Context: an optimization exercise on an open-source flow, tuned for small area, a short achievable clock period and few clock cycles. The choices shown serve that exercise and are no tape-out recipe. RTL that was checked went through simulation tests only; none was proved equivalent to the original. The series may have gaps, and a smaller design here may also do less where the tests do not look. The RTL of run 2 was laid out without a check of its function.

[design/flow/run.sh]
#!/bin/bash
# synth_recipe.tcl (not shown) runs the flow's synth.tcl, then flattens the netlist and writes it again
# the make line also repeats each setting of config.mk as NAME=value (left out here)
make -C /OpenROAD-flow-scripts/flow DESIGN_CONFIG=/design/flow/config.mk WORK_HOME=/design/flow/orfs CLKGATE_MAP_FILE= SYNTH_SCRIPT=/design/flow/synth_recipe.tcl finish
[design/flow/config.mk]
export PLATFORM = sky130hd
export DESIGN_NAME = risky
export DESIGN_NICKNAME = risky
export VERILOG_FILES = /design/flow/design.v
export SDC_FILE = /design/flow/constraint.sdc
export NUM_CORES = 4
export LEC_CHECK = 0
export CAP_MARGIN = 20
export CORE_MARGIN = 2
export CORE_UTILIZATION = 30
export PLACE_DENSITY = 0.5
export SLEW_MARGIN = 20
[design/flow/constraint.sdc]
create_clock -name core_clock -period 10.0 [get_ports {clk}]
set_input_delay 2.0000 -clock core_clock [delete_from_list [all_inputs] [get_ports {clk}]]
set_output_delay 2.0000 -clock core_clock [all_outputs]
set_load 0.01 [all_outputs]
[design/flow/design.v]
`timescale 1ns / 1ps
module decoder(inst_b,src1_reg,src2_reg,dst_reg,imm,alu_code,alu_op1_type,alu_op2_type,reg_w_enable,is_load,is_store,is_halt);
  input  wire [31:0]  inst_b;            
  output [4:0]	src1_reg;   
  output [4:0]	src2_reg;   
  output [4:0]	dst_reg;    
  output [31:0]	imm;           
  output reg   [5:0]	alu_code;       
  output reg   [1:0]	alu_op1_type;   
  output reg   [1:0]	alu_op2_type;   
  output reg	     	reg_w_enable;        
  output reg		is_load;       
  output reg		is_store;      
  output reg    is_halt;
  reg [31:0]	imm;
  reg [4:0] src1_reg;
  reg [4:0] src2_reg;
  reg [4:0] dst_reg;
  wire [6:0] opcode;
  wire [2:0] opcode_2;
  wire [6:0] opcode_3;
  assign opcode = inst_b[6:0];
  assign opcode_2 = inst_b[14:12];
  assign opcode_3 = inst_b[31:25];
  always@(*) begin
    src1_reg <= 1'd0;
    src2_reg <= 1'd0;
    dst_reg <= 1'd0;
    imm <= 32'd0;
    alu_code <= 6'd63;
    alu_op1_type <= 2'd0;
    alu_op2_type <= 2'd0;
    reg_w_enable <= 1'b0;
    is_load <= 1'b0;
    is_store <= 1'b0;
    is_halt <= 1'b0;
    case (opcode)
      7'b0010011: begin
        alu_op1_type <= 2'd1;
        alu_op2_type <= 2'd2;
        reg_w_enable <= 1'b1;
        is_load <= 1'b0;
        is_store <= 1'b0;
        is_halt <= 1'b0;
        src1_reg <= inst_b[19:15];
        src2_reg <= 0;
        dst_reg <= inst_b[11:7];
        if (opcode_2 != 3'b001 && opcode_2 != 3'b101) begin
          imm <= {{20{inst_b[31]}},inst_b[31:20]};
          case (opcode_2)
            3'b000: begin
              alu_code <= 6'd17;
            end
            3'b010: begin
              alu_code <= 6'd19;
            end
            3'b011: begin
              alu_code <= 6'd20;
            end
            3'b100: begin
              alu_code <= 6'd21;
            end
            3'b110: begin
              alu_code <= 6'd22;
            end
            3'b111: begin
              alu_code <= 6'd23;
            end
          endcase
        end
        else begin
          imm <= {{27{inst_b[24]}},inst_b[24:20]};
          if (opcode_2 == 3'b001) begin
            alu_code <= 6'd24;
          end
          else if (opcode_2 == 3'b101) begin
            if (opcode_3 == 7'b0000000) begin
              alu_code <= 6'd25;
            end
            else begin
              alu_code <= 6'd26;
            end
          end
        end
      end
      7'b0110011: begin
        alu_op1_type <= 2'd1;
        alu_op2_type <= 2'd1;
        reg_w_enable <= 1'b1;
        is_load <= 1'b0;
        is_store <= 1'b0;
        is_halt <= 1'b0;
        src1_reg <= inst_b[19:15];
        src2_reg <= inst_b[24:20];
        dst_reg <= inst_b[11:7];
        imm <= 32'b0;
        case (opcode_2)
          3'b000: begin
            if (opcode_3 == 7'b0000000) begin
              alu_code <= 6'd17;
            end
            else if (opcode_3 == 7'b0100000) begin
              alu_code <= 6'd18;
            end
          end
          3'b001: begin
              alu_code <= 6'd24;
          end
          3'b010: begin
              alu_code <= 6'd19;
          end
          3'b011: begin
              alu_code <= 6'd20;
          end
          3'b100: begin
              alu_code <= 6'd21;
          end
          3'b101: begin
            if (opcode_3 == 7'b0000000) begin
              alu_code <= 6'd25;
            end
            else if (opcode_3 == 7'b0100000) begin
              alu_code <= 6'd26;
            end
          end
          3'b110: begin
              alu_code <= 6'd22;
          end
          3'b111: begin
              alu_code <= 6'd23;
          end
        endcase
      end
    7'b0110111: begin
        alu_op1_type <= 2'd0;
        alu_op2_type <= 2'd2;
        reg_w_enable <= 1'b1;
        is_load <= 1'b0;
        is_store <= 1'b0;
        is_halt <= 1'b0;
        src1_reg <= 0;
        src2_reg <= 0;
        dst_reg <= inst_b[11:7];
        imm <= {inst_b[31:12],{12{1'b0}}};
        alu_code <= 6'd0;
    end
    7'b0010111: begin
        alu_op1_type <= 2'd2;
        alu_op2_type <= 2'd3;
        reg_w_enable <= 1'b1;
        is_load <= 1'b0;
        is_store <= 1'b0;
        is_halt <= 1'b0;
        src1_reg <= 0;
        src2_reg <= 0;
        dst_reg <= inst_b[11:7];
        imm <= {inst_b[31:12],{12{1'b0}}};
        alu_code <= 6'd17;
    end
    7'b1101111: begin
        alu_op1_type <= 2'd0;
        alu_op2_type <= 2'd3;
        reg_w_enable <= 1'b1;
        if (inst_b[11:7] == 5'b00000) begin
          reg_w_enable <= 1'b0; 
        end
        is_load <= 1'b0;
        is_store <= 1'b0;
        is_halt <= 1'b0;
        src1_reg <= 0;
        src2_reg <= 0;
        dst_reg <= inst_b[11:7];
        imm <= {{11{inst_b[31]}},inst_b[31],inst_b[19:12],inst_b[20],inst_b[30:21],{1'b0}};
        alu_code <= 6'd1;
    end
    7'b1100111: begin
        alu_op1_type <= 2'd1;
        alu_op2_type <= 2'd3;
        reg_w_enable <= 1;
        if (inst_b[11:7] == 5'b00000) begin
          reg_w_enable <= 1'b0; 
        end
        is_load <= 1'b0;
        is_store <= 1'b0;
        is_halt <= 1'b0;
        src1_reg <= inst_b[19:15];
        src2_reg <= 0;
        dst_reg <= inst_b[11:7];
        imm <= {{20{inst_b[31]}},inst_b[31:20]};
        alu_code <= 6'd2;
    end
    7'b1100011:begin
        alu_op1_type <= 2'd1;
        alu_op2_type <= 2'd1;
        reg_w_enable <= 1'b0;
        is_load <= 1'b0;
        is_store <= 1'b0;
        is_halt <= 1'b0;
        src1_reg <= inst_b[19:15];
        src2_reg <= inst_b[24:20];
        dst_reg <= 1'd0;
        imm <= {{19{inst_b[31]}},inst_b[31],inst_b[7],inst_b[30:25],inst_b[11:8],{1'b0}};
        case (opcode_2)
          3'b000: begin
            alu_code <= 6'd3;
          end
          3'b001: begin
            alu_code <= 6'd4;
          end
          3'b100: begin
            alu_code <= 6'd5;
          end
          3'b101: begin
            alu_code <= 6'd6;
          end
          3'b110: begin
            alu_code <= 6'd7;
          end
          3'b111: begin
            alu_code <= 6'd8;
          end
        endcase
    end
    7'b0100011: begin
        alu_op1_type <= 2'd1;
        alu_op2_type <= 2'd2;
        reg_w_enable <= 1'b0;
        is_load <= 1'b0;
        is_store <= 1'b1;
        is_halt <= 1'b0;
        src1_reg <= inst_b[19:15];
        src2_reg <= inst_b[24:20];
        dst_reg <= 1'd0;
        imm <= {{20{inst_b[31]}},inst_b[31:25],inst_b[11:7]};
      case (opcode_2)
        3'b000: begin
          alu_code <= 6'd14;
        end
        3'b001: begin
          alu_code <= 6'd15;
        end
        3'b010: begin
          alu_code <= 6'd16;
        end
      endcase
    end
    7'b0000011: begin
        alu_op1_type <= 2'd1;
        alu_op2_type <= 2'd2;
        reg_w_enable <= 1'b1;
        is_load <= 1'b1;
        is_store <= 1'b0;
        is_halt <= 1'b0;
        src1_reg <= inst_b[19:15];
        src2_reg <= 0;
        dst_reg <= inst_b[11:7];
        imm <= {{20{inst_b[31]}},inst_b[31:20]};
        case (opcode_2)
          3'b000: begin
            alu_code <= 6'd9;
          end
          3'b001: begin
            alu_code <= 6'd10;
          end
          3'b010: begin
            alu_code <= 6'd11;
          end
          3'b100: begin
            alu_code <= 6'd12;
          end
          3'b101: begin
            alu_code <= 6'd13;
          end
        endcase
    end
    default: begin
      src1_reg <= 1'd0;
      src2_reg <= 1'd0;
      dst_reg <= 1'd0;
      imm <= 32'd0;
      alu_code <= 6'd63;
      alu_op1_type <= 2'd0;
      alu_op2_type <= 2'd0;
      reg_w_enable <= 1'b0;
      is_load <= 1'b0;
      is_store <= 1'b0;
      is_halt <= 1'b1;
    end
    endcase
  end
endmodule
`timescale 1ns / 1ps
module alu(alucode,op1,op2,alu_result,br_taken,mem_access_width,is_load_unsigned);
  input wire [5:0] alucode;      
  input wire [31:0] op1;         
  input wire [31:0] op2;         
  output reg [31:0] alu_result;  
  output reg br_taken;    
  output reg [1:0] mem_access_width;
  output reg is_load_unsigned;
  wire signed [31:0] op1_signed;
  wire signed [31:0] op2_signed;
  assign op1_signed = $signed(op1);
  assign op2_signed = $signed(op2);
  always@(*) begin
    alu_result <= 32'd0;
    br_taken <= 1'b0;
    mem_access_width <= 2'd0;
    is_load_unsigned <= 1'b0;
    case (alucode)
      6'd0: begin
        alu_result <= op2;
        br_taken <= 1'b0;
        mem_access_width <= 2'd0;
        is_load_unsigned <= 1'b0;
      end
      6'd1: begin
        alu_result <= op2 + 4;
        br_taken <= 1'b1;
        mem_access_width <= 2'd0;
        is_load_unsigned <= 1'b0;
      end
      6'd2: begin
        alu_result <= op2 + 4;
        br_taken <= 1'b1;
        mem_access_width <= 2'd0;
        is_load_unsigned <= 1'b0;
      end
      6'd3: begin
        alu_result <= 0;
        br_taken <= (op1 == op2) ? 1'b1 : 1'b0;
        mem_access_width <= 2'd0;
        is_load_unsigned <= 1'b0;
      end
      6'd4: begin
        alu_result <= 0;
        br_taken <= op1 != op2 ? 1'b1 : 1'b0;
        mem_access_width <= 2'd0;
        is_load_unsigned <= 1'b0;
      end
      6'd5: begin
        alu_result <= 0;
        if (op1_signed < op2_signed) begin
          br_taken <= 1'b1;
        end
        else begin
          br_taken <= 1'b0;
        end
        mem_access_width <= 2'd0;
        is_load_unsigned <= 1'b0;
      end
      6'd6: begin
        alu_result <= 0;
        if (op1_signed >= op2_signed) begin
          br_taken <= 1'b1;
        end
        else begin
          br_taken <= 1'b0;
        end
        mem_access_width <= 2'd0;
        is_load_unsigned <= 1'b0;
      end
      6'd7: begin
        alu_result <= 0;
        br_taken <= op1 < op2 ? 1'b1 : 1'b0;
        mem_access_width <= 2'd0;
        is_load_unsigned <= 1'b0;
      end
      6'd8: begin
        alu_result <= 0;
        br_taken <= op1 >= op2 ? 1'b1 : 1'b0;
        mem_access_width <= 2'd0;
        is_load_unsigned <= 1'b0;
      end
      6'd9: begin
        alu_result <= op1 + op2;
        br_taken <= 1'b0;
        mem_access_width <= 2'd1;
        is_load_unsigned <= 1'b0;
      end
      6'd10: begin
        alu_result <= op1 + op2;
        br_taken <= 1'b0;
        mem_access_width <= 2'd2;
        is_load_unsigned <= 1'b0;
      end
      6'd11: begin
        alu_result <= op1 + op2;
        br_taken <= 1'b0;
        mem_access_width <= 2'd3;
        is_load_unsigned <= 1'b0;
      end
      6'd12: begin
        alu_result <= op1 + op2;
        br_taken <= 1'b0;
        mem_access_width <= 2'd1;
        is_load_unsigned <= 1'b1;
      end
      6'd13: begin
        alu_result <= op1 + op2;
        br_taken <= 1'b0;
        mem_access_width <= 2'd2;
        is_load_unsigned <= 1'b1;
      end
      6'd14: begin
        alu_result <= op1 + op2;
        br_taken <= 1'b0;
        mem_access_width <= 2'd1;
        is_load_unsigned <= 1'b0;
      end
      6'd15: begin
        alu_result <= op1 + op2;
        br_taken <= 1'b0;
        mem_access_width <= 2'd2;
        is_load_unsigned <= 1'b0;
      end
      6'd16: begin
        alu_result <= op1 + op2;
        br_taken <= 1'b0;
        mem_access_width <= 2'd3;
        is_load_unsigned <= 1'b0;
      end
      6'd17: begin
        alu_result <= (op1 + op2) & 32'hffffffff;
        br_taken <= 1'b0;
        mem_access_width <= 2'd0;
        is_load_unsigned <= 1'b0;
      end
      6'd18: begin
        alu_result <= op1 - op2;
        br_taken <= 1'b0;
        mem_access_width <= 2'd0;
        is_load_unsigned <= 1'b0;
      end
      6'd19: begin
        if (op1_signed < op2_signed) begin
          alu_result <= 1;
        end
        else begin
          alu_result <= 0;
        end
        br_taken <= 1'b0;
        mem_access_width <= 2'd0;
        is_load_unsigned <= 1'b0;
      end
      6'd20: begin
        alu_result <= op1 < op2 ? 1 : 0;;
        br_taken <= 1'b0;
        mem_access_width <= 2'd0;
        is_load_unsigned <= 1'b0;
      end
      6'd21: begin
        alu_result <= op1 ^ op2;
        br_taken <= 1'b0;
        mem_access_width <= 2'd0;
        is_load_unsigned <= 1'b0;
      end
      6'd22: begin
        alu_result <= op1 | op2;
        br_taken <= 1'b0;
        mem_access_width <= 2'd0;
        is_load_unsigned <= 1'b0;
      end
      6'd23: begin
        alu_result <= op1 & op2;
        br_taken <= 1'b0;
        mem_access_width <= 2'd0;
        is_load_unsigned <= 1'b0;
      end
      6'd24: begin
        alu_result <= op1 << (op2 & 5'b11111);
        br_taken <= 1'b0;
        mem_access_width <= 2'd0;
        is_load_unsigned <= 1'b0;
      end
      6'd25: begin
        alu_result <= op1 >> (op2 & 5'b11111);
        br_taken <= 1'b0;
        mem_access_width <= 2'd0;
        is_load_unsigned <= 1'b0;
      end
      6'd26: begin
        alu_result <= $signed(op1) >>> ($signed(op2) & 5'b11111);
        br_taken <= 1'b0;
        mem_access_width <= 2'd0;
        is_load_unsigned <= 1'b0;
      end
      6'd63: begin
        alu_result <= 32'd0;
        br_taken <= 1'b0;
        mem_access_width <= 2'd0;
        is_load_unsigned <= 1'b0;
      end
    endcase
  end
endmodule
`timescale 1ns / 1ps
module exec_switcher(pc,rs1,rs2,imm,alu_code,alu_op1_type,alu_op2_type,alu_op1,alu_op2,npc_op1,npc_op2);
  input wire [31:0] pc;
  input wire [31:0] rs1;
  input wire [31:0] rs2;
  input wire [31:0] imm;
  input wire [5:0] alu_code;
  input wire [1:0] alu_op1_type;
  input wire [1:0] alu_op2_type;
  output wire [31:0] alu_op1;
  output wire [31:0] alu_op2;
  output [31:0] npc_op1;
  output [31:0] npc_op2;
  reg [31:0] npc_op1;
  reg [31:0] npc_op2;
  assign alu_op1 = (alu_op1_type == 2'd1) ? rs1 : (alu_op1_type == 2'd2) ? imm : (alu_op1_type == 2'd3) ? pc :  32'd0;
  assign alu_op2 = (alu_op2_type == 2'd1) ? rs2 : (alu_op2_type == 2'd2) ? imm : (alu_op2_type == 2'd3) ? pc :  32'd0;
  always@(*) begin
    case (alu_code)
      6'd1: begin
        npc_op1 <= pc;
        npc_op2 <= imm;
      end
      6'd2: begin
        npc_op1 <= rs1;
        npc_op2 <= imm;
      end
      6'd3: begin
        npc_op1 <= pc;
        npc_op2 <= imm;
      end
      6'd4: begin
        npc_op1 <= pc;
        npc_op2 <= imm;
      end
      6'd5: begin
        npc_op1 <= pc;
        npc_op2 <= imm;
      end
      6'd6: begin
        npc_op1 <= pc;
        npc_op2 <= imm;
      end
      6'd7: begin
        npc_op1 <= pc;
        npc_op2 <= imm;
      end
      6'd8: begin
        npc_op1 <= pc;
        npc_op2 <= imm;
      end
      default : begin
        npc_op1 <= pc;
        npc_op2 <= 32'd4;
      end
    endcase
  end
endmodule
`timescale 1ns / 1ps
module npc_gen(npc_op1,npc_op2,br_taken,npc);
  input wire [31:0] npc_op1;
  input wire [31:0] npc_op2;
  input wire br_taken;
  output wire [31:0] npc;
  assign npc = (br_taken == 1'b1) ? npc_op1 + npc_op2 : npc_op1 + 4;
endmodule
`timescale 1ns / 1ps
module writeback_gen(is_load,mem_r_data,alu_result,writeback_data);
  input wire is_load;
  input wire [31:0] mem_r_data;
  input wire [31:0] alu_result;
  output wire [31:0] writeback_data;
  assign writeback_data = is_load ? mem_r_data : alu_result;
endmodule
`timescale 1ns / 1ps
module reg_file(clk, rstd, w_data, r_addr1, r_addr2, w_addr, w_enable, r_data1, r_data2);
	input	clk, rstd, w_enable;
	input	[31:0]	w_data;
	input	[4:0]	r_addr1, r_addr2, w_addr;
	output	[31:0]	r_data1, r_data2;
	reg		[31:0]	register_file[0:31];
  wire [31:0] sum;
  assign sum = register_file[3];
	assign r_data1 = register_file[r_addr1];
	assign r_data2 = register_file[r_addr2];
	always @(negedge rstd or posedge clk) begin
    if (rstd == 0)	begin
      for (integer i = 0; i < 32; i = i+1) begin
        register_file[i] <= 32'h00000000;
      end
    end
    else if (w_enable == 1)	begin
      register_file[w_addr] <= w_data;
    end
  end
endmodule
`timescale 1ns / 1ps
module risky(
  input  wire        clk,
  input  wire        rst_n,
  output wire [29:0] imem_addr,
  input  wire [31:0] imem_rdata,
  output wire [29:0] dmem_addr,
  output wire [31:0] dmem_wdata,
  output wire [3:0]  dmem_wstrb,
  input  wire [31:0] dmem_rdata
);
  reg [2:0]  stage;
  reg [31:0] pc;
  reg [31:0] inst_reg;
  wire [4:0]  src1_reg;
  wire [4:0]  src2_reg;
  wire [4:0]  dst_reg;
  wire [31:0] imm;
  wire [5:0]  alu_code;
  wire [1:0]  alu_op1_type;
  wire [1:0]  alu_op2_type;
  wire        w_enable;
  wire        is_load;
  wire        is_store;
  wire        is_halt;
  decoder decoder(inst_reg,src1_reg,src2_reg,dst_reg,imm,alu_code,alu_op1_type,alu_op2_type,w_enable,is_load,is_store,is_halt);
  wire [31:0] src1_data;
  wire [31:0] src2_data;
  wire [31:0] writeback_data;
  reg         wb_pending;
  reg  [4:0]  wb_dst;
  wire        wb_w_enable = (stage == 3'd0) && wb_pending;
  reg_file reg_file(clk, rst_n, writeback_data, src1_reg, src2_reg, wb_dst, wb_w_enable, src1_data, src2_data);
  reg [31:0] pc_reg_ex;
  reg [31:0] src1_data_reg;
  reg [31:0] src2_data_reg;
  reg [31:0] imm_reg;
  reg [5:0]  alu_code_reg;
  reg [1:0]  alu_op1_type_reg;
  reg [1:0]  alu_op2_type_reg;
  reg        is_load_ex;
  reg        is_store_ex;
  reg        w_enable_ex;
  reg [4:0]  dst_reg_ex;
  wire [31:0] alu_op1;
  wire [31:0] alu_op2;
  wire [31:0] npc_op1;
  wire [31:0] npc_op2;
  wire [31:0] alu_result;
  wire        br_taken;
  wire [1:0]  mem_access_width;
  wire        is_load_unsigned;
  wire [31:0] npc;
  exec_switcher exec_switcher(pc_reg_ex,src1_data_reg,src2_data_reg,imm_reg,alu_code_reg,alu_op1_type_reg,alu_op2_type_reg,alu_op1,alu_op2,npc_op1,npc_op2);
  alu alu(alu_code_reg,alu_op1,alu_op2,alu_result,br_taken,mem_access_width,is_load_unsigned);
  npc_gen npc_gen(npc_op1,npc_op2,br_taken,npc);
  reg [31:0] alu_result_reg;
  reg [31:0] npc_reg;
  reg [1:0]  mem_access_width_reg;
  reg        is_load_unsigned_reg;
  reg        is_load_ma;
  reg        is_store_ma;
  reg        w_enable_ma;
  reg [4:0]  dst_reg_ma;
  reg [31:0] w_data_reg;
  wire [1:0]  offset = alu_result_reg[1:0];
  reg  [31:0] shifted_w_data;
  reg  [3:0]  w_strb;
  always @(*) begin
    case (mem_access_width_reg)
      2'd1: begin
        shifted_w_data = (w_data_reg & 32'hff) << (offset*8);
        w_strb = 4'b0001 << offset;
      end
      2'd2: begin
        shifted_w_data = (w_data_reg & 32'hffff) << (offset*8);
        w_strb = 4'b0011 << offset;
      end
      2'd3: begin
        shifted_w_data = w_data_reg;
        w_strb = 4'b1111;
      end
      default: begin
        shifted_w_data = 32'd0;
        w_strb = 4'b0000;
      end
    endcase
  end
  assign imem_addr  = pc[31:2];
  assign dmem_addr  = alu_result_reg[31:2];
  assign dmem_wdata = shifted_w_data;
  assign dmem_wstrb = (stage == 3'd4 && is_store_ma) ? w_strb : 4'b0000;
  reg        wb_is_load;
  reg [31:0] wb_result;
  reg [1:0]  wb_width;
  reg        wb_unsigned;
  reg [1:0]  wb_offset;
  function [31:0] r_data_gen;
    input [31:0] row_r_data;
    input [1:0] mem_access_width;
    input is_load_unsigned;
    input [1:0] offset;
    begin
      case (mem_access_width)
        2'd1: begin
          r_data_gen = is_load_unsigned
            ? ({32{1'b0}}) | ((row_r_data >> (offset * 8)) & 8'hff)
            : ({32{row_r_data[(offset+1) * 8 - 1]}} << 8) | ((row_r_data >> (offset * 8)) & 8'hff)
            ;
        end
        2'd2: begin
          r_data_gen = is_load_unsigned
            ? ({32{1'b0}}) | ((row_r_data >> (offset * 8)) & 16'hffff)
            : ({32{row_r_data[(offset + 2) * 8  -1]}} << 16) | ((row_r_data >> (offset * 8)) & 16'hffff)
            ;
        end
        default: begin
          r_data_gen = row_r_data;
        end
      endcase
    end
  endfunction
  wire [31:0] r_data = r_data_gen(dmem_rdata, wb_width, wb_unsigned, wb_offset);
  writeback_gen writeback_gen(wb_is_load, r_data, wb_result, writeback_data);
  always @(posedge clk or negedge rst_n) begin
    if (!rst_n) begin
      stage <= 3'd0;
      pc <= 32'd0;
      wb_pending <= 1'b0;
    end
    else begin
      case (stage)
        3'd0: begin
          stage <= 3'd1;
          wb_pending <= 1'b0;
        end
        3'd1: begin
          stage <= 3'd2;
        end
        3'd2: begin
          stage <= 3'd3;
        end
        3'd3: begin
          stage <= 3'd4;
        end
        3'd4: begin
          stage <= 3'd0;
          pc <= {npc_reg[31:1], 1'b0};
          wb_pending <= w_enable_ma;
        end
        default: begin
          stage <= 3'd0;
        end
      endcase
    end
  end
  always @(posedge clk or negedge rst_n) begin
    if (!rst_n) begin
      alu_result_reg <= 32'd0;
    end
    else if (stage == 3'd3) begin
      alu_result_reg <= alu_result;
    end
  end
  always @(posedge clk) begin
    case (stage)
      3'd1: begin
        inst_reg <= imem_rdata;
      end
      3'd2: begin
        pc_reg_ex <= pc;
        src1_data_reg <= src1_data;
        src2_data_reg <= src2_data;
        imm_reg <= imm;
        alu_code_reg <= alu_code;
        alu_op1_type_reg <= alu_op1_type;
        alu_op2_type_reg <= alu_op2_type;
        is_load_ex <= is_load;
        is_store_ex <= is_store;
        w_enable_ex <= (dst_reg == 5'd0) ? 1'b0 : w_enable;
        dst_reg_ex <= dst_reg;
      end
      3'd3: begin
        npc_reg <= npc;
        mem_access_width_reg <= mem_access_width;
        is_load_unsigned_reg <= is_load_unsigned;
        is_load_ma <= is_load_ex;
        is_store_ma <= is_store_ex;
        w_enable_ma <= w_enable_ex;
        dst_reg_ma <= dst_reg_ex;
        w_data_reg <= src2_data_reg;
      end
      3'd4: begin
        wb_is_load <= is_load_ma;
        wb_result <= alu_result_reg;
        wb_width <= mem_access_width_reg;
        wb_unsigned <= is_load_unsigned_reg;
        wb_offset <= offset;
        wb_dst <= dst_reg_ma;
      end
      default: begin
      end
    endcase
  end
endmodule
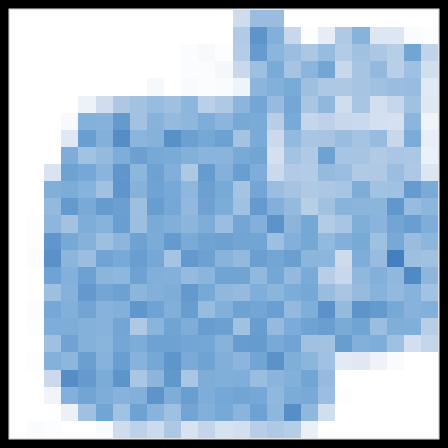
run_1/util_map.png
The die is cut into 25 by 25 equal tiles; white is low, dark blue is high, 0 to 100% covered.
emptiest ninth of the die = north-west
nearly empty tiles = 23%
mean over tiles = 32%
fullest tile = 67%
CORE AREA: 252,000 um2
final core utilization: 0.346

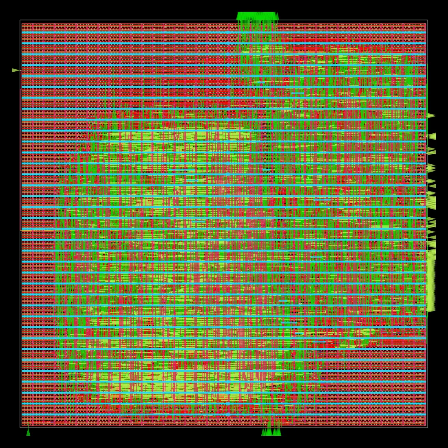
run_1/top_view.png
Cell Count, Final, Fillers Out: 11.6k
io pins: 162

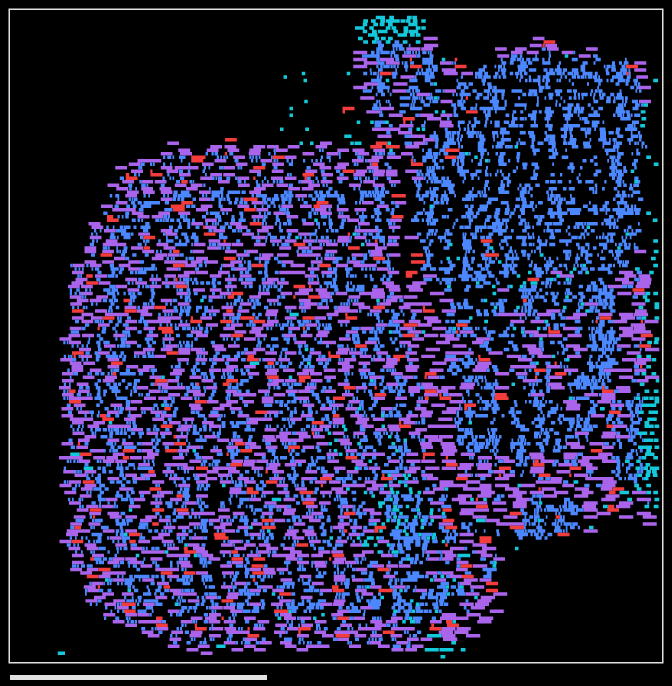
run_1/class_map.png
Scale bar: 200 um.
purple -> registers  # cells 1,383, share of their area 43%
red -> clock drivers and dummy loads  # cells 300, share of their area 6.8%
blue -> remaining logic cells  # cells 6,162, share of their area 46%
cyan -> remaining buffers and delay cells  # cells 396, share of their area 4.2%
sequential share of cell area: 0.413
Final Cell Area: 87,300 um2
row cnt: 184

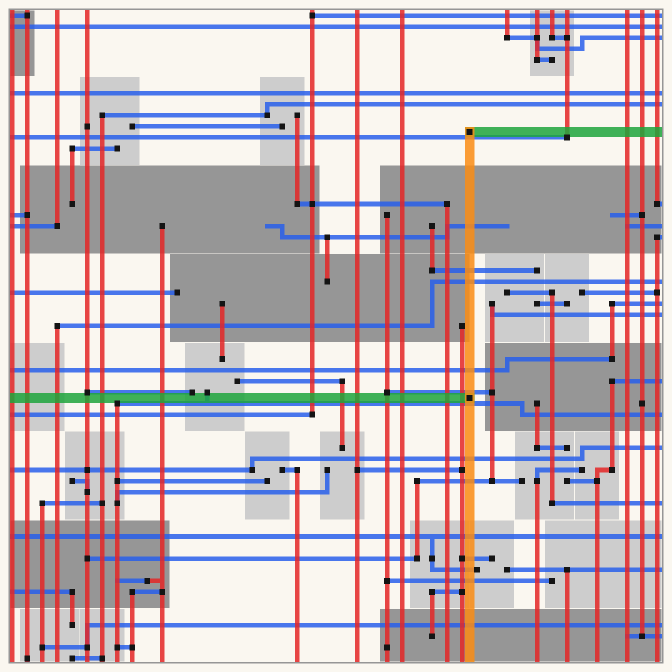
run_1/closeup.png
Window x 117 to 137, y 371 to 391 um. Cells in grey, sequential cells in the stronger grey; small squares are vias.
blue -> M1
orange -> M4
green -> M3
red -> M2
netlist names of flops here include = `reg_file.register_file` (6)
most frequent = nand2_1 (8), o21ai_0 (7), dfrtp_1 (6)
sequential cells in the window = 6
cells with their middle in the window = 22

==> metrics.md, run 1 <==
| Metric | Value |
|---|---|
| Worst r2r dst | npc_reg[31]$_DFFE_PP_ |
| Worst Setup Start Kind | flip-flop |
| Most used cell along the critical path | buf_4 |
| Placed Cells | 11.3k |
| Largest Register | reg_file.register_file |
| Port bufs | 161 |
| Met2 Usage GRT | 0.472 |
| Critical path required time | 10.57 ns |
| Most common cell after layout, fill and taps aside | nand2_1 |
| Final wirelength | 423,000 um |
| Crit path launch | alu_op2_type_reg[1]$_DFFE_PN_ |
| Post-synth EDFFs | 292 |
| M1 WL | 164,000 um |
| Initial antenna violation count | 47 |
| Syn avg cell area | 9.14 um2 |
| DR vias/cell | 6.36 |
| TritonCTS clock tree | yes |
| Commonest non-fill, non-tap cells in the layout | 1,439 x nand2_1, 1,244 x o21ai_0, 1,091 x dfrtp_1, 534 x a22oi_1, 312 x nor2_1 |
| Status | complete, no violations |
| Multi-input combinational area share | 0.427 |
| Area contributors post-synth | dfrtp_1 36%, edfxtp_1 12%, o21ai_0 8.4% |
| Resized Gates After CTS | 0 |
| Via count | 73.8k |
| Worst path depth | 16 |
| Cell count of the worst reg-to-reg path | 16 |
| Die Area | 258,000 um2 |
| Ys Warns | 6 |
| Post-Synthesis Cells | 8,331 |
| CTS Root Cell | clkbuf_16 |
| Global route overflow | 0 |
| Crit-path max FO | 53 |
| RSZ-0062 raised after global routing | false |
| Endpoints failing setup | 0 |
| GR Layer Usage met1 | 0.404 |
| Final hold violations | 0 |
| NumNets Final | 8,314 |
| Rel. slew slack | 0.159 |
| TritonRoute pass-1 iters | 7 |
| Sum of negative setup slack | 0 ns |
| CTS H-tree depth | 4 |
| Longest Clk Path Bufs | 3 |
| Post-Synth XOR/XNOR Area | 0.00886 |
| #MultiIn Comb | 6,024 |
| # fillers | 25.8k |
| Min cycle time layout | 6.32 ns |
| Post-placement cell area | 81,500 um2 |
| Top Metal Used | met5 |
| Buf/Inv on CP | 3 |
| Layout area overhead | 14.6% |
| Most frequent cells after synthesis | 1,452 x nand2_1, 1,271 x o21ai_0, 1,091 x dfrtp_1 |
| Dpl ws | 3.79 ns |
| Chip Height | 508 um |
| Crit-path cells | buf_4, nor2b_2, buf_4, a22o_1, ha_1, nor2_1, nand3_1, or2_2, a211oi_1, a21oi_1, o21ai_1, o221a_1, a211o_2, buf_4, mux2i_1, xnor2_1 |
| Final period utilization | 0.632 |
| Post CTS Setup Buffer Count | 0 |
| Multiplexer share of the synthesized area | 0.0438 |
| CP max stage delay | 0.63 ns |
| Routability cong. | 0.992 |
| WS Path Type | reg -> reg |
| Top_reg_cell synth | dfrtp_1 |
| Detailed-route DRC error count | 0 |
--- run 2 (changed files replaced; the others as in run 1) ---
==> design/flow/design.v <==
`timescale 1ns / 1ps
module risky(
  input  wire        clk,
  input  wire        rst_n,
  output wire [29:0] imem_addr,
  input  wire [31:0] imem_rdata,
  output wire [29:0] dmem_addr,
  output wire [31:0] dmem_wdata,
  output wire [3:0]  dmem_wstrb,
  input  wire [31:0] dmem_rdata
);
  reg  [29:0] fa;        
  reg  [29:0] pc_d;      
  reg         v_d;       
  assign imem_addr = fa;
  wire [31:0] ins = imem_rdata;
  wire [6:0]  opc = ins[6:0];
  wire [2:0]  f3  = ins[14:12];
  wire [4:0]  rs1 = ins[19:15];
  wire [4:0]  rs2 = ins[24:20];
  wire [4:0]  rd  = ins[11:7];
  wire op_lui   = (opc == 7'b0110111);
  wire op_auipc = (opc == 7'b0010111);
  wire op_jal   = (opc == 7'b1101111);
  wire op_jalr  = (opc == 7'b1100111);
  wire op_br    = (opc == 7'b1100011);
  wire op_ld    = (opc == 7'b0000011);
  wire op_st    = (opc == 7'b0100011);
  wire op_imm   = (opc == 7'b0010011);
  wire op_reg   = (opc == 7'b0110011);
  wire use1 = op_jalr | op_br | op_ld | op_st | op_imm | op_reg;
  wire use2 = op_br | op_st | op_reg;
  wire wr   = (op_lui | op_auipc | op_jal | op_jalr | op_ld | op_imm | op_reg) & (rd != 5'd0);
  wire [31:0] imm_i = {{20{ins[31]}}, ins[31:20]};
  wire [31:0] imm_s = {{20{ins[31]}}, ins[31:25], ins[11:7]};
  wire [31:0] imm_b = {{19{ins[31]}}, ins[31], ins[7], ins[30:25], ins[11:8], 1'b0};
  wire [31:0] imm_u = {ins[31:12], 12'd0};
  wire [31:0] imm_j = {{11{ins[31]}}, ins[31], ins[19:12], ins[20], ins[30:21], 1'b0};
  wire [31:0] imm_t = op_br ? imm_b : op_jal ? imm_j : imm_u;
  wire [29:0] dsum  = pc_d + imm_t[31:2];
  wire        pred  = op_jal | (op_br & ins[31]);
  reg  [1023:32] rf;              
  reg  [31:1] rv;                  
  reg  [4:0]  rd_w;                
  wire [31:0] wd_w;
  reg  [31:0] rf1, rf2;
  integer k;
  always @(*) begin
    rf1 = 32'd0;
    rf2 = 32'd0;
    for (k = 1; k < 32; k = k + 1) begin
      rf1 = rf1 | ({32{rv[k] && rs1 == k}} & rf[32*k +: 32]);
      rf2 = rf2 | ({32{rv[k] && rs2 == k}} & rf[32*k +: 32]);
    end
  end
  genvar g;
  generate
    for (g = 1; g < 32; g = g + 1) begin : regs
      always @(posedge clk) begin
        if (rd_w == g) rf[32*g +: 32] <= wd_w;
      end
    end
  endgenerate
  always @(posedge clk or negedge rst_n) begin
    if (!rst_n) rv <= 31'd0;
    else if (rd_w != 5'd0) rv[rd_w] <= 1'b1;
  end
  reg  [31:0] a_x, b_x, c_x;
  reg  [4:0]  rd_x;                
  reg         ld_x, st_x, br_x, jr_x, pr_x;
  reg  [2:0]  f3_x;
  reg         s_add, s_sub, s_slt, s_sltu, s_xor, s_or, s_and, s_sh, s_b;
  reg         sl_x, sra_x;
  wire [31:0] res_x;
  reg  [31:0] res_m, res_w, wd_m;
  reg  [4:0]  rd_m;
  reg         ld_m, ld_w;
  reg  [3:0]  strb_m;
  reg  [2:0]  f3_m, f3_w;
  wire hx1 = (rd_x == rs1) && (rs1 != 5'd0);
  wire hx2 = (rd_x == rs2) && (rs2 != 5'd0);
  wire hm1 = (rd_m == rs1) && (rs1 != 5'd0);
  wire hm2 = (rd_m == rs2) && (rs2 != 5'd0);
  wire hw1 = (rd_w == rs1) && (rs1 != 5'd0);
  wire hw2 = (rd_w == rs2) && (rs2 != 5'd0);
  wire [31:0] r1 = hx1 ? res_x : hm1 ? res_m : hw1 ? wd_w : rf1;
  wire [31:0] r2 = hx2 ? res_x : hm2 ? res_m : hw2 ? wd_w : rf2;
  wire        xredir;
  wire [29:0] xtarget;
  wire stall = v_d && !xredir &&
               ((ld_x && ((hx1 && use1) || (hx2 && use2))) ||
                (ld_m && ((hm1 && use1) || (hm2 && use2))));
  wire go    = v_d && !xredir && !stall;
  wire dredir = go && pred;
  always @(posedge clk or negedge rst_n) begin
    if (!rst_n) begin
      fa   <= 30'd0;
      v_d  <= 1'b0;
    end
    else begin
      fa   <= xredir ? xtarget : stall ? pc_d : dredir ? dsum : fa + 30'd1;
      v_d  <= !(xredir || stall || dredir);
    end
  end
  always @(posedge clk) pc_d <= fa;
  always @(posedge clk or negedge rst_n) begin
    if (!rst_n) begin
      rd_x <= 5'd0;
      ld_x <= 1'b0;
      st_x <= 1'b0;
      br_x <= 1'b0;
      jr_x <= 1'b0;
    end
    else begin
      rd_x <= go && wr ? rd : 5'd0;
      ld_x <= go && op_ld;
      st_x <= go && op_st;
      br_x <= go && op_br;
      jr_x <= go && op_jalr;
    end
  end
  wire alu_op = op_imm | op_reg;
  wire i30    = ins[30];
  always @(posedge clk) begin
    a_x    <= r1;
    c_x    <= (op_reg | op_br) ? r2 : op_st ? imm_s : imm_i;
    b_x    <= op_st ? r2 :
              op_lui ? imm_u :
              op_auipc ? {dsum, 2'b00} :
              (op_br && !pred) ? {dsum, 2'b00} : {fa, 2'b00};
    pr_x   <= pred;
    f3_x   <= f3;
    s_b    <= op_lui | op_auipc | op_jal | op_jalr;
    s_add  <= op_ld | op_st | (alu_op && f3 == 3'b000 && !(op_reg && i30));
    s_sub  <= op_reg && f3 == 3'b000 && i30;
    s_slt  <= alu_op && f3 == 3'b010;
    s_sltu <= alu_op && f3 == 3'b011;
    s_xor  <= alu_op && f3 == 3'b100;
    s_or   <= alu_op && f3 == 3'b110;
    s_and  <= alu_op && f3 == 3'b111;
    s_sh   <= alu_op && (f3 == 3'b001 || f3 == 3'b101);
    sl_x   <= f3 == 3'b001;
    sra_x  <= f3 == 3'b101 && i30;
  end
  wire [31:0] sum  = a_x + c_x;
  wire [32:0] diff = {1'b0, a_x} - {1'b0, c_x};
  wire        eq   = (a_x == c_x);
  wire        ltu  = diff[32];
  wire        lt   = (a_x[31] ^ c_x[31]) ? a_x[31] : ltu;
  reg taken;
  always @(*) begin
    case (f3_x[2:1])
      2'b00:   taken = eq  ^ f3_x[0];
      2'b10:   taken = lt  ^ f3_x[0];
      2'b11:   taken = ltu ^ f3_x[0];
      default: taken = 1'b0;
    endcase
  end
  assign xredir  = (br_x && (taken != pr_x)) || jr_x;
  assign xtarget = jr_x ? sum[31:2] : b_x[31:2];
  reg  [31:0] a_rev;
  always @(*) for (k = 0; k < 32; k = k + 1) a_rev[k] = a_x[31 - k];
  wire [31:0] sh_in  = sl_x ? a_rev : a_x;
  wire [32:0] sh_ext = {sra_x & a_x[31], sh_in};
  wire [32:0] sh_out = $signed(sh_ext) >>> c_x[4:0];
  reg  [31:0] sh_rev;
  always @(*) for (k = 0; k < 32; k = k + 1) sh_rev[k] = sh_out[31 - k];
  wire [31:0] shr = sl_x ? sh_rev : sh_out[31:0];
  assign res_x = ({32{s_add}}  & sum) |
                 ({32{s_sub}}  & diff[31:0]) |
                 ({32{s_slt}}  & {31'd0, lt}) |
                 ({32{s_sltu}} & {31'd0, ltu}) |
                 ({32{s_xor}}  & (a_x ^ c_x)) |
                 ({32{s_or}}   & (a_x | c_x)) |
                 ({32{s_and}}  & (a_x & c_x)) |
                 ({32{s_sh}}   & shr) |
                 ({32{s_b}}    & b_x);
  reg [3:0] strb;
  always @(*) begin
    case (f3_x[1:0])
      2'b00:   strb = 4'b0001 << sum[1:0];
      2'b01:   strb = sum[1] ? 4'b1100 : 4'b0011;
      default: strb = 4'b1111;
    endcase
  end
  always @(posedge clk or negedge rst_n) begin
    if (!rst_n) begin
      rd_m   <= 5'd0;
      ld_m   <= 1'b0;
      strb_m <= 4'd0;
      rd_w   <= 5'd0;
      ld_w   <= 1'b0;
    end
    else begin
      rd_m   <= rd_x;
      ld_m   <= ld_x;
      strb_m <= st_x ? strb : 4'd0;
      rd_w   <= rd_m;
      ld_w   <= ld_m;
    end
  end
  always @(posedge clk) begin
    res_m <= res_x;
    f3_m  <= f3_x;
    wd_m  <= {f3_x[1] ? b_x[31:24] : f3_x[0] ? b_x[15:8] : b_x[7:0],
              f3_x[1] ? b_x[23:16] : b_x[7:0],
              (f3_x[1] | f3_x[0]) ? b_x[15:8] : b_x[7:0],
              b_x[7:0]};
    res_w <= res_m;
    f3_w  <= f3_m;
  end
  assign dmem_addr  = res_m[31:2];
  assign dmem_wstrb = strb_m;
  assign dmem_wdata = wd_m;
  wire [1:0]  off_w = res_w[1:0];
  wire [7:0]  lb = off_w[1] ? (off_w[0] ? dmem_rdata[31:24] : dmem_rdata[23:16])
                            : (off_w[0] ? dmem_rdata[15:8]  : dmem_rdata[7:0]);
  wire [15:0] lh = off_w[1] ? dmem_rdata[31:16] : dmem_rdata[15:0];
  wire [31:0] ldata = (f3_w[1:0] == 2'b00) ? {{24{lb[7]  & ~f3_w[2]}}, lb} :
                      (f3_w[1:0] == 2'b01) ? {{16{lh[15] & ~f3_w[2]}}, lh} :
                      dmem_rdata;
  assign wd_w = ld_w ? ldata : res_w;
endmodule
==> design/flow/config.mk <==
export PLATFORM = sky130hd
export DESIGN_NAME = risky
export DESIGN_NICKNAME = risky
export VERILOG_FILES = /design/flow/design.v
export SDC_FILE = /design/flow/constraint.sdc
export NUM_CORES = 4
export LEC_CHECK = 0
export CAP_MARGIN = 20
export CORE_MARGIN = 2
export CORE_UTILIZATION = 45
export PLACE_DENSITY = 0.6
export SETUP_SLACK_MARGIN = 5
export SLEW_MARGIN = 20
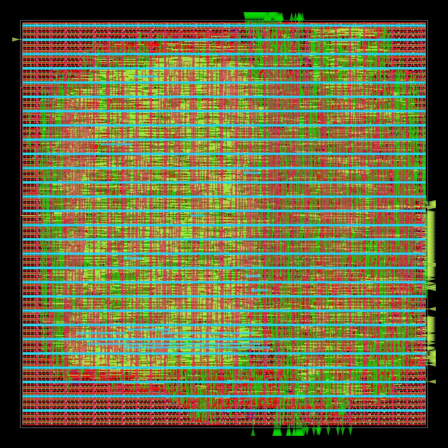
run_2/top_view.png
Cell Count, Final, Fillers Out: 7,743
die width: 388 um
final wirelength: 338,000 um
final core utilization: 0.518
Chip Height: 388 um

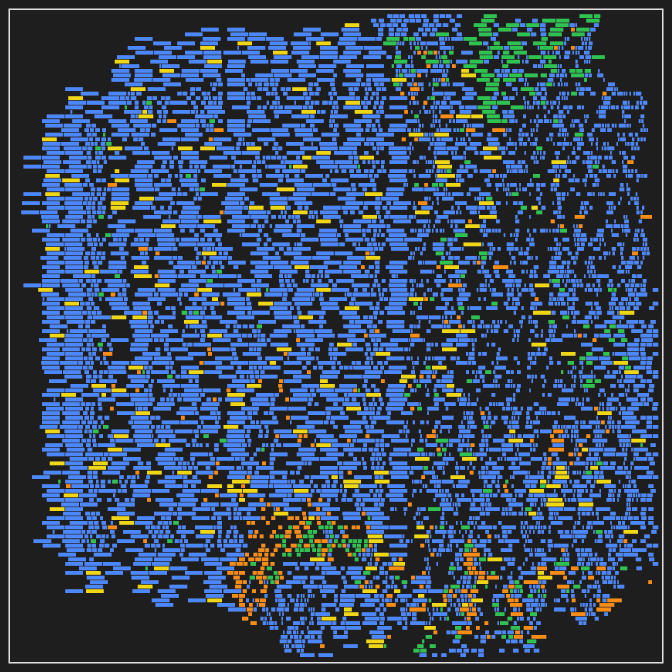
run_2/sizing.png
blue -> x1 and smaller  # cells 4,975, share 86%
green -> x2  # cells 312, share 5.4%
yellow -> x6 and larger  # cells 202, share 3.5%
orange -> x3 and x4  # cells 318, share 5.5%
Layout area overhead: 14.7%
final worst slack: 4.79 ns
Buffers excl. clock: 381
Final Cell Area: 76,300 um2

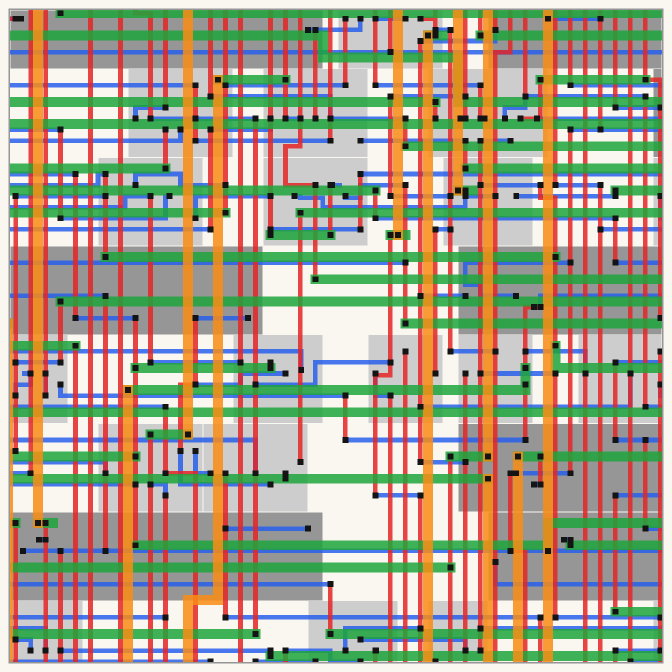
run_2/closeup.png
Window x 87 to 107, y 281 to 301 um. Cells in grey, sequential cells in the stronger grey; small squares are vias.
green -> M3
orange -> M4
red -> M2
blue -> M1
cells with their middle in the window = 22
sequential cells in the window = 5
netlist names of flops here include = `rf` (5)
most frequent = a221oi_1 (5), edfxtp_1 (5), a22o_1 (4)

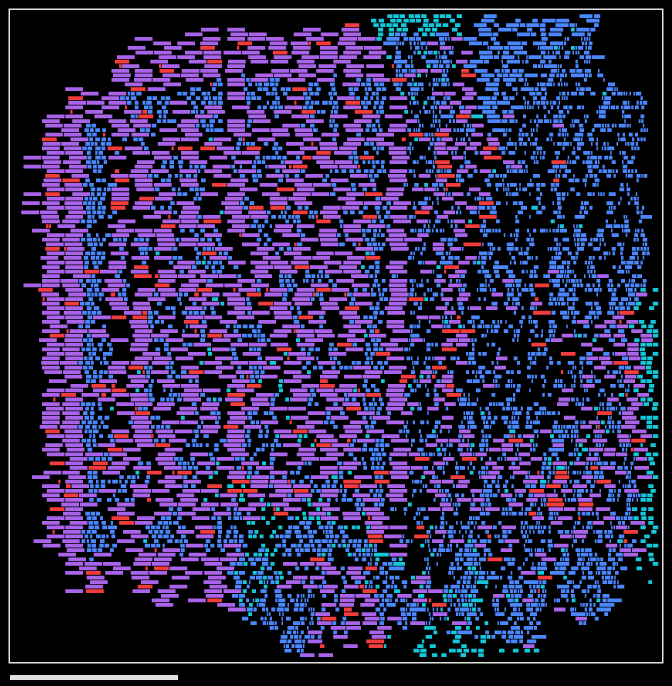
run_2/class_map.png
Scale bar: 100 um.
purple -> registers  # cells 1,322, share of their area 50%
cyan -> remaining buffers and delay cells  # cells 381, share of their area 4.6%
blue -> remaining logic cells  # cells 3,845, share of their area 39%
red -> clock drivers and dummy loads  # cells 259, share of their area 6.6%
row cnt: 141
sequential share of cell area: 0.483
CORE AREA: 147,000 um2

==> run 2 against run 1 <==
Critical endpoint is now a_x[15]$_DFF_P_. Global-route usage increased by 12 points. Sequential cell count shrank 61. Cell area down 13%. Die area fell by 41%. Utilization increased by 17 points. Area after synthesis shrank 13%. Critical path depth decreased by 6.
==> metrics.md, run 2 <==
| Metric | Value |
|---|---|
| TritonCTS clock tree | yes |
| CP max stage delay | 1.12 ns (+0.49 ns) |
| Post CTS Setup Buffer Count | 15 (+15) |
| Commonest non-fill, non-tap cells in the layout | 992 x edfxtp_1, 365 x a22oi_1, 316 x nand2_1, 300 x a221oi_1, 290 x a22o_1 |
| Crit-path max FO | 20 (-62%) |
| Hold Path End | f3_w[2]$_DFF_P_ |
| Reg clk slew, reported paths | 0.06 ns |
| Detailed-route DRC error count | 0 (unchanged) |
| NumNets Final | 5,899 (-29%) |
| Hold buffer count at cts | 0 |
| #MultiIn Comb | 3,699 (-39%) |
| Min cycle time layout | 5.21 ns (-1.11 ns) |
| Worst r2r dst | fa[16]$_DFF_PN0_ |
| Post-Synthesis Cells | 5,669 (-32%) |
| Die Area | 151,000 um2 (-41%) |
| TritonRoute pass-1 iters | 15 (+8) |
| Buf/Inv on CP | 2 (-1) |
| M1 WL | 110,000 um (-33%) |
| CTS Root Cell | clkbuf_16 |
| Synth Area in Adders | 0.0269 |
| R2r setup slk | 5.06 ns |
| Worst path depth | 10 (-6) |
| Io pins | 162 (unchanged) |
| CP arrival | 5.91 ns |
| Top_reg_cell synth | edfxtp_1 |
| Longest Clk Path Bufs | 3 (unchanged) |
| Met2 Usage GRT | 0.635 (+0.163) |
| Crit-path cells | clkdlybuf4s15_2, nor3b_1, and3_2, buf_4, a221oi_1, nand3_1, nor3_1, a211oi_1, a21oi_1, mux2i_1 |
| Area contributors post-synth | edfxtp_1 45%, dfxtp_1 7.3%, a22oi_1 4.1% |
| Ant diodes | 6 |
| Max-cap violation count | 0 |
| Most frequent cell after synthesis | edfxtp_1 |
| Port bufs | 161 (unchanged) |
| Resized Gates After CTS | 103 (+103) |
| Via count | 59.7k (-19%) |
| Syn_nets | 5,876 |
| Crit path launch | imem_rdata[17] |
| CTS H-tree depth | 4 (unchanged) |
| Routability cong. | 1.05 (+6.4%) |
| Clk tree area frac | 0.0635 |
| Met3 wire length | 51,300 um |
| CTS buffer count | 142 |
| Status | complete, no violations |
| Seq cells post-synth | 1,322 |
| Global route overflow | 0 (unchanged) |
| Worst-Margin Slew | 1.36 ns |
| Multi-input combinational area share | 0.370 (-0.0570) |
| Number of global-route vias before repair | 55.8k |
| Share of layout cells above drive strength 1 | 0.143 |
| Worst Setup Start Kind | primary input |
| # fillers | 12.7k (-51%) |
| Worst hold path class | reg -> reg |
| Initial antenna violation count | 14 (-70%) |
| Seq_cells | 1,322 |
| Dpl ws | 3.21 ns (-0.586 ns) |
| Top Metal Used | met5 |
| Ys Warns | 1 (-5) |
| Hold path cells | 0 |
| Largest Register | rf |
| Post-placement cell area | 70,400 um2 (-14%) |
| # clk buffers | 179 |
| Signal inverters | 146 |
| Sum of negative setup slack | 0 ns (unchanged) |
| Placed Cells | 7,448 (-34%) |
| Cell count of the worst reg-to-reg path | 12 (-4) |
| Endpoints failing setup | 0 (unchanged) |
| Compound-gate portion of the synthesized area | 0.221 |
| Final hold violations | 0 (unchanged) |
| Post-Synth XOR/XNOR Area | 0.0169 (+0.00800) |
| Yosys top cell by area | edfxtp_1 |
| Tapcells inserted | 1,930 |
| Routing usage on met3 | 0.172 |
| Worst setup endpoint | a_x[15]$_DFF_P_ |
| RSZ-0062 raised after global routing | true |
| Met2 wire length | 141,000 um |
| Insertion delay to the later sink of the worst-skew pair | 0.84 ns |
| Syn avg cell area | 11.7 um2 (+28%) |
| Multiplexer share of the synthesized area | 0.0468 (+0.00298) |
| Critical path required time | 10.71 ns (+0.14 ns) |
| Final period utilization | 0.521 (-0.111) |
| GR Layer Usage met1 | 0.508 (+0.104) |
| WS Path Type | in -> reg |
| Post-synth EDFFs | 992 (+240%) |
| Rel. slew slack | 0.0826 (-0.0761) |
| Most common cell after layout, fill and taps aside | edfxtp_1 |
| First-pass GRT wire length | 457,000 um |
| Most frequent cells after synthesis | 992 x edfxtp_1, 366 x a22oi_1, 345 x clkbuf_1 |
| DR vias/cell | 7.70 (+21%) |
run_2/util_map.png
The die is cut into 39 by 39 equal tiles; white is low, dark blue is high, 0 to 100% covered.
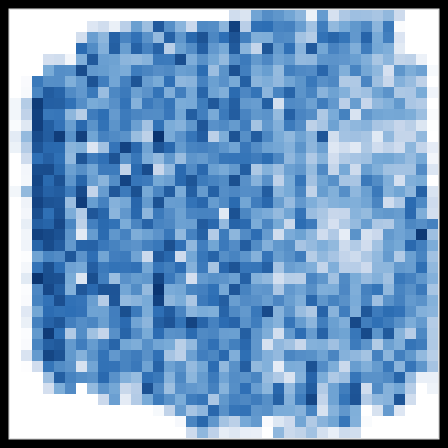

==> run 3: changes to the inputs <==
--- a/design/flow/design.v
+++ b/design/flow/design.v
@@ -69,8 +69,10 @@
   reg  [4:0]  rd_x;                
   reg         ld_x, st_x, br_x, jr_x, pr_x;
   reg  [2:0]  f3_x;
-  reg         s_add, s_sub, s_slt, s_sltu, s_xor, s_or, s_and, s_sh, s_b;
+  reg         s_add, s_slt, s_sltu, s_xor, s_or, s_and, s_sh, s_b;
+  reg         sub_x;               
   reg         sl_x, sra_x;
+  reg         fa_x, fb_x, fc_x;    
   wire [31:0] res_x;
   reg  [31:0] res_m, res_w, wd_m;
   reg  [4:0]  rd_m;
@@ -83,8 +85,8 @@
   wire hm2 = (rd_m == rs2) && (rs2 != 5'd0);
   wire hw1 = (rd_w == rs1) && (rs1 != 5'd0);
   wire hw2 = (rd_w == rs2) && (rs2 != 5'd0);
-  wire [31:0] r1 = hx1 ? res_x : hm1 ? res_m : hw1 ? wd_w : rf1;
-  wire [31:0] r2 = hx2 ? res_x : hm2 ? res_m : hw2 ? wd_w : rf2;
+  wire [31:0] r1 = hm1 ? res_m : hw1 ? wd_w : rf1;
+  wire [31:0] r2 = hm2 ? res_m : hw2 ? wd_w : rf2;
   wire        xredir;
   wire [29:0] xtarget;
   wire stall = v_d && !xredir &&
@@ -98,7 +100,7 @@
       v_d  <= 1'b0;
     end
     else begin
-      fa   <= xredir ? xtarget : stall ? pc_d : dredir ? dsum : fa + 30'd1;
+      fa   <= dredir ? dsum : xredir ? xtarget : stall ? pc_d : fa + 30'd1;
       v_d  <= !(xredir || stall || dredir);
     end
   end
@@ -129,10 +131,13 @@
               op_auipc ? {dsum, 2'b00} :
               (op_br && !pred) ? {dsum, 2'b00} : {fa, 2'b00};
     pr_x   <= pred;
+    fa_x   <= hx1;
+    fb_x   <= hx2 & op_st;
+    fc_x   <= hx2 & (op_reg | op_br);
     f3_x   <= f3;
     s_b    <= op_lui | op_auipc | op_jal | op_jalr;
-    s_add  <= op_ld | op_st | (alu_op && f3 == 3'b000 && !(op_reg && i30));
-    s_sub  <= op_reg && f3 == 3'b000 && i30;
+    s_add  <= op_ld | op_st | (alu_op && f3 == 3'b000);
+    sub_x  <= op_br | (op_reg && f3 == 3'b000 && i30) | (alu_op && f3[2:1] == 2'b01);
     s_slt  <= alu_op && f3 == 3'b010;
     s_sltu <= alu_op && f3 == 3'b011;
     s_xor  <= alu_op && f3 == 3'b100;
@@ -142,11 +147,13 @@
     sl_x   <= f3 == 3'b001;
     sra_x  <= f3 == 3'b101 && i30;
   end
-  wire [31:0] sum  = a_x + c_x;
-  wire [32:0] diff = {1'b0, a_x} - {1'b0, c_x};
-  wire        eq   = (a_x == c_x);
-  wire        ltu  = diff[32];
-  wire        lt   = (a_x[31] ^ c_x[31]) ? a_x[31] : ltu;
+  wire [31:0] xa = fa_x ? res_m : a_x;
+  wire [31:0] xb = fb_x ? res_m : b_x;
+  wire [31:0] xc = fc_x ? res_m : c_x;
+  wire [32:0] sum  = {1'b0, xa} + {1'b0, xc ^ {32{sub_x}}} + {32'd0, sub_x};
+  wire        eq   = (xa == xc);
+  wire        ltu  = ~sum[32];
+  wire        lt   = (xa[31] ^ xc[31]) ? xa[31] : ltu;
   reg taken;
   always @(*) begin
     case (f3_x[2:1])
@@ -157,24 +164,23 @@
     endcase
   end
   assign xredir  = (br_x && (taken != pr_x)) || jr_x;
-  assign xtarget = jr_x ? sum[31:2] : b_x[31:2];
+  assign xtarget = jr_x ? sum[31:2] : xb[31:2];
   reg  [31:0] a_rev;
-  always @(*) for (k = 0; k < 32; k = k + 1) a_rev[k] = a_x[31 - k];
-  wire [31:0] sh_in  = sl_x ? a_rev : a_x;
-  wire [32:0] sh_ext = {sra_x & a_x[31], sh_in};
-  wire [32:0] sh_out = $signed(sh_ext) >>> c_x[4:0];
+  always @(*) for (k = 0; k < 32; k = k + 1) a_rev[k] = xa[31 - k];
+  wire [31:0] sh_in  = sl_x ? a_rev : xa;
+  wire [32:0] sh_ext = {sra_x & xa[31], sh_in};
+  wire [32:0] sh_out = $signed(sh_ext) >>> xc[4:0];
   reg  [31:0] sh_rev;
   always @(*) for (k = 0; k < 32; k = k + 1) sh_rev[k] = sh_out[31 - k];
   wire [31:0] shr = sl_x ? sh_rev : sh_out[31:0];
-  assign res_x = ({32{s_add}}  & sum) |
-                 ({32{s_sub}}  & diff[31:0]) |
+  assign res_x = ({32{s_add}}  & sum[31:0]) |
                  ({32{s_slt}}  & {31'd0, lt}) |
                  ({32{s_sltu}} & {31'd0, ltu}) |
-                 ({32{s_xor}}  & (a_x ^ c_x)) |
-                 ({32{s_or}}   & (a_x | c_x)) |
-                 ({32{s_and}}  & (a_x & c_x)) |
+                 ({32{s_xor}}  & (xa ^ xc)) |
+                 ({32{s_or}}   & (xa | xc)) |
+                 ({32{s_and}}  & (xa & xc)) |
                  ({32{s_sh}}   & shr) |
-                 ({32{s_b}}    & b_x);
+                 ({32{s_b}}    & xb);
   reg [3:0] strb;
   always @(*) begin
     case (f3_x[1:0])
@@ -202,10 +208,10 @@
   always @(posedge clk) begin
     res_m <= res_x;
     f3_m  <= f3_x;
-    wd_m  <= {f3_x[1] ? b_x[31:24] : f3_x[0] ? b_x[15:8] : b_x[7:0],
-              f3_x[1] ? b_x[23:16] : b_x[7:0],
-              (f3_x[1] | f3_x[0]) ? b_x[15:8] : b_x[7:0],
-              b_x[7:0]};
+    wd_m  <= {f3_x[1] ? xb[31:24] : f3_x[0] ? xb[15:8] : xb[7:0],
+              f3_x[1] ? xb[23:16] : xb[7:0],
+              (f3_x[1] | f3_x[0]) ? xb[15:8] : xb[7:0],
+              xb[7:0]};
     res_w <= res_m;
     f3_w  <= f3_m;
   end
--- a/design/flow/config.mk
+++ b/design/flow/config.mk
@@ -7,7 +7,7 @@
 export LEC_CHECK = 0
 export CAP_MARGIN = 20
 export CORE_MARGIN = 2
-export CORE_UTILIZATION = 45
-export PLACE_DENSITY = 0.6
+export CORE_UTILIZATION = 50
+export PLACE_DENSITY = 0.65
 export SETUP_SLACK_MARGIN = 5
 export SLEW_MARGIN = 20
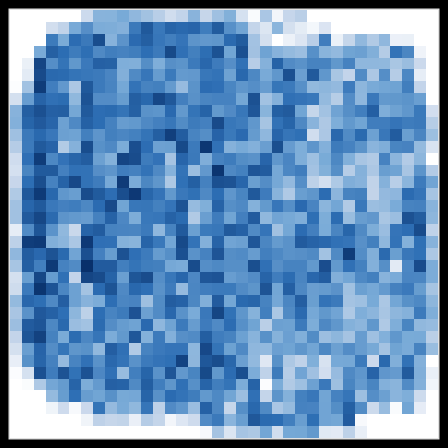
run_3/util_map.png
The die is cut into 36 by 36 equal tiles; white is low, dark blue is high, 0 to 100% covered.
mean over tiles = 55%
emptiest ninth of the die = north-east
nearly empty tiles = 7.1%
tiles over 75% full = 19%
fullest tile = 100%
initial core utilization: 0.505
CORE AREA: 128,000 um2
final core utilization: 0.584

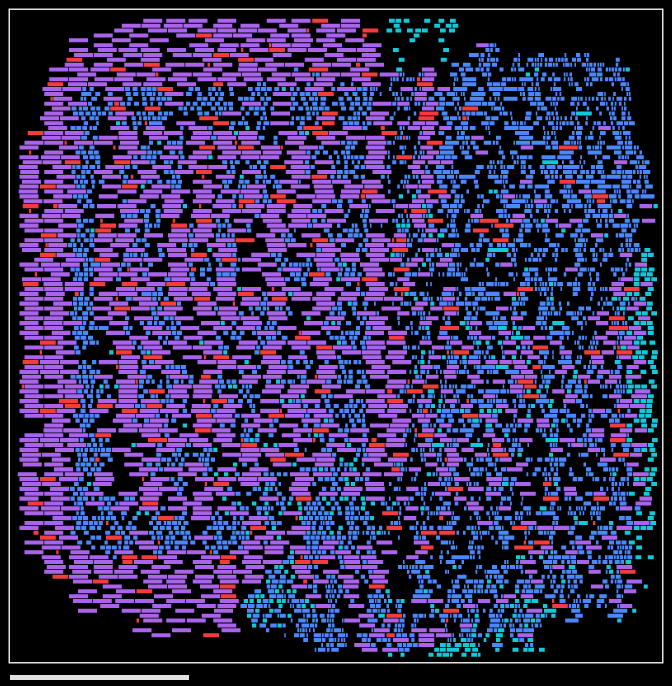
run_3/class_map.png
Scale bar: 100 um.
blue -> remaining logic cells  # cells 3,698, share of their area 37%
purple -> registers  # cells 1,325, share of their area 51%
cyan -> remaining buffers and delay cells  # cells 416, share of their area 5.1%
red -> clock drivers and dummy loads  # cells 259, share of their area 6.6%
Final Cell Area: 74,700 um2
sequential share of cell area: 0.494

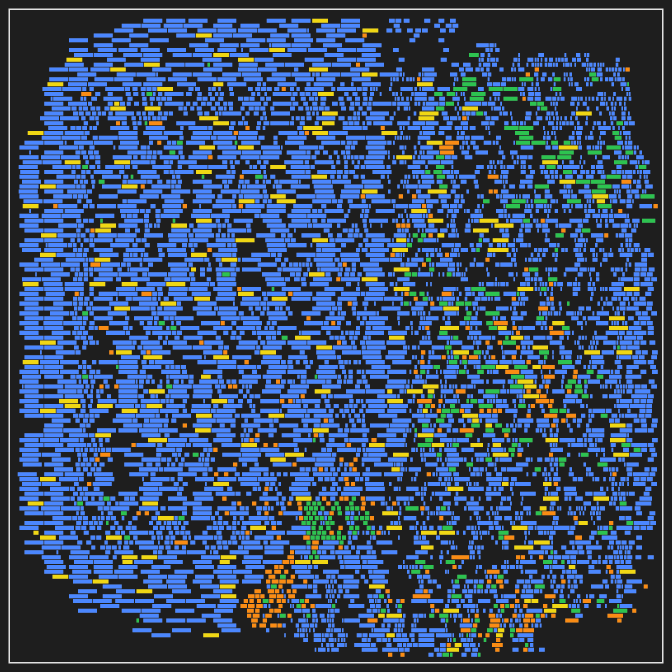
run_3/sizing.png
Buffers excl. clock: 416
Layout area overhead: 15.5%
final worst slack: 4.83 ns

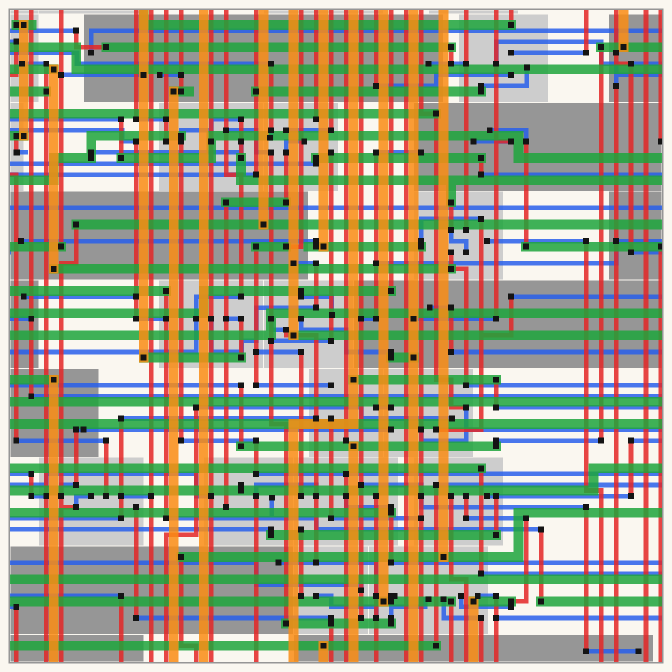
run_3/closeup.png
Window x 81 to 101, y 263 to 283 um. Cells in grey, sequential cells in the stronger grey; small squares are vias.
orange -> M4
blue -> M1
green -> M3
red -> M2
netlist names of flops here include = `rf` (5)
cells with their middle in the window = 19
most frequent = a22oi_1 (6), edfxtp_1 (5)
sequential cells in the window = 5

==> run 3 against run 2 <==
Global-route usage up 3.9 points. Fmax up 0.77%. Via count down 1.3%. Cell area down 2.1%. Area after synthesis down 2.7%. Wire length down 4.6%. Utilization up 6.5 points. Register-to-register slack worse by 0.03 ns. Die area down 12%. Cell count down 3.8%. First-iteration DRC count up 9.5%. Critical path type unchanged. Critical endpoint is now a_x[23]$_DFF_P_.
==> metrics.md, run 3 <==
| Metric | Value |
|---|---|
| Status | complete, no violations |
| Most common cell after layout, fill and taps aside | edfxtp_1 |
| NonClk Buf Share | 0.0496 |
| Endpoints failing setup | 0 (unchanged) |
| WS Path Type | in -> reg |
| CP endpoint kind | flip-flop |
| Hold Path End | f3_w[0]$_DFF_P_ |
| Die width | 364 um (-6.4%) |
| Hold buffer count at cts | 0 (unchanged) |
| Yosys cell types | 90 |
| Post CTS Setup Buffer Count | 23 (+8) |
| Seq_cells | 1,325 (+0.23%) |
| Multi-input combinational area share | 0.357 (-0.0132) |
| Final antenna-violating net count | 0 |
| Port bufs | 161 (unchanged) |
| Buf/Inv on CP | 2 (unchanged) |
| GR Layer Usage met1 | 0.558 (+0.0501) |
| Largest Register | rf |
| CP max-delay cell | nor4_1 |
| Rel. slew slack | 0.149 (+0.0665) |
| Worst Setup Start Kind | primary input |
| Syn avg cell area | 11.8 um2 (+0.16%) |
| Crit path launch | imem_rdata[16] |
| Worst path top cell family by delay | simple AND/OR/NAND/NOR gates |
| RSZ-0062 raised after global routing | true |
| Via count | 58.9k (-1.3%) |
| # clk buffers | 173 (-3.4%) |
| Worst hold path class | reg -> reg |
| Gr busiest metal | met2 |
| Max FFs per register | 992 |
| Min cycle time layout | 5.17 ns (-0.0399 ns) |
| Met2 Usage GRT | 0.669 (+0.0342) |
| NumNets Final | 5,788 (-1.9%) |
| First-pass GRT wire length | 434,000 um (-4.9%) |
| Top_reg_cell synth | edfxtp_1 |
| M1 WL | 103,000 um (-6.5%) |
| DRT iter0 DRCs | 14.7k |
| Post-Synthesis Cells | 5,505 (-2.9%) |
| Die Area | 132,000 um2 (-12%) |
| DR vias/cell | 7.90 (+2.6%) |
| Compound-gate portion of the synthesized area | 0.208 (-0.0125) |
| DP HPWL | 196,000 um |
| Worst R2R Start | fa_x$_DFF_P_ |
| Share of layout cells above drive strength 1 | 0.150 (+0.00643) |
| Cell count of the worst reg-to-reg path | 13 (+1) |
| #MultiIn Comb | 3,594 (-2.8%) |
| Multiplexer share of the synthesized area | 0.0442 (-0.00265) |
| Worst r2r dst | fa[27]$_DFF_PN0_ |
| Yosys top cell by area | edfxtp_1 |
| Most used cell along the critical path | o21ai_0 |
| TritonRoute pass-1 iters | 15 (unchanged) |
| Routing usage on met3 | 0.202 (+0.0293) |
| Met3 wire length | 52,400 um (+2.0%) |
| Cell Count, Final, Fillers Out | 7,449 (-3.8%) |
| Dominant class by area | registers |
| Hold path cells | 0 (unchanged) |
| Global route overflow | 0 (unchanged) |
| Post-synth EDFFs | 992 (unchanged) |
| CTS H-tree depth | 4 (unchanged) |
| Ant diodes | 22 (+16) |
| Worst setup endpoint | a_x[23]$_DFF_P_ |
| Maximum achievable frequency | 194 MHz |
| Yosys top cell area share | 0.460 |
| Longest Clk Path Bufs | 3 (unchanged) |
| R2r setup slk | 5.03 ns (-0.03 ns) |
| Final Hold Slack | 0.333 ns |
| Sum of negative setup slack | 0 ns (unchanged) |
| Seq cells post-synth | 1,325 (+0.23%) |
| Worst-Margin Slew | 1.24 ns (-0.121 ns) |
| Initial antenna violation count | 20 (+6) |
| Largest family of logic cells by synthesized area | compound AO/OA/AOI/OAI gates |
| Met2 wire length | 130,000 um (-7.7%) |
| Ys Warns | 1 (unchanged) |
| Critical path required time | 10.67 ns (-0.04 ns) |
| Syn_nets | 5,710 (-2.8%) |
| Row cnt | 131 (-7.1%) |
| Area contributors post-synth | edfxtp_1 46%, dfxtp_1 7.6%, a22oi_1 4.7% |
| Simple-Gate Fraction of Synth Area | 0.0941 |
| Final wirelength | 323,000 um (-4.6%) |
| Clock sinks | 1,325 |
| Seq/Total Area, Yosys | 0.570 |
| Max-cap violation count | 0 (unchanged) |
| Worst path depth | 11 (+1) |
| Dpl ws | 2.83 ns (-0.379 ns) |
| Crit-path max FO | 18 (-10%) |
| Io pins | 162 (unchanged) |
| Crit-path cells | dlygate4sd2_1, nor2_1, and3_2, buf_4, a22o_1, a221oi_1, nand3_1, nor4_1, nand2_1, o21ai_0, o21ai_0 |
| Chip Height | 364 um (-6.4%) |
| Tapcells inserted | 1,729 (-10%) |
| Multi-input logic area | 26,700 um2 |
| CP arrival | 5.84 ns (-0.07 ns) |
| Sequential cell area | 36,900 um2 |
| Final period utilization | 0.517 (-0.00399) |
| Most frequent cells after synthesis | 992 x edfxtp_1, 403 x a22oi_1, 385 x clkbuf_1 |
| Insertion delay to the later sink of the worst-skew pair | 0.82 ns (-0.02 ns) |
| Number of global-route vias before repair | 54.3k (-2.5%) |
| Signal inverters | 104 (-29%) |
| Routability cong. | 1.07 (+1.2%) |
| Placed Cells | 7,115 (-4.5%) |
| Most frequent cell after synthesis | edfxtp_1 |
| TritonCTS clock tree | yes |
| # fillers | 10.3k (-19%) |
| Resized Gates After CTS | 110 (+6.8%) |
| Setup Skew | 0.0491 ns |
| Synth Area in Adders | 0.0271 (+0.000253) |
| Largest net degree at the start of global routing | 66 |
| Reg clk slew, reported paths | 0.06 ns (about the same) |
| Hold path start | f3_m[0]$_DFF_P_ |
| Final slew viol count | 0 |
| CTS Root Cell | clkbuf_16 |
| Detailed-route DRC error count | 0 (unchanged) |
| CP max stage delay | 0.76 ns (-0.36 ns) |
| GR Util All Layers | 0.475 |
| Clk tree area frac | 0.0642 (+0.000737) |
| Post-Synth XOR/XNOR Area | 0.0190 (+0.00210) |
| Commonest non-fill, non-tap cells in the layout | 992 x edfxtp_1, 402 x a22oi_1, 346 x nand2_1, 263 x nor2_1, 257 x a221oi_1 |
| Top Metal Used | met5 |
| CTS buffer count | 142 (unchanged) |
| Cell Area, Synth | 64,700 um2 |
| Post-placement cell area | 68,600 um2 (-2.6%) |
| Final hold violations | 0 (unchanged) |
Testbench counts for the RTL of run 3, summed over its fixed seeds: cycles 412,398.
run_3/top_view.png
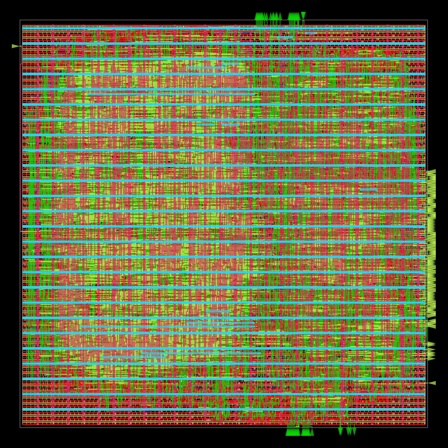

==> run 4: changes to the inputs <==
--- a/design/flow/design.v
+++ b/design/flow/design.v
@@ -10,10 +10,13 @@
   input  wire [31:0] dmem_rdata
 );
   reg  [29:0] fa;        
+  reg  [29:0] pc_i;      
+  reg         v_i;       
+  reg  [31:0] ir;        
   reg  [29:0] pc_d;      
   reg         v_d;       
   assign imem_addr = fa;
-  wire [31:0] ins = imem_rdata;
+  wire [31:0] ins = ir;
   wire [6:0]  opc = ins[6:0];
   wire [2:0]  f3  = ins[14:12];
   wire [4:0]  rs1 = ins[19:15];
@@ -36,9 +39,9 @@
   wire [31:0] imm_b = {{19{ins[31]}}, ins[31], ins[7], ins[30:25], ins[11:8], 1'b0};
   wire [31:0] imm_u = {ins[31:12], 12'd0};
   wire [31:0] imm_j = {{11{ins[31]}}, ins[31], ins[19:12], ins[20], ins[30:21], 1'b0};
-  wire [31:0] imm_t = op_br ? imm_b : op_jal ? imm_j : imm_u;
+  wire [31:0] imm_t = !opc[2] ? imm_b : imm_u;
   wire [29:0] dsum  = pc_d + imm_t[31:2];
-  wire        pred  = op_jal | (op_br & ins[31]);
+  reg         pred;                
   reg  [1023:32] rf;              
   reg  [31:1] rv;                  
   reg  [4:0]  rd_w;                
@@ -66,6 +69,7 @@
     else if (rd_w != 5'd0) rv[rd_w] <= 1'b1;
   end
   reg  [31:0] a_x, b_x, c_x;
+  reg  [2:0]  px_x;                
   reg  [4:0]  rd_x;                
   reg         ld_x, st_x, br_x, jr_x, pr_x;
   reg  [2:0]  f3_x;
@@ -93,18 +97,32 @@
                ((ld_x && ((hx1 && use1) || (hx2 && use2))) ||
                 (ld_m && ((hm1 && use1) || (hm2 && use2))));
   wire go    = v_d && !xredir && !stall;
-  wire dredir = go && pred;
+  wire [31:0] iw     = imem_rdata;
+  wire        i_jal  = (iw[6:0] == 7'b1101111);
+  reg  [7:0] bh;
+  wire        i_bb   = (iw[6:0] == 7'b1100011) && (iw[31] || bh[pc_i[2:0]]);
+  wire [29:0] i_imm  = iw[3] ? {{12{iw[31]}}, iw[19:12], iw[20], iw[30:22]}
+                             : {{20{iw[31]}}, iw[7], iw[30:25], iw[11:9]};
+  wire [29:0] isum   = pc_i + i_imm;
+  wire        ired   = v_i && (i_jal || i_bb) && !xredir && !stall;
   always @(posedge clk or negedge rst_n) begin
     if (!rst_n) begin
       fa   <= 30'd0;
+      v_i  <= 1'b0;
       v_d  <= 1'b0;
     end
     else begin
-      fa   <= dredir ? dsum : xredir ? xtarget : stall ? pc_d : fa + 30'd1;
-      v_d  <= !(xredir || stall || dredir);
-    end
-  end
-  always @(posedge clk) pc_d <= fa;
+      fa   <= ired ? isum : xredir ? xtarget : stall ? pc_d : fa + 30'd1;
+      v_i  <= !(xredir || stall || ired);
+      v_d  <= v_i && !(xredir || stall);
+    end
+  end
+  always @(posedge clk) begin
+    pc_i <= fa;
+    ir   <= imem_rdata;
+    pc_d <= pc_i;
+    pred <= i_jal || i_bb;
+  end
   always @(posedge clk or negedge rst_n) begin
     if (!rst_n) begin
       rd_x <= 5'd0;
@@ -129,8 +147,9 @@
     b_x    <= op_st ? r2 :
               op_lui ? imm_u :
               op_auipc ? {dsum, 2'b00} :
-              (op_br && !pred) ? {dsum, 2'b00} : {fa, 2'b00};
+              (op_br && !pred) ? {dsum, 2'b00} : {pc_i, 2'b00};
     pr_x   <= pred;
+    px_x   <= pc_d[2:0];
     fa_x   <= hx1;
     fb_x   <= hx2 & op_st;
     fc_x   <= hx2 & (op_reg | op_br);
@@ -164,6 +183,10 @@
     endcase
   end
   assign xredir  = (br_x && (taken != pr_x)) || jr_x;
+  always @(posedge clk or negedge rst_n) begin
+    if (!rst_n) bh <= 8'd0;
+    else if (br_x) bh[px_x] <= taken;
+  end
   assign xtarget = jr_x ? sum[31:2] : xb[31:2];
   reg  [31:0] a_rev;
   always @(*) for (k = 0; k < 32; k = k + 1) a_rev[k] = xa[31 - k];
==> design/flow/flow/run.sh (new file) <==
#!/bin/bash
bash standard.sh "BUFFER_PORTS_ARGS=-buffer_cell sky130_fd_sc_hd__buf_4" SETUP_SLACK_MARGIN=6.0 finish > standard.log 2>&1
==> design/flow/standard.sh (new file) <==
#!/bin/bash
# synth_recipe.tcl (not shown) runs the flow's synth.tcl, then flattens the netlist and writes it again
# the make line also repeats each setting of config.mk as NAME=value (left out here)
make -C /OpenROAD-flow-scripts/flow DESIGN_CONFIG=/design/flow/config.mk WORK_HOME=/design/flow/orfs CLKGATE_MAP_FILE= SYNTH_SCRIPT=/design/flow/synth_recipe.tcl "${@:-finish}"
--- a/design/flow/config.mk
+++ b/design/flow/config.mk
@@ -7,7 +7,7 @@
 export LEC_CHECK = 0
 export CAP_MARGIN = 20
 export CORE_MARGIN = 2
-export CORE_UTILIZATION = 50
-export PLACE_DENSITY = 0.65
+export CORE_UTILIZATION = 38
+export PLACE_DENSITY = 0.5
 export SETUP_SLACK_MARGIN = 5
 export SLEW_MARGIN = 20
removed: design/flow/run.sh
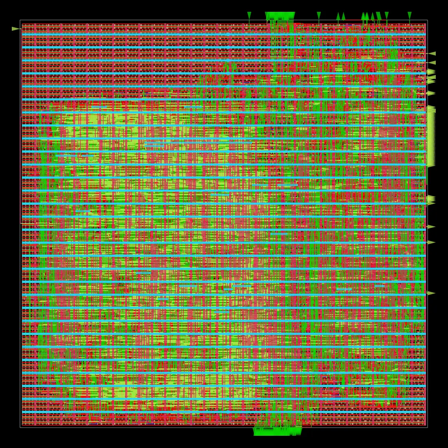
run_4/top_view.png
Chip Height: 426 um
row cnt: 154
die width: 426 um

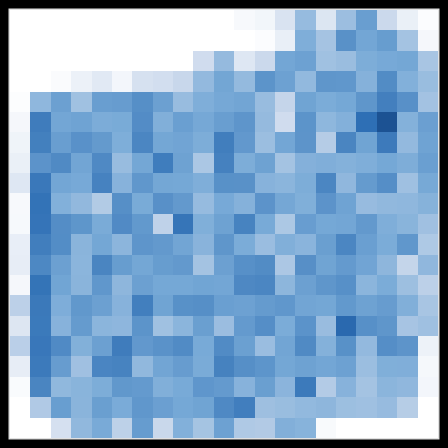
run_4/util_map.png
The die is cut into 21 by 21 equal tiles; white is low, dark blue is high, 0 to 100% covered.
emptiest ninth of the die = north-west
fullest tile = 86%
mean over tiles = 43%
nearly empty tiles = 10%
tiles over 75% full = 0.50%
initial core utilization: 0.383
CORE AREA: 176,000 um2
final core utilization: 0.456

==> run 4 against run 3 <==
Worst setup slack improved by 0.76 ns. Sequential share of layout area down 1.6 points. Register-to-register slack better by 0.56 ns. Utilization fell by 13 points. Clock skew rose by 0.0021 ns. Cell count increased by 12%. Cell area grew 7.7%. Via count rose by 2.2%. Global-route usage decreased by 8.0 points. Critical endpoint is now br_x$_DFF_PN0_. Largest cell class unchanged. Highest routed layer unchanged.
==> metrics.md, run 4 <==
| Metric | Value |
|---|---|
| DR vias/cell | 7.20 (-8.9%) |
| CP max stage delay | 0.55 ns (-0.21 ns) |
| Signal inverters | 113 (+8.7%) |
| Hold buffer count at cts | 0 (unchanged) |
| Share of layout cells above drive strength 1 | 0.205 (+0.0554) |
| Ys Warns | 1 (unchanged) |
| Routability cong. | 0.990 (-7.3%) |
| Most frequent cell after synthesis | edfxtp_1 |
| Final slew viol count | 0 (unchanged) |
| Synth Area in Adders | 0.0322 (+0.00507) |
| M1 WL | 127,000 um (+23%) |
| # clk buffers | 206 (+19%) |
| Yosys top cell by area | edfxtp_1 |
| CTS H-tree depth | 4 (unchanged) |
| Clk tree area frac | 0.0652 (+0.000940) |
| Simple-Gate Fraction of Synth Area | 0.0881 (-0.00595) |
| Insertion delay to the later sink of the worst-skew pair | 0.86 ns (+0.04 ns) |
| CTS Root Cell | clkbuf_16 |
| Yosys top cell area share | 0.441 (-0.0196) |
| Status | complete, no violations |
| Yosys cell types | 89 (-1.1%) |
| Met3 wire length | 52,500 um (+0.17%) |
| Worst setup endpoint | br_x$_DFF_PN0_ |
| Post-Synthesis Cells | 5,697 (+3.5%) |
| Setup Skew | 0.0513 ns (+0.00214 ns) |
| First-pass GRT wire length | 489,000 um (+12%) |
| Compound-gate portion of the synthesized area | 0.198 (-0.0101) |
| Global route overflow | 0 (unchanged) |
| Worst r2r dst | br_x$_DFF_PN0_ |
| CP arrival | 5.17 ns (-0.67 ns) |
| Seq_cells | 1,400 (+5.7%) |
| Met2 Usage GRT | 0.583 (-0.0859) |
| DP HPWL | 221,000 um (+13%) |
| Min cycle time layout | 4.41 ns (-0.758 ns) |
| CTS buffer count | 159 (+12%) |
| Worst path top cell family by delay | compound AO/OA/AOI/OAI gates |
| Met2 wire length | 156,000 um (+20%) |
| Via count | 60.1k (+2.2%) |
| Reg clk slew, reported paths | 0.06 ns (about the same) |
| Clock sinks | 1,400 (+5.7%) |
| Post-synth EDFFs | 992 (unchanged) |
| Sum of negative setup slack | 0 ns (unchanged) |
| R2r setup slk | 5.59 ns (+0.56 ns) |
| Final hold violations | 0 (unchanged) |
| Final wirelength | 371,000 um (+15%) |
| Most used cell along the critical path | a21o_1 |
| Max-cap violation count | 0 (unchanged) |
| Top Metal Used | met5 |
| Buf/Inv on CP | 3 (+1) |
| Syn_nets | 5,935 (+3.9%) |
| Most frequent cells after synthesis | 992 x edfxtp_1, 362 x clkbuf_1, 354 x a22oi_1 |
| Multi-input logic area | 29,400 um2 (+10%) |
| Commonest non-fill, non-tap cells in the layout | 992 x edfxtp_1, 392 x buf_4, 353 x a22oi_1, 327 x nand2_1, 288 x dfxtp_1 |
| Rel. slew slack | 0.196 (+0.0465) |
| Crit-path cells | buf_16, mux2i_4, inv_1, ha_2, a21o_1, a21o_1, o21ai_4, a21oi_4, a31o_4, o31a_1, a211oi_4, buf_12, mux2_8, or4b_4, or2_4, nor2_1 |
| Post-Synth XOR/XNOR Area | 0.0229 (+0.00399) |
| Post CTS Setup Buffer Count | 51 (+120%) |
| Syn avg cell area | 11.9 um2 (+0.93%) |
| Dominant class by area | registers |
| Max FFs per register | 992 (unchanged) |
| # fillers | 16.1k (+56%) |
| Hold Path End | f3_w[2]$_DFF_P_ |
| RSZ-0062 raised after global routing | true |
| Cell Count, Final, Fillers Out | 8,356 (+12%) |
| Crit path launch | fa_x$_DFF_P_ |
| Crit-path max FO | 11 (-7) |
| Seq/Total Area, Yosys | 0.569 (-0.00140) |
| Die Area | 181,000 um2 (+37%) |
| Cell count of the worst reg-to-reg path | 16 (+3) |
| Hold path start | f3_m[2]$_DFF_P_ |
| TritonCTS clock tree | yes |
| DRT iter0 DRCs | 12.1k (-18%) |
| Sequential cell area | 38,500 um2 (+4.3%) |
| Number of global-route vias before repair | 55.3k (+1.7%) |
| Gr busiest metal | met2 |
| Routing usage on met3 | 0.149 (-0.0525) |
| Io pins | 162 (unchanged) |
| Worst hold path class | reg -> reg |
| Resized Gates After CTS | 233 (+110%) |
| NonClk Buf Share | 0.0493 (-0.000353) |
| GR Util All Layers | 0.394 (-0.0802) |
| CP endpoint kind | flip-flop |
| GR Layer Usage met1 | 0.467 (-0.0917) |
| Endpoints failing setup | 0 (unchanged) |
| Detailed-route DRC error count | 0 (unchanged) |
| Cell Area, Synth | 67,600 um2 (+4.4%) |
| Multi-input combinational area share | 0.365 (+0.00791) |
| Dpl ws | 3.62 ns (+0.795 ns) |
| WS Path Type | reg -> reg |
| Area contributors post-synth | edfxtp_1 44%, dfxtp_1 9.2%, a22oi_1 3.9% |
| Post-placement cell area | 72,200 um2 (+5.3%) |
| Worst R2R Start | fa_x$_DFF_P_ |
| Seq cells post-synth | 1,400 (+5.7%) |
| Placed Cells | 7,930 (+11%) |
| Most common cell after layout, fill and taps aside | edfxtp_1 |
| Ant diodes | 13 (-41%) |
| Maximum achievable frequency | 227 MHz (+17%) |
| Tapcells inserted | 2,340 (+35%) |
| Hold path cells | 0 (unchanged) |
| TritonRoute pass-1 iters | 10 (-5) |
| Largest family of logic cells by synthesized area | compound AO/OA/AOI/OAI gates |
| Port bufs | 161 (unchanged) |
| Final antenna-violating net count | 0 (unchanged) |
| Longest Clk Path Bufs | 3 (unchanged) |
| Final Hold Slack | 0.324 ns (-0.00873 ns) |
| Top_reg_cell synth | edfxtp_1 |
| Largest Register | rf |
| Largest net degree at the start of global routing | 67 (+1.5%) |
| Final period utilization | 0.441 (-0.0758) |
| Worst Setup Start Kind | flip-flop |
| Multiplexer share of the synthesized area | 0.0551 (+0.0110) |
| #MultiIn Comb | 3,745 (+4.2%) |
| Worst path depth | 16 (+5) |
| Initial antenna violation count | 32 (+60%) |
| Critical path required time | 10.76 ns (+0.09 ns) |
Testbench counts for the RTL of run 4, summed over its fixed seeds: cycles 417,215.
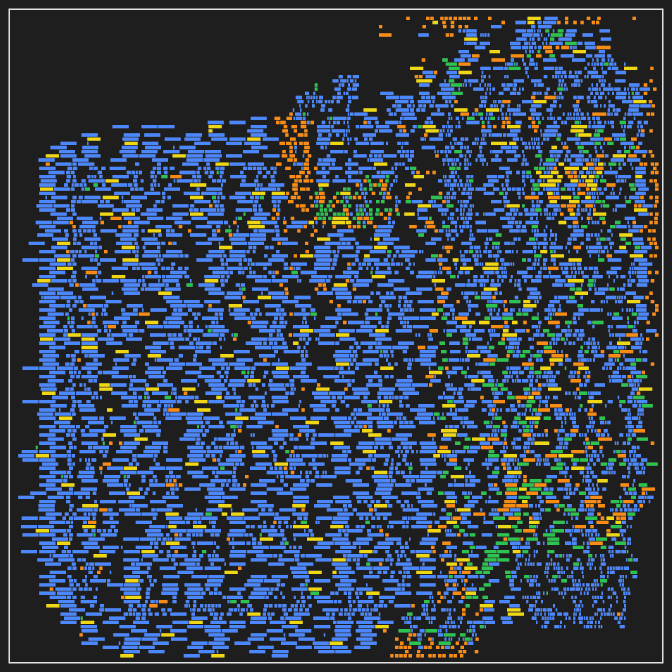
run_4/sizing.png
Buffers excl. clock: 455
final worst slack: 5.59 ns
Layout area overhead: 19.0%

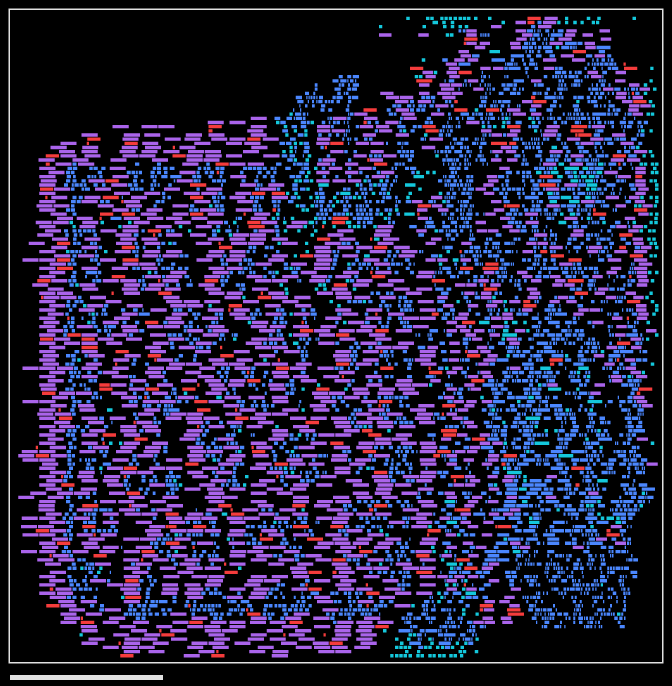
run_4/class_map.png
Scale bar: 100 um.
blue -> remaining logic cells  # cells 3,858, share of their area 38%
red -> clock drivers and dummy loads  # cells 290, share of their area 6.8%
cyan -> remaining buffers and delay cells  # cells 455, share of their area 5.1%
purple -> registers  # cells 1,400, share of their area 50%
Final Cell Area: 80,400 um2
sequential share of cell area: 0.478

run_4/closeup.png
Window x 96 to 116, y 309 to 329 um. Cells in grey, sequential cells in the stronger grey; small squares are vias.
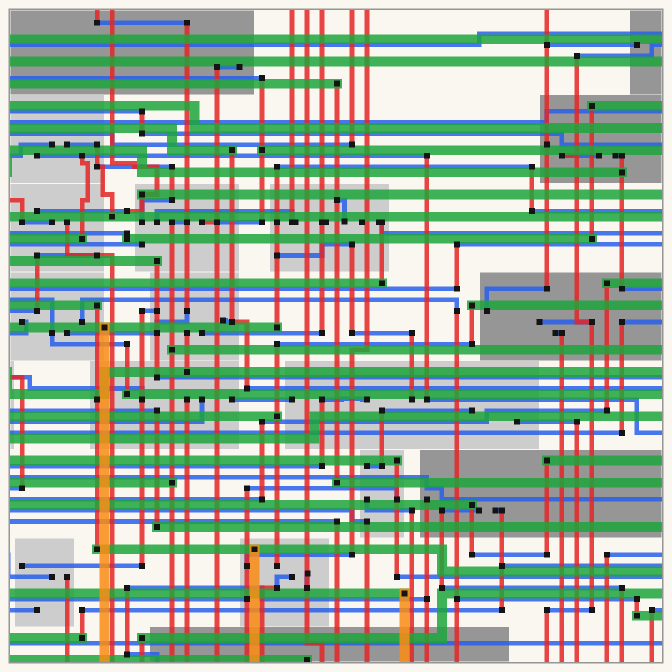

==> run 5: changes to the inputs <==
--- a/design/flow/design.v
+++ b/design/flow/design.v
@@ -70,8 +70,13 @@
   end
   reg  [31:0] a_x, b_x, c_x;
   reg  [2:0]  px_x;                
-  reg  [4:0]  rd_x;                
-  reg         ld_x, st_x, br_x, jr_x, pr_x;
+  reg  [4:0]  rd_xr;
+  reg         ld_xr, st_xr, br_xr, jr_xr, pr_x, kx;
+  wire [4:0]  rd_x = kx ? 5'd0 : rd_xr;    
+  wire        ld_x = ld_xr && !kx;
+  wire        st_x = st_xr && !kx;
+  wire        br_x = br_xr && !kx;
+  wire        jr_x = jr_xr && !kx;
   reg  [2:0]  f3_x;
   reg         s_add, s_slt, s_sltu, s_xor, s_or, s_and, s_sh, s_b;
   reg         sub_x;               
@@ -93,10 +98,10 @@
   wire [31:0] r2 = hm2 ? res_m : hw2 ? wd_w : rf2;
   wire        xredir;
   wire [29:0] xtarget;
-  wire stall = v_d && !xredir &&
+  wire stall = v_d &&
                ((ld_x && ((hx1 && use1) || (hx2 && use2))) ||
                 (ld_m && ((hm1 && use1) || (hm2 && use2))));
-  wire go    = v_d && !xredir && !stall;
+  wire go    = v_d && !stall;
   wire [31:0] iw     = imem_rdata;
   wire        i_jal  = (iw[6:0] == 7'b1101111);
   reg  [7:0] bh;
@@ -125,18 +130,20 @@
   end
   always @(posedge clk or negedge rst_n) begin
     if (!rst_n) begin
-      rd_x <= 5'd0;
-      ld_x <= 1'b0;
-      st_x <= 1'b0;
-      br_x <= 1'b0;
-      jr_x <= 1'b0;
+      rd_xr <= 5'd0;
+      ld_xr <= 1'b0;
+      st_xr <= 1'b0;
+      br_xr <= 1'b0;
+      jr_xr <= 1'b0;
+      kx    <= 1'b0;
     end
     else begin
-      rd_x <= go && wr ? rd : 5'd0;
-      ld_x <= go && op_ld;
-      st_x <= go && op_st;
-      br_x <= go && op_br;
-      jr_x <= go && op_jalr;
+      rd_xr <= go && wr ? rd : 5'd0;
+      ld_xr <= go && op_ld;
+      st_xr <= go && op_st;
+      br_xr <= go && op_br;
+      jr_xr <= go && op_jalr;
+      kx    <= xredir;
     end
   end
   wire alu_op = op_imm | op_reg;
--- a/design/flow/config.mk
+++ b/design/flow/config.mk
@@ -8,6 +8,8 @@
 export CAP_MARGIN = 20
 export CORE_MARGIN = 2
 export CORE_UTILIZATION = 38
+export CTS_CLUSTER_DIAMETER = 80
+export CTS_CLUSTER_SIZE = 24
 export PLACE_DENSITY = 0.5
 export SETUP_SLACK_MARGIN = 5
 export SLEW_MARGIN = 20
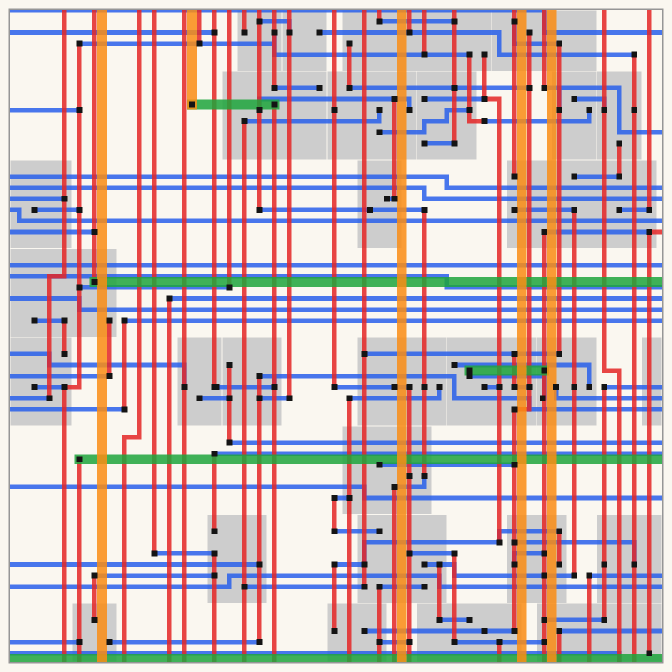
run_5/closeup.png
Window x 97 to 117, y 311 to 331 um. Cells in grey, sequential cells in the stronger grey; small squares are vias.
orange -> M4
blue -> M1
green -> M3
red -> M2
cells with their middle in the window = 28
most frequent = a21oi_1 (6), nand2_1 (4), ha_1 (4)
sequential cells in the window = 0

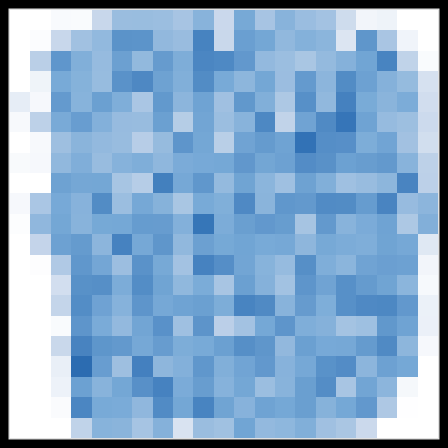
run_5/util_map.png
The die is cut into 21 by 21 equal tiles; white is low, dark blue is high, 0 to 100% covered.
fullest tile = 76%
nearly empty tiles = 9.1%
mean over tiles = 42%
tiles over 75% full = 0.20%
CORE AREA: 179,000 um2
final core utilization: 0.444
initial core utilization: 0.383

==> run 5 against run 4 <==
Still clean on timing, DRC and antenna. Area after synthesis grew 1.1%. Non-clock buffer count grew 38. Via count grew 0.18%. Critical path depth grew 3. Largest cell class unchanged.
==> metrics.md, run 5 <==
| Metric | Value |
|---|---|
| Routing usage on met3 | 0.148 (-0.00113) |
| M1 WL | 141,000 um (+11%) |
| Cell count of the worst reg-to-reg path | 19 (+3) |
| Critical path required time | 10.68 ns (-0.08 ns) |
| Most frequent cells after synthesis | 992 x edfxtp_1, 355 x clkbuf_1, 354 x a22oi_1 |
| TritonRoute pass-1 iters | 10 (unchanged) |
| Worst Setup Start Kind | flip-flop |
| Top Metal Used | met5 |
| Rel. slew slack | 0.0917 (-0.104) |
| Multiplexer share of the synthesized area | 0.0612 (+0.00605) |
| Largest net degree at the start of global routing | 65 (-3.0%) |
| Largest family of logic cells by synthesized area | compound AO/OA/AOI/OAI gates |
| Final Hold Slack | 0.333 ns (+0.00912 ns) |
| Seq_cells | 1,401 (+0.071%) |
| Worst R2R Start | fc_x$_DFF_P_ |
| Resized Gates After CTS | 257 (+10%) |
| Most common cell after layout, fill and taps aside | edfxtp_1 |
| Min cycle time layout | 4.18 ns (-0.227 ns) |
| Hold path cells | 0 (unchanged) |
| DR vias/cell | 7.22 (+0.28%) |
| Top_reg_cell synth | edfxtp_1 |
| RSZ-0062 raised after global routing | true |
| WS Path Type | reg -> reg |
| Setup Skew | 0.0652 ns (+0.0139 ns) |
| Met3 wire length | 57,000 um (+8.7%) |
| CP endpoint kind | flip-flop |
| R2r setup slk | 5.82 ns (+0.23 ns) |
| Max FFs per register | 992 (unchanged) |
| Buf/Inv on CP | 6 (+3) |
| Compound-gate portion of the synthesized area | 0.198 (-0.000644) |
| Insertion delay to the later sink of the worst-skew pair | 0.80 ns (-0.06 ns) |
| Dominant class by area | registers |
| Final slew viol count | 0 (unchanged) |
| Met2 wire length | 143,000 um (-8.6%) |
| Hold buffer count at cts | 0 (unchanged) |
| Hold Path End | f3_w[2]$_DFF_P_ |
| Worst path top cell family by delay | compound AO/OA/AOI/OAI gates |
| Syn_nets | 6,018 (+1.4%) |
| CP arrival | 4.86 ns (-0.31 ns) |
| GR Layer Usage met1 | 0.525 (+0.0580) |
| Endpoints failing setup | 0 (unchanged) |
| GR Util All Layers | 0.380 (-0.0144) |
| # fillers | 16.3k (+1.6%) |
| Clock sinks | 1,401 (+0.071%) |
| Placed Cells | 8,025 (+1.2%) |
| Sequential share of cell area | 0.485 (+0.00684) |
| Number of global-route vias before repair | 55.4k (+0.32%) |
| Routability cong. | 0.986 (-0.40%) |
| Sequential cell area | 38,500 um2 (about the same) |
| Dpl ws | 3.89 ns (+0.268 ns) |
| Sum of negative setup slack | 0 ns (unchanged) |
| CTS buffer count | 91 (-43%) |
| Syn avg cell area | 11.8 um2 (-0.32%) |
| CP max stage delay | 0.45 ns (-0.10 ns) |
| CTS Root Cell | clkbuf_16 |
| #MultiIn Comb | 3,789 (+1.2%) |
| Worst hold path class | reg -> reg |
| Post-Synthesis Cells | 5,780 (+1.5%) |
| Simple-Gate Fraction of Synth Area | 0.0909 (+0.00279) |
| Status | complete, no violations |
| Seq/Total Area, Yosys | 0.563 (-0.00600) |
| Final antenna-violating net count | 0 (unchanged) |
| DRT iter0 DRCs | 13.3k (+9.8%) |
| Tapcells inserted | 2,355 (+0.64%) |
| Initial antenna violation count | 28 (-13%) |
| Multi-input logic area | 29,900 um2 (+1.9%) |
| Yosys top cell by area | edfxtp_1 |
| Via count | 60.2k (+0.18%) |
| Maximum achievable frequency | 239 MHz (+5.4%) |
| Area contributors post-synth | edfxtp_1 44%, dfxtp_1 9.1%, a22oi_1 3.9% |
| Post CTS Setup Buffer Count | 84 (+65%) |
| Port bufs | 161 (unchanged) |
| Row cnt | 155 (+0.65%) |
| DP HPWL | 221,000 um (about the same) |
| Largest Register | rf |
Testbench counts for the RTL of run 5, summed over its fixed seeds: cycles 417,215.
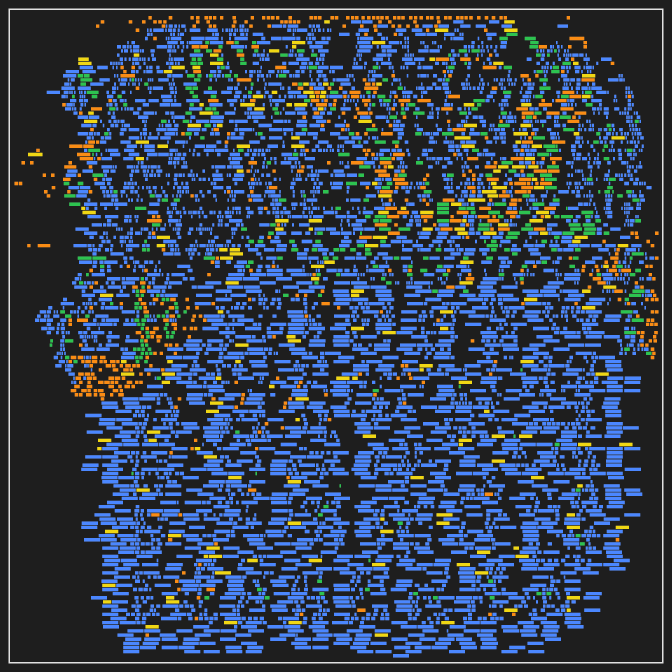
run_5/sizing.png
orange -> x3 and x4  # cells 608, share 10%
yellow -> x6 and larger  # cells 203, share 3.4%
blue -> x1 and smaller  # cells 4,775, share 80%
green -> x2  # cells 395, share 6.6%
final worst slack: 5.82 ns
Layout area overhead: 16.1%
Buffers excl. clock: 493
Final Cell Area: 79,300 um2

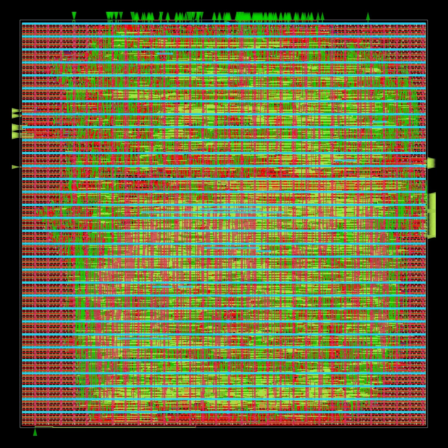
run_5/top_view.png
Die Area: 183,000 um2
final wirelength: 363,000 um
die width: 428 um
Cell Count, Final, Fillers Out: 8,347

run_5/class_map.png
Scale bar: 100 um.
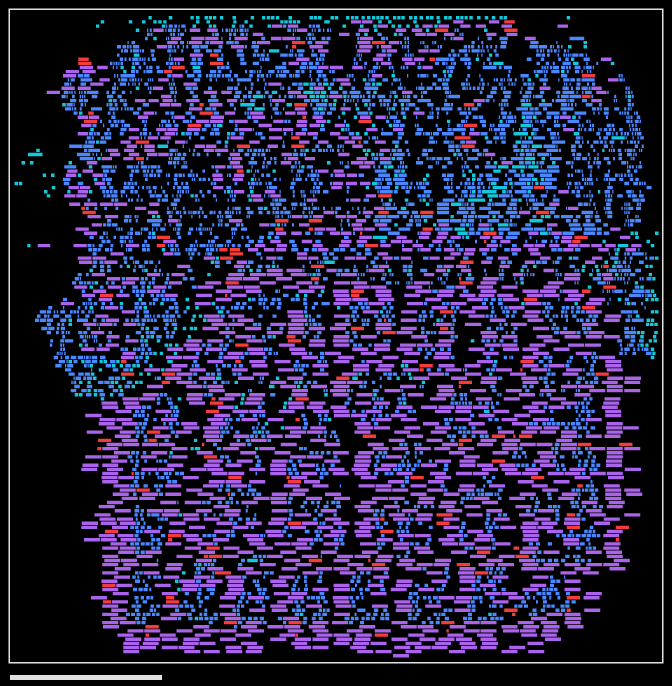

==> run 6: changes to the inputs <==
--- a/design/flow/config.mk
+++ b/design/flow/config.mk
@@ -7,9 +7,9 @@
 export LEC_CHECK = 0
 export CAP_MARGIN = 20
 export CORE_MARGIN = 2
-export CORE_UTILIZATION = 38
+export CORE_UTILIZATION = 42
 export CTS_CLUSTER_DIAMETER = 80
 export CTS_CLUSTER_SIZE = 24
-export PLACE_DENSITY = 0.5
+export PLACE_DENSITY = 0.56
 export SETUP_SLACK_MARGIN = 5
 export SLEW_MARGIN = 20
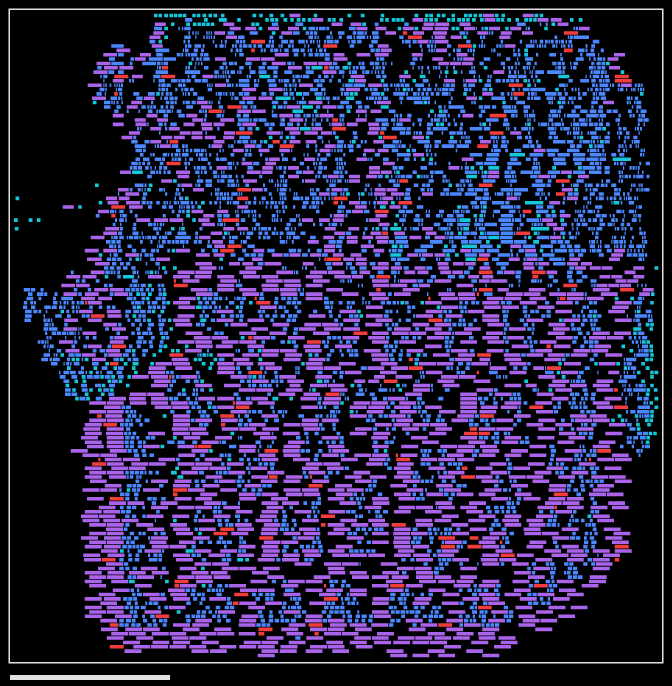
run_6/class_map.png
Scale bar: 100 um.
cyan -> remaining buffers and delay cells  # cells 429, share of their area 4.9%
blue -> remaining logic cells  # cells 3,925, share of their area 40%
purple -> registers  # cells 1,401, share of their area 51%
red -> clock drivers and dummy loads  # cells 150, share of their area 3.8%
CORE AREA: 162,000 um2
sequential share of cell area: 0.494

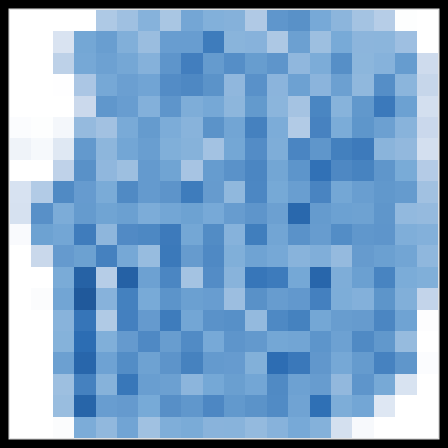
run_6/util_map.png
The die is cut into 20 by 20 equal tiles; white is low, dark blue is high, 0 to 100% covered.
tiles over 75% full = 2.2%
mean over tiles = 45%
fullest tile = 84%
emptiest ninth of the die = north-west
nearly empty tiles = 12%
final core utilization: 0.481
initial core utilization: 0.421

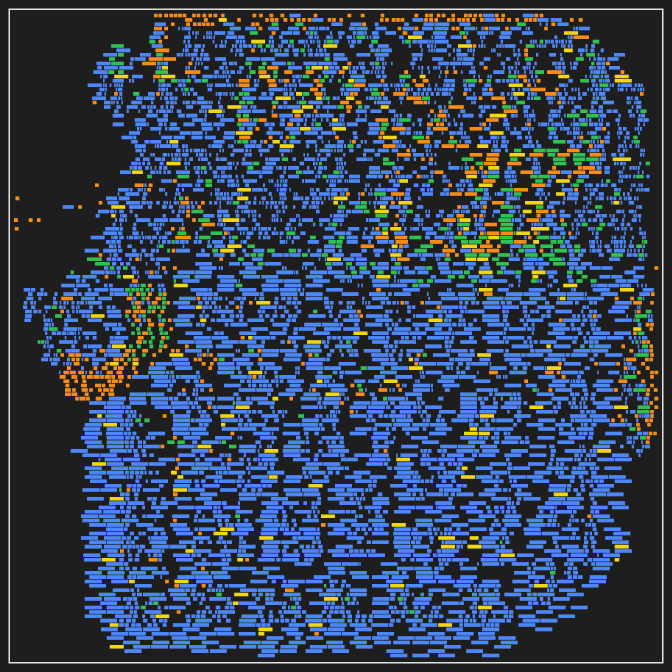
run_6/sizing.png
Final Cell Area: 78,000 um2
Buffers excl. clock: 429

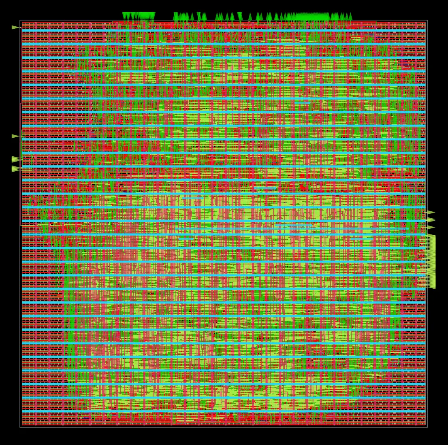
run_6/top_view.png
row cnt: 148
Chip Height: 407 um
die width: 407 um

==> run 6 against run 5 <==
The layout now fails its checks (capacitance limit, slew limit). Non-clock buffer count is 64 lower. Die area is 9.4% lower. Wire length is 2.7% lower. Critical path depth stayed put. Area after synthesis stayed put. Fmax is 5.0% lower. Global-route usage is 2.8 points higher. Synthesized cell count stayed put.
==> metrics.md, run 6 <==
| Metric | Value |
|---|---|
| Tapcells inserted | 2,175 (-7.6%) |
| Dominant class by area | registers |
| Worst Setup Start Kind | flip-flop |
| Most common cell after layout, fill and taps aside | edfxtp_1 |
| Placed Cells | 7,846 (-2.2%) |
| Worst path top cell family by delay | compound AO/OA/AOI/OAI gates |
| RSZ-0062 raised after global routing | true |
| Simple-Gate Fraction of Synth Area | 0.0909 (unchanged) |
| Most frequent cells after synthesis | 992 x edfxtp_1, 355 x clkbuf_1, 354 x a22oi_1 |
| Routability cong. | 1.01 (+2.4%) |
| Final Hold Slack | 0.329 ns (-0.00403 ns) |
| Compound-gate portion of the synthesized area | 0.198 (unchanged) |
| Met3 wire length | 61,400 um (+7.7%) |
| GR Util All Layers | 0.408 (+0.0281) |
| Final wirelength | 353,000 um (-2.7%) |
| Multi-input combinational area share | 0.380 |
| CP max stage delay | 0.64 ns (+0.19 ns) |
| CTS Root Cell | clkbuf_16 |
| Worst hold path class | reg -> reg |
| Top_reg_cell synth | edfxtp_1 |
| Post CTS Setup Buffer Count | 50 (-40%) |
| Yosys top cell by area | edfxtp_1 |
| Final antenna-violating net count | 0 (unchanged) |
| Status | complete, but fails checks |
| Clock sinks | 1,401 (unchanged) |
| Syn_nets | 6,018 (unchanged) |
| Buf/Inv on CP | 6 (unchanged) |
| Critical path required time | 10.61 ns (-0.07 ns) |
| Post-Synthesis Cells | 5,780 (unchanged) |
| Seq/Total Area, Yosys | 0.563 (unchanged) |
| CTS buffer count | 85 (-6.6%) |
| Die Area | 166,000 um2 (-9.4%) |
| Met2 wire length | 138,000 um (-3.3%) |
| Routing usage on met3 | 0.178 (+0.0303) |
| Multi-input logic area | 29,700 um2 (-0.79%) |
| CP endpoint kind | flip-flop |
| Final slew viol count | 5 (+5) |
| Hold Path End | f3_w[0]$_DFF_P_ |
| Largest Register | rf |
| Hold buffer count at cts | 0 (unchanged) |
| Seq_cells | 1,401 (unchanged) |
| R2r setup slk | 5.60 ns (-0.22 ns) |
| GR Layer Usage met1 | 0.545 (+0.0202) |
| Min cycle time layout | 4.40 ns (+0.222 ns) |
| Sum of negative setup slack | 0 ns (unchanged) |
| Sequential cell area | 38,500 um2 (about the same) |
| Cell count of the worst reg-to-reg path | 19 (unchanged) |
| Via count | 60.9k (+1.1%) |
| Final hold violations | 0 |
| Number of global-route vias before repair | 55.6k (+0.36%) |
| Setup Skew | 0.0534 ns (-0.0118 ns) |
| Area contributors post-synth | edfxtp_1 44%, dfxtp_1 9.1%, a22oi_1 3.9% |
| Resized Gates After CTS | 237 (-7.8%) |
| Max-cap violation count | 1 |
| Largest net degree at the start of global routing | 63 (-3.1%) |
| Fail Reasons | capacitance limit, slew limit |
| Final worst slack | 5.60 ns (-0.222 ns) |
| CTS H-tree depth | 3 |
| Dpl ws | 4.12 ns (+0.227 ns) |
| Max FFs per register | 992 (unchanged) |
| Insertion delay to the later sink of the worst-skew pair | 0.78 ns (-0.02 ns) |
| # fillers | 14.5k (-11%) |
| WS Path Type | reg -> reg |
| Endpoints failing setup | 0 (unchanged) |
| Maximum achievable frequency | 227 MHz (-5.0%) |
| Multiplexer share of the synthesized area | 0.0612 (unchanged) |
| Cell Count, Final, Fillers Out | 8,109 (-2.9%) |
| TritonRoute pass-1 iters | 14 (+4) |
| #MultiIn Comb | 3,790 (+0.026%) |
| CP arrival | 5.01 ns (+0.15 ns) |
| Worst R2R Start | res_m[1]$_DFF_P_ |
| DP HPWL | 214,000 um (-3.4%) |
| Layout area overhead | 14.1% |
| DR vias/cell | 7.51 (+4.0%) |
run_6/closeup.png
Window x 92 to 112, y 296 to 316 um. Cells in grey, sequential cells in the stronger grey; small squares are vias.
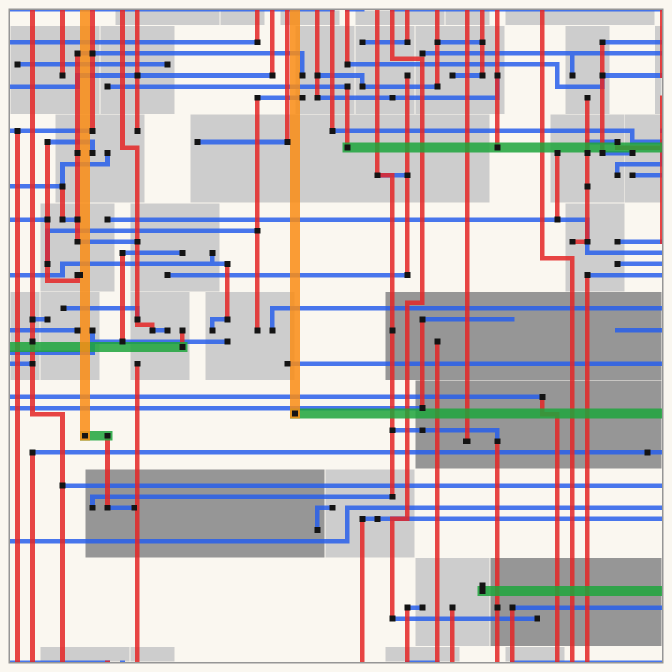

==> run 7: changes to the inputs <==
--- a/design/flow/design.v
+++ b/design/flow/design.v
@@ -109,7 +109,9 @@
   wire [29:0] i_imm  = iw[3] ? {{12{iw[31]}}, iw[19:12], iw[20], iw[30:22]}
                              : {{20{iw[31]}}, iw[7], iw[30:25], iw[11:9]};
   wire [29:0] isum   = pc_i + i_imm;
-  wire        ired   = v_i && (i_jal || i_bb) && !xredir && !stall;
+  wire        ipred  = v_i && (i_jal || i_bb);
+  wire        ired   = ipred && !xredir && !stall;
+  wire [29:0] fa_d   = stall ? pc_d : ipred ? isum : fa + 30'd1;
   always @(posedge clk or negedge rst_n) begin
     if (!rst_n) begin
       fa   <= 30'd0;
@@ -117,7 +119,7 @@
       v_d  <= 1'b0;
     end
     else begin
-      fa   <= ired ? isum : xredir ? xtarget : stall ? pc_d : fa + 30'd1;
+      fa   <= xredir ? xtarget : fa_d;
       v_i  <= !(xredir || stall || ired);
       v_d  <= v_i && !(xredir || stall);
     end
==> design/flow/flow/run.sh (replaced) <==
#!/bin/bash
bash standard.sh "BUFFER_PORTS_ARGS=-buffer_cell sky130_fd_sc_hd__buf_4" SETUP_SLACK_MARGIN=5.9 finish > standard.log 2>&1
--- a/design/flow/config.mk
+++ b/design/flow/config.mk
@@ -7,9 +7,9 @@
 export LEC_CHECK = 0
 export CAP_MARGIN = 20
 export CORE_MARGIN = 2
-export CORE_UTILIZATION = 42
+export CORE_UTILIZATION = 38
 export CTS_CLUSTER_DIAMETER = 80
 export CTS_CLUSTER_SIZE = 24
-export PLACE_DENSITY = 0.56
+export PLACE_DENSITY = 0.5
 export SETUP_SLACK_MARGIN = 5
 export SLEW_MARGIN = 20
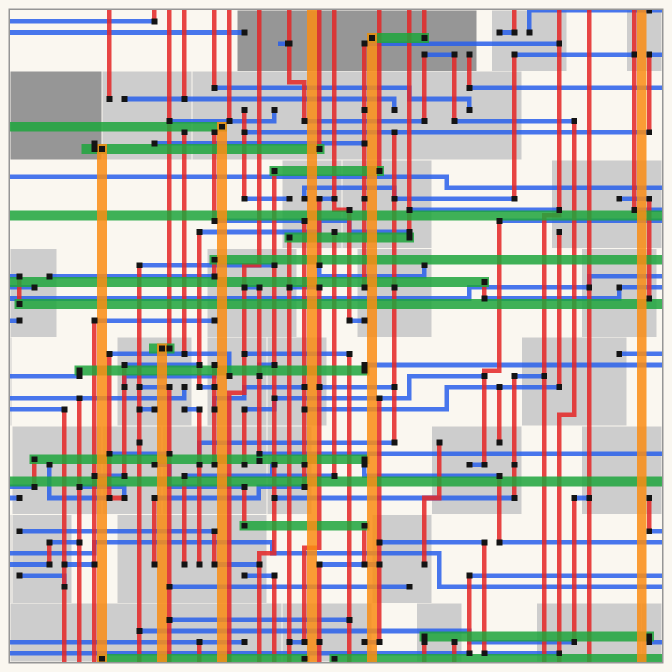
run_7/closeup.png
Window x 97 to 117, y 311 to 331 um. Cells in grey, sequential cells in the stronger grey; small squares are vias.
green -> M3
red -> M2
blue -> M1
orange -> M4
sequential cells in the window = 1
cells with their middle in the window = 28
netlist names of flops here include = `pc_d` (1)
most frequent = a21oi_1 (4), a21o_1 (3)

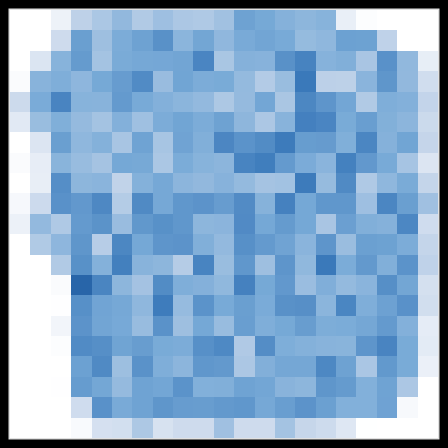
run_7/util_map.png
The die is cut into 21 by 21 equal tiles; white is low, dark blue is high, 0 to 100% covered.
initial core utilization: 0.383
final core utilization: 0.442
CORE AREA: 179,000 um2

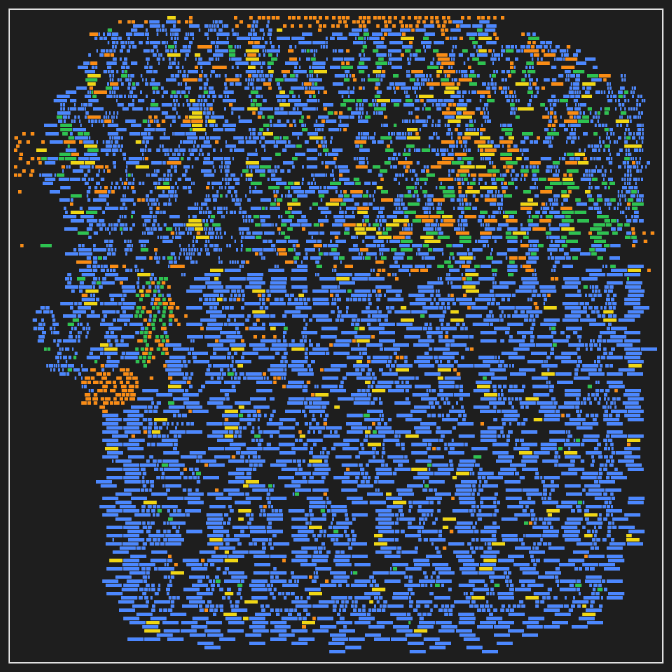
run_7/sizing.png
final worst slack: 5.72 ns
Layout area overhead: 15.6%

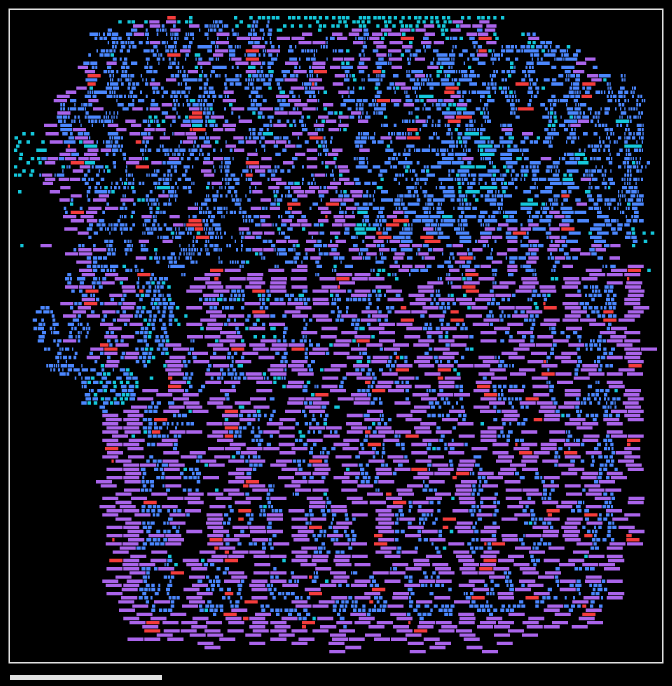
run_7/class_map.png
Scale bar: 100 um.
Final Cell Area: 79,000 um2
sequential share of cell area: 0.487
row cnt: 155

==> run 7 against run 6 <==
The run now finishes clean. Sequential share of layout area shrank 0.63 points. Non-clock buffer count increased by 20. Area after synthesis about the same. Worst hold slack gained 0.0055 ns. Sequential cell count stayed put. Cell count is 2.7% higher.
==> metrics.md, run 7 <==
| Metric | Value |
|---|---|
| Die Area | 183,000 um2 (+10%) |
| M1 WL | 143,000 um |
| Yosys top cell by area | edfxtp_1 |
| Sequential cell area | 38,500 um2 (about the same) |
| Placed Cells | 8,032 (+2.4%) |
| Dominant class by area | registers |
| Insertion delay to the later sink of the worst-skew pair | 0.81 ns (+0.03 ns) |
| DR vias/cell | 7.34 (-2.2%) |
| Status | complete, no violations |
| # fillers | 16.5k (+13%) |
| Post CTS Setup Buffer Count | 58 (+16%) |
| Via count | 61.1k (+0.43%) |
| Multiplexer share of the synthesized area | 0.0577 (-0.00347) |
| Worst path depth | 15 |
| GR Util All Layers | 0.395 (-0.0128) |
| Crit-path cells | mux2i_4, xnor2_1, ha_2, a21o_1, a211o_1, a211oi_4, o211ai_1, o211a_1, a311oi_4, buf_12, buf_12, buf_4, buf_6, mux2_4, a311oi_1 |
| Critical path required time | 10.70 ns (+0.09 ns) |
| Global route overflow | 0 |
| Resized Gates After CTS | 233 (-1.7%) |
| Number of global-route vias before repair | 56.1k (+0.89%) |
| Cell Area, Synth | 68,300 um2 |
| CTS buffer count | 91 (+7.1%) |
| Area contributors post-synth | edfxtp_1 44%, dfxtp_1 9.1%, a22oi_1 5.6% |
| Final wirelength | 379,000 um (+7.3%) |
| Most used cell along the critical path | buf_12 |
| Worst path top cell family by delay | compound AO/OA/AOI/OAI gates |
| Syn_nets | 6,048 (+0.50%) |
| R2r setup slk | 5.72 ns (+0.12 ns) |
| Seq_cells | 1,401 (unchanged) |
| Tapcells inserted | 2,355 (+8.3%) |
| Routing usage on met3 | 0.157 (-0.0215) |
| Compound-gate portion of the synthesized area | 0.196 (-0.00204) |
| Final hold violations | 0 (unchanged) |
| Post-Synthesis Cells | 5,810 (+0.52%) |
| WL per Instance | 45.5 um |
| Reg clk slew, reported paths | 0.10 ns |
| Yosys cell types | 85 |
| # clk buffers | 103 |
| Die width | 428 um (+5.1%) |
| Chip Height | 428 um (+5.1%) |
| Gr busiest metal | met2 |
| Worst Setup Start Kind | flip-flop |
| TritonRoute pass-1 iters | 9 (-5) |
| CP max stage delay | 0.82 ns (+0.18 ns) |
| Post-Synth XOR/XNOR Area | 0.0212 |
| Seq/Total Area, Yosys | 0.563 (about the same) |
| Setup Skew | 0.0589 ns (+0.00551 ns) |
| Maximum achievable frequency | 233 MHz (+2.8%) |
| Hold path cells | 0 |
| Final slew viol count | 0 (-5) |
| Simple-Gate Fraction of Synth Area | 0.0956 (+0.00474) |
| Final Hold Slack | 0.335 ns (+0.00553 ns) |
| Min cycle time layout | 4.28 ns (-0.118 ns) |
| Buffers excl. clock | 449 (+4.7%) |
| Multi-input combinational area share | 0.379 (-0.00150) |
| Longest Clk Path Bufs | 3 |
| Clock sinks | 1,401 (unchanged) |
| #MultiIn Comb | 3,839 (+1.3%) |
| CTS H-tree depth | 3 (unchanged) |
| Largest net degree at the start of global routing | 68 (+7.9%) |
| Signal inverters | 105 |
| DP HPWL | 226,000 um (+5.7%) |
| NonClk Buf Share | 0.0494 |
| Final antenna-violating net count | 0 (unchanged) |
| Hold buffer count at cts | 0 (unchanged) |
| Buf/Inv on CP | 4 (-2) |
| WS Path Type | reg -> reg |
| Top_reg_cell synth | edfxtp_1 |
| Sum of negative setup slack | 0 ns (unchanged) |
| Synth Area in Adders | 0.0318 |
| Cell count of the worst reg-to-reg path | 15 (-4) |
| Commonest non-fill, non-tap cells in the layout | 992 x edfxtp_1, 505 x a22oi_1, 394 x buf_4, 342 x nand2_1, 289 x dfxtp_1 |
| Hold Path End | f3_w[2]$_DFF_P_ |
| Met2 Usage GRT | 0.534 |
| RSZ-0062 raised after global routing | true |
| Endpoints failing setup | 0 (unchanged) |
| GR Layer Usage met1 | 0.533 (-0.0117) |
| Most frequent cell after synthesis | edfxtp_1 |
| Largest Register | rf |
| Final period utilization | 0.428 |
| Share of layout cells above drive strength 1 | 0.198 |
| Asr flop ratio synth | 0.0692 |
| Port bufs | 161 |
| Routability cong. | 1.03 (+2.1%) |
| Multi-input logic area | 29,900 um2 (+0.88%) |
| CP arrival | 4.98 ns (-0.03 ns) |
| Dpl ws | 4.04 ns (-0.0797 ns) |
| CP endpoint kind | flip-flop |
| CTS Root Cell | clkbuf_16 |
| Cell Count, Final, Fillers Out | 8,327 (+2.7%) |
| First-pass GRT wire length | 497,000 um |
| Most common cell after layout, fill and taps aside | edfxtp_1 |
| Max FFs per register | 992 (unchanged) |
| Worst R2R Start | res_m[28]$_DFF_P_ |
| TritonCTS clock tree | yes |
| Met2 wire length | 149,000 um (+7.6%) |
| Max-cap violation count | 0 (-1) |
| Worst hold path class | reg -> reg |
| Most frequent cells after synthesis | 992 x edfxtp_1, 507 x a22oi_1, 372 x clkbuf_1 |
| Met3 wire length | 60,300 um (-1.9%) |
Testbench counts for the RTL of run 7, summed over its fixed seeds: cycles 417,215.

-- separate check: timing with driven ports --
No port has a modelled driver above. Below, the same layouts with a new extraction and two added sets of constraints.
Step 1 (the two cells are an assumption about what drives the block):
set clk [get_ports {clk}]
set_driving_cell -lib_cell sky130_fd_sc_hd__clkbuf_16 $clk
set_driving_cell -lib_cell sky130_fd_sc_hd__buf_2 [delete_from_list [all_inputs] $clk]
Step 2 moves the port delays by t, midway between the first and last clock arrival at a register: inputs arrive t later, outputs are due t later. That takes back most of the time a late clock gives input paths.
Slacks: ideal / step 1 / step 2; pairs: ideal / step 1.
run	t (ns)	setup WS [ns]	worst setup path after step 2
run 1	0.939	3.680 / 3.680 / 3.680	register to register
run 2	0.879	4.794 / 4.844 / 3.965	input to register
run 3	0.877	4.834 / 4.881 / 4.004	input to register
run 4	0.927	5.592 / 5.592 / 4.775	input to register
run 5	0.860	5.819 / 5.819 / 5.120	input to register
run 6	0.840	5.597 / 5.597 / 4.834	input to register
run 7	0.861	5.716 / 5.716 / 5.027	input to register
The setup slack of run 3, which loses most, moves by +0.047 ns with the drivers and by -0.830 ns with both steps.
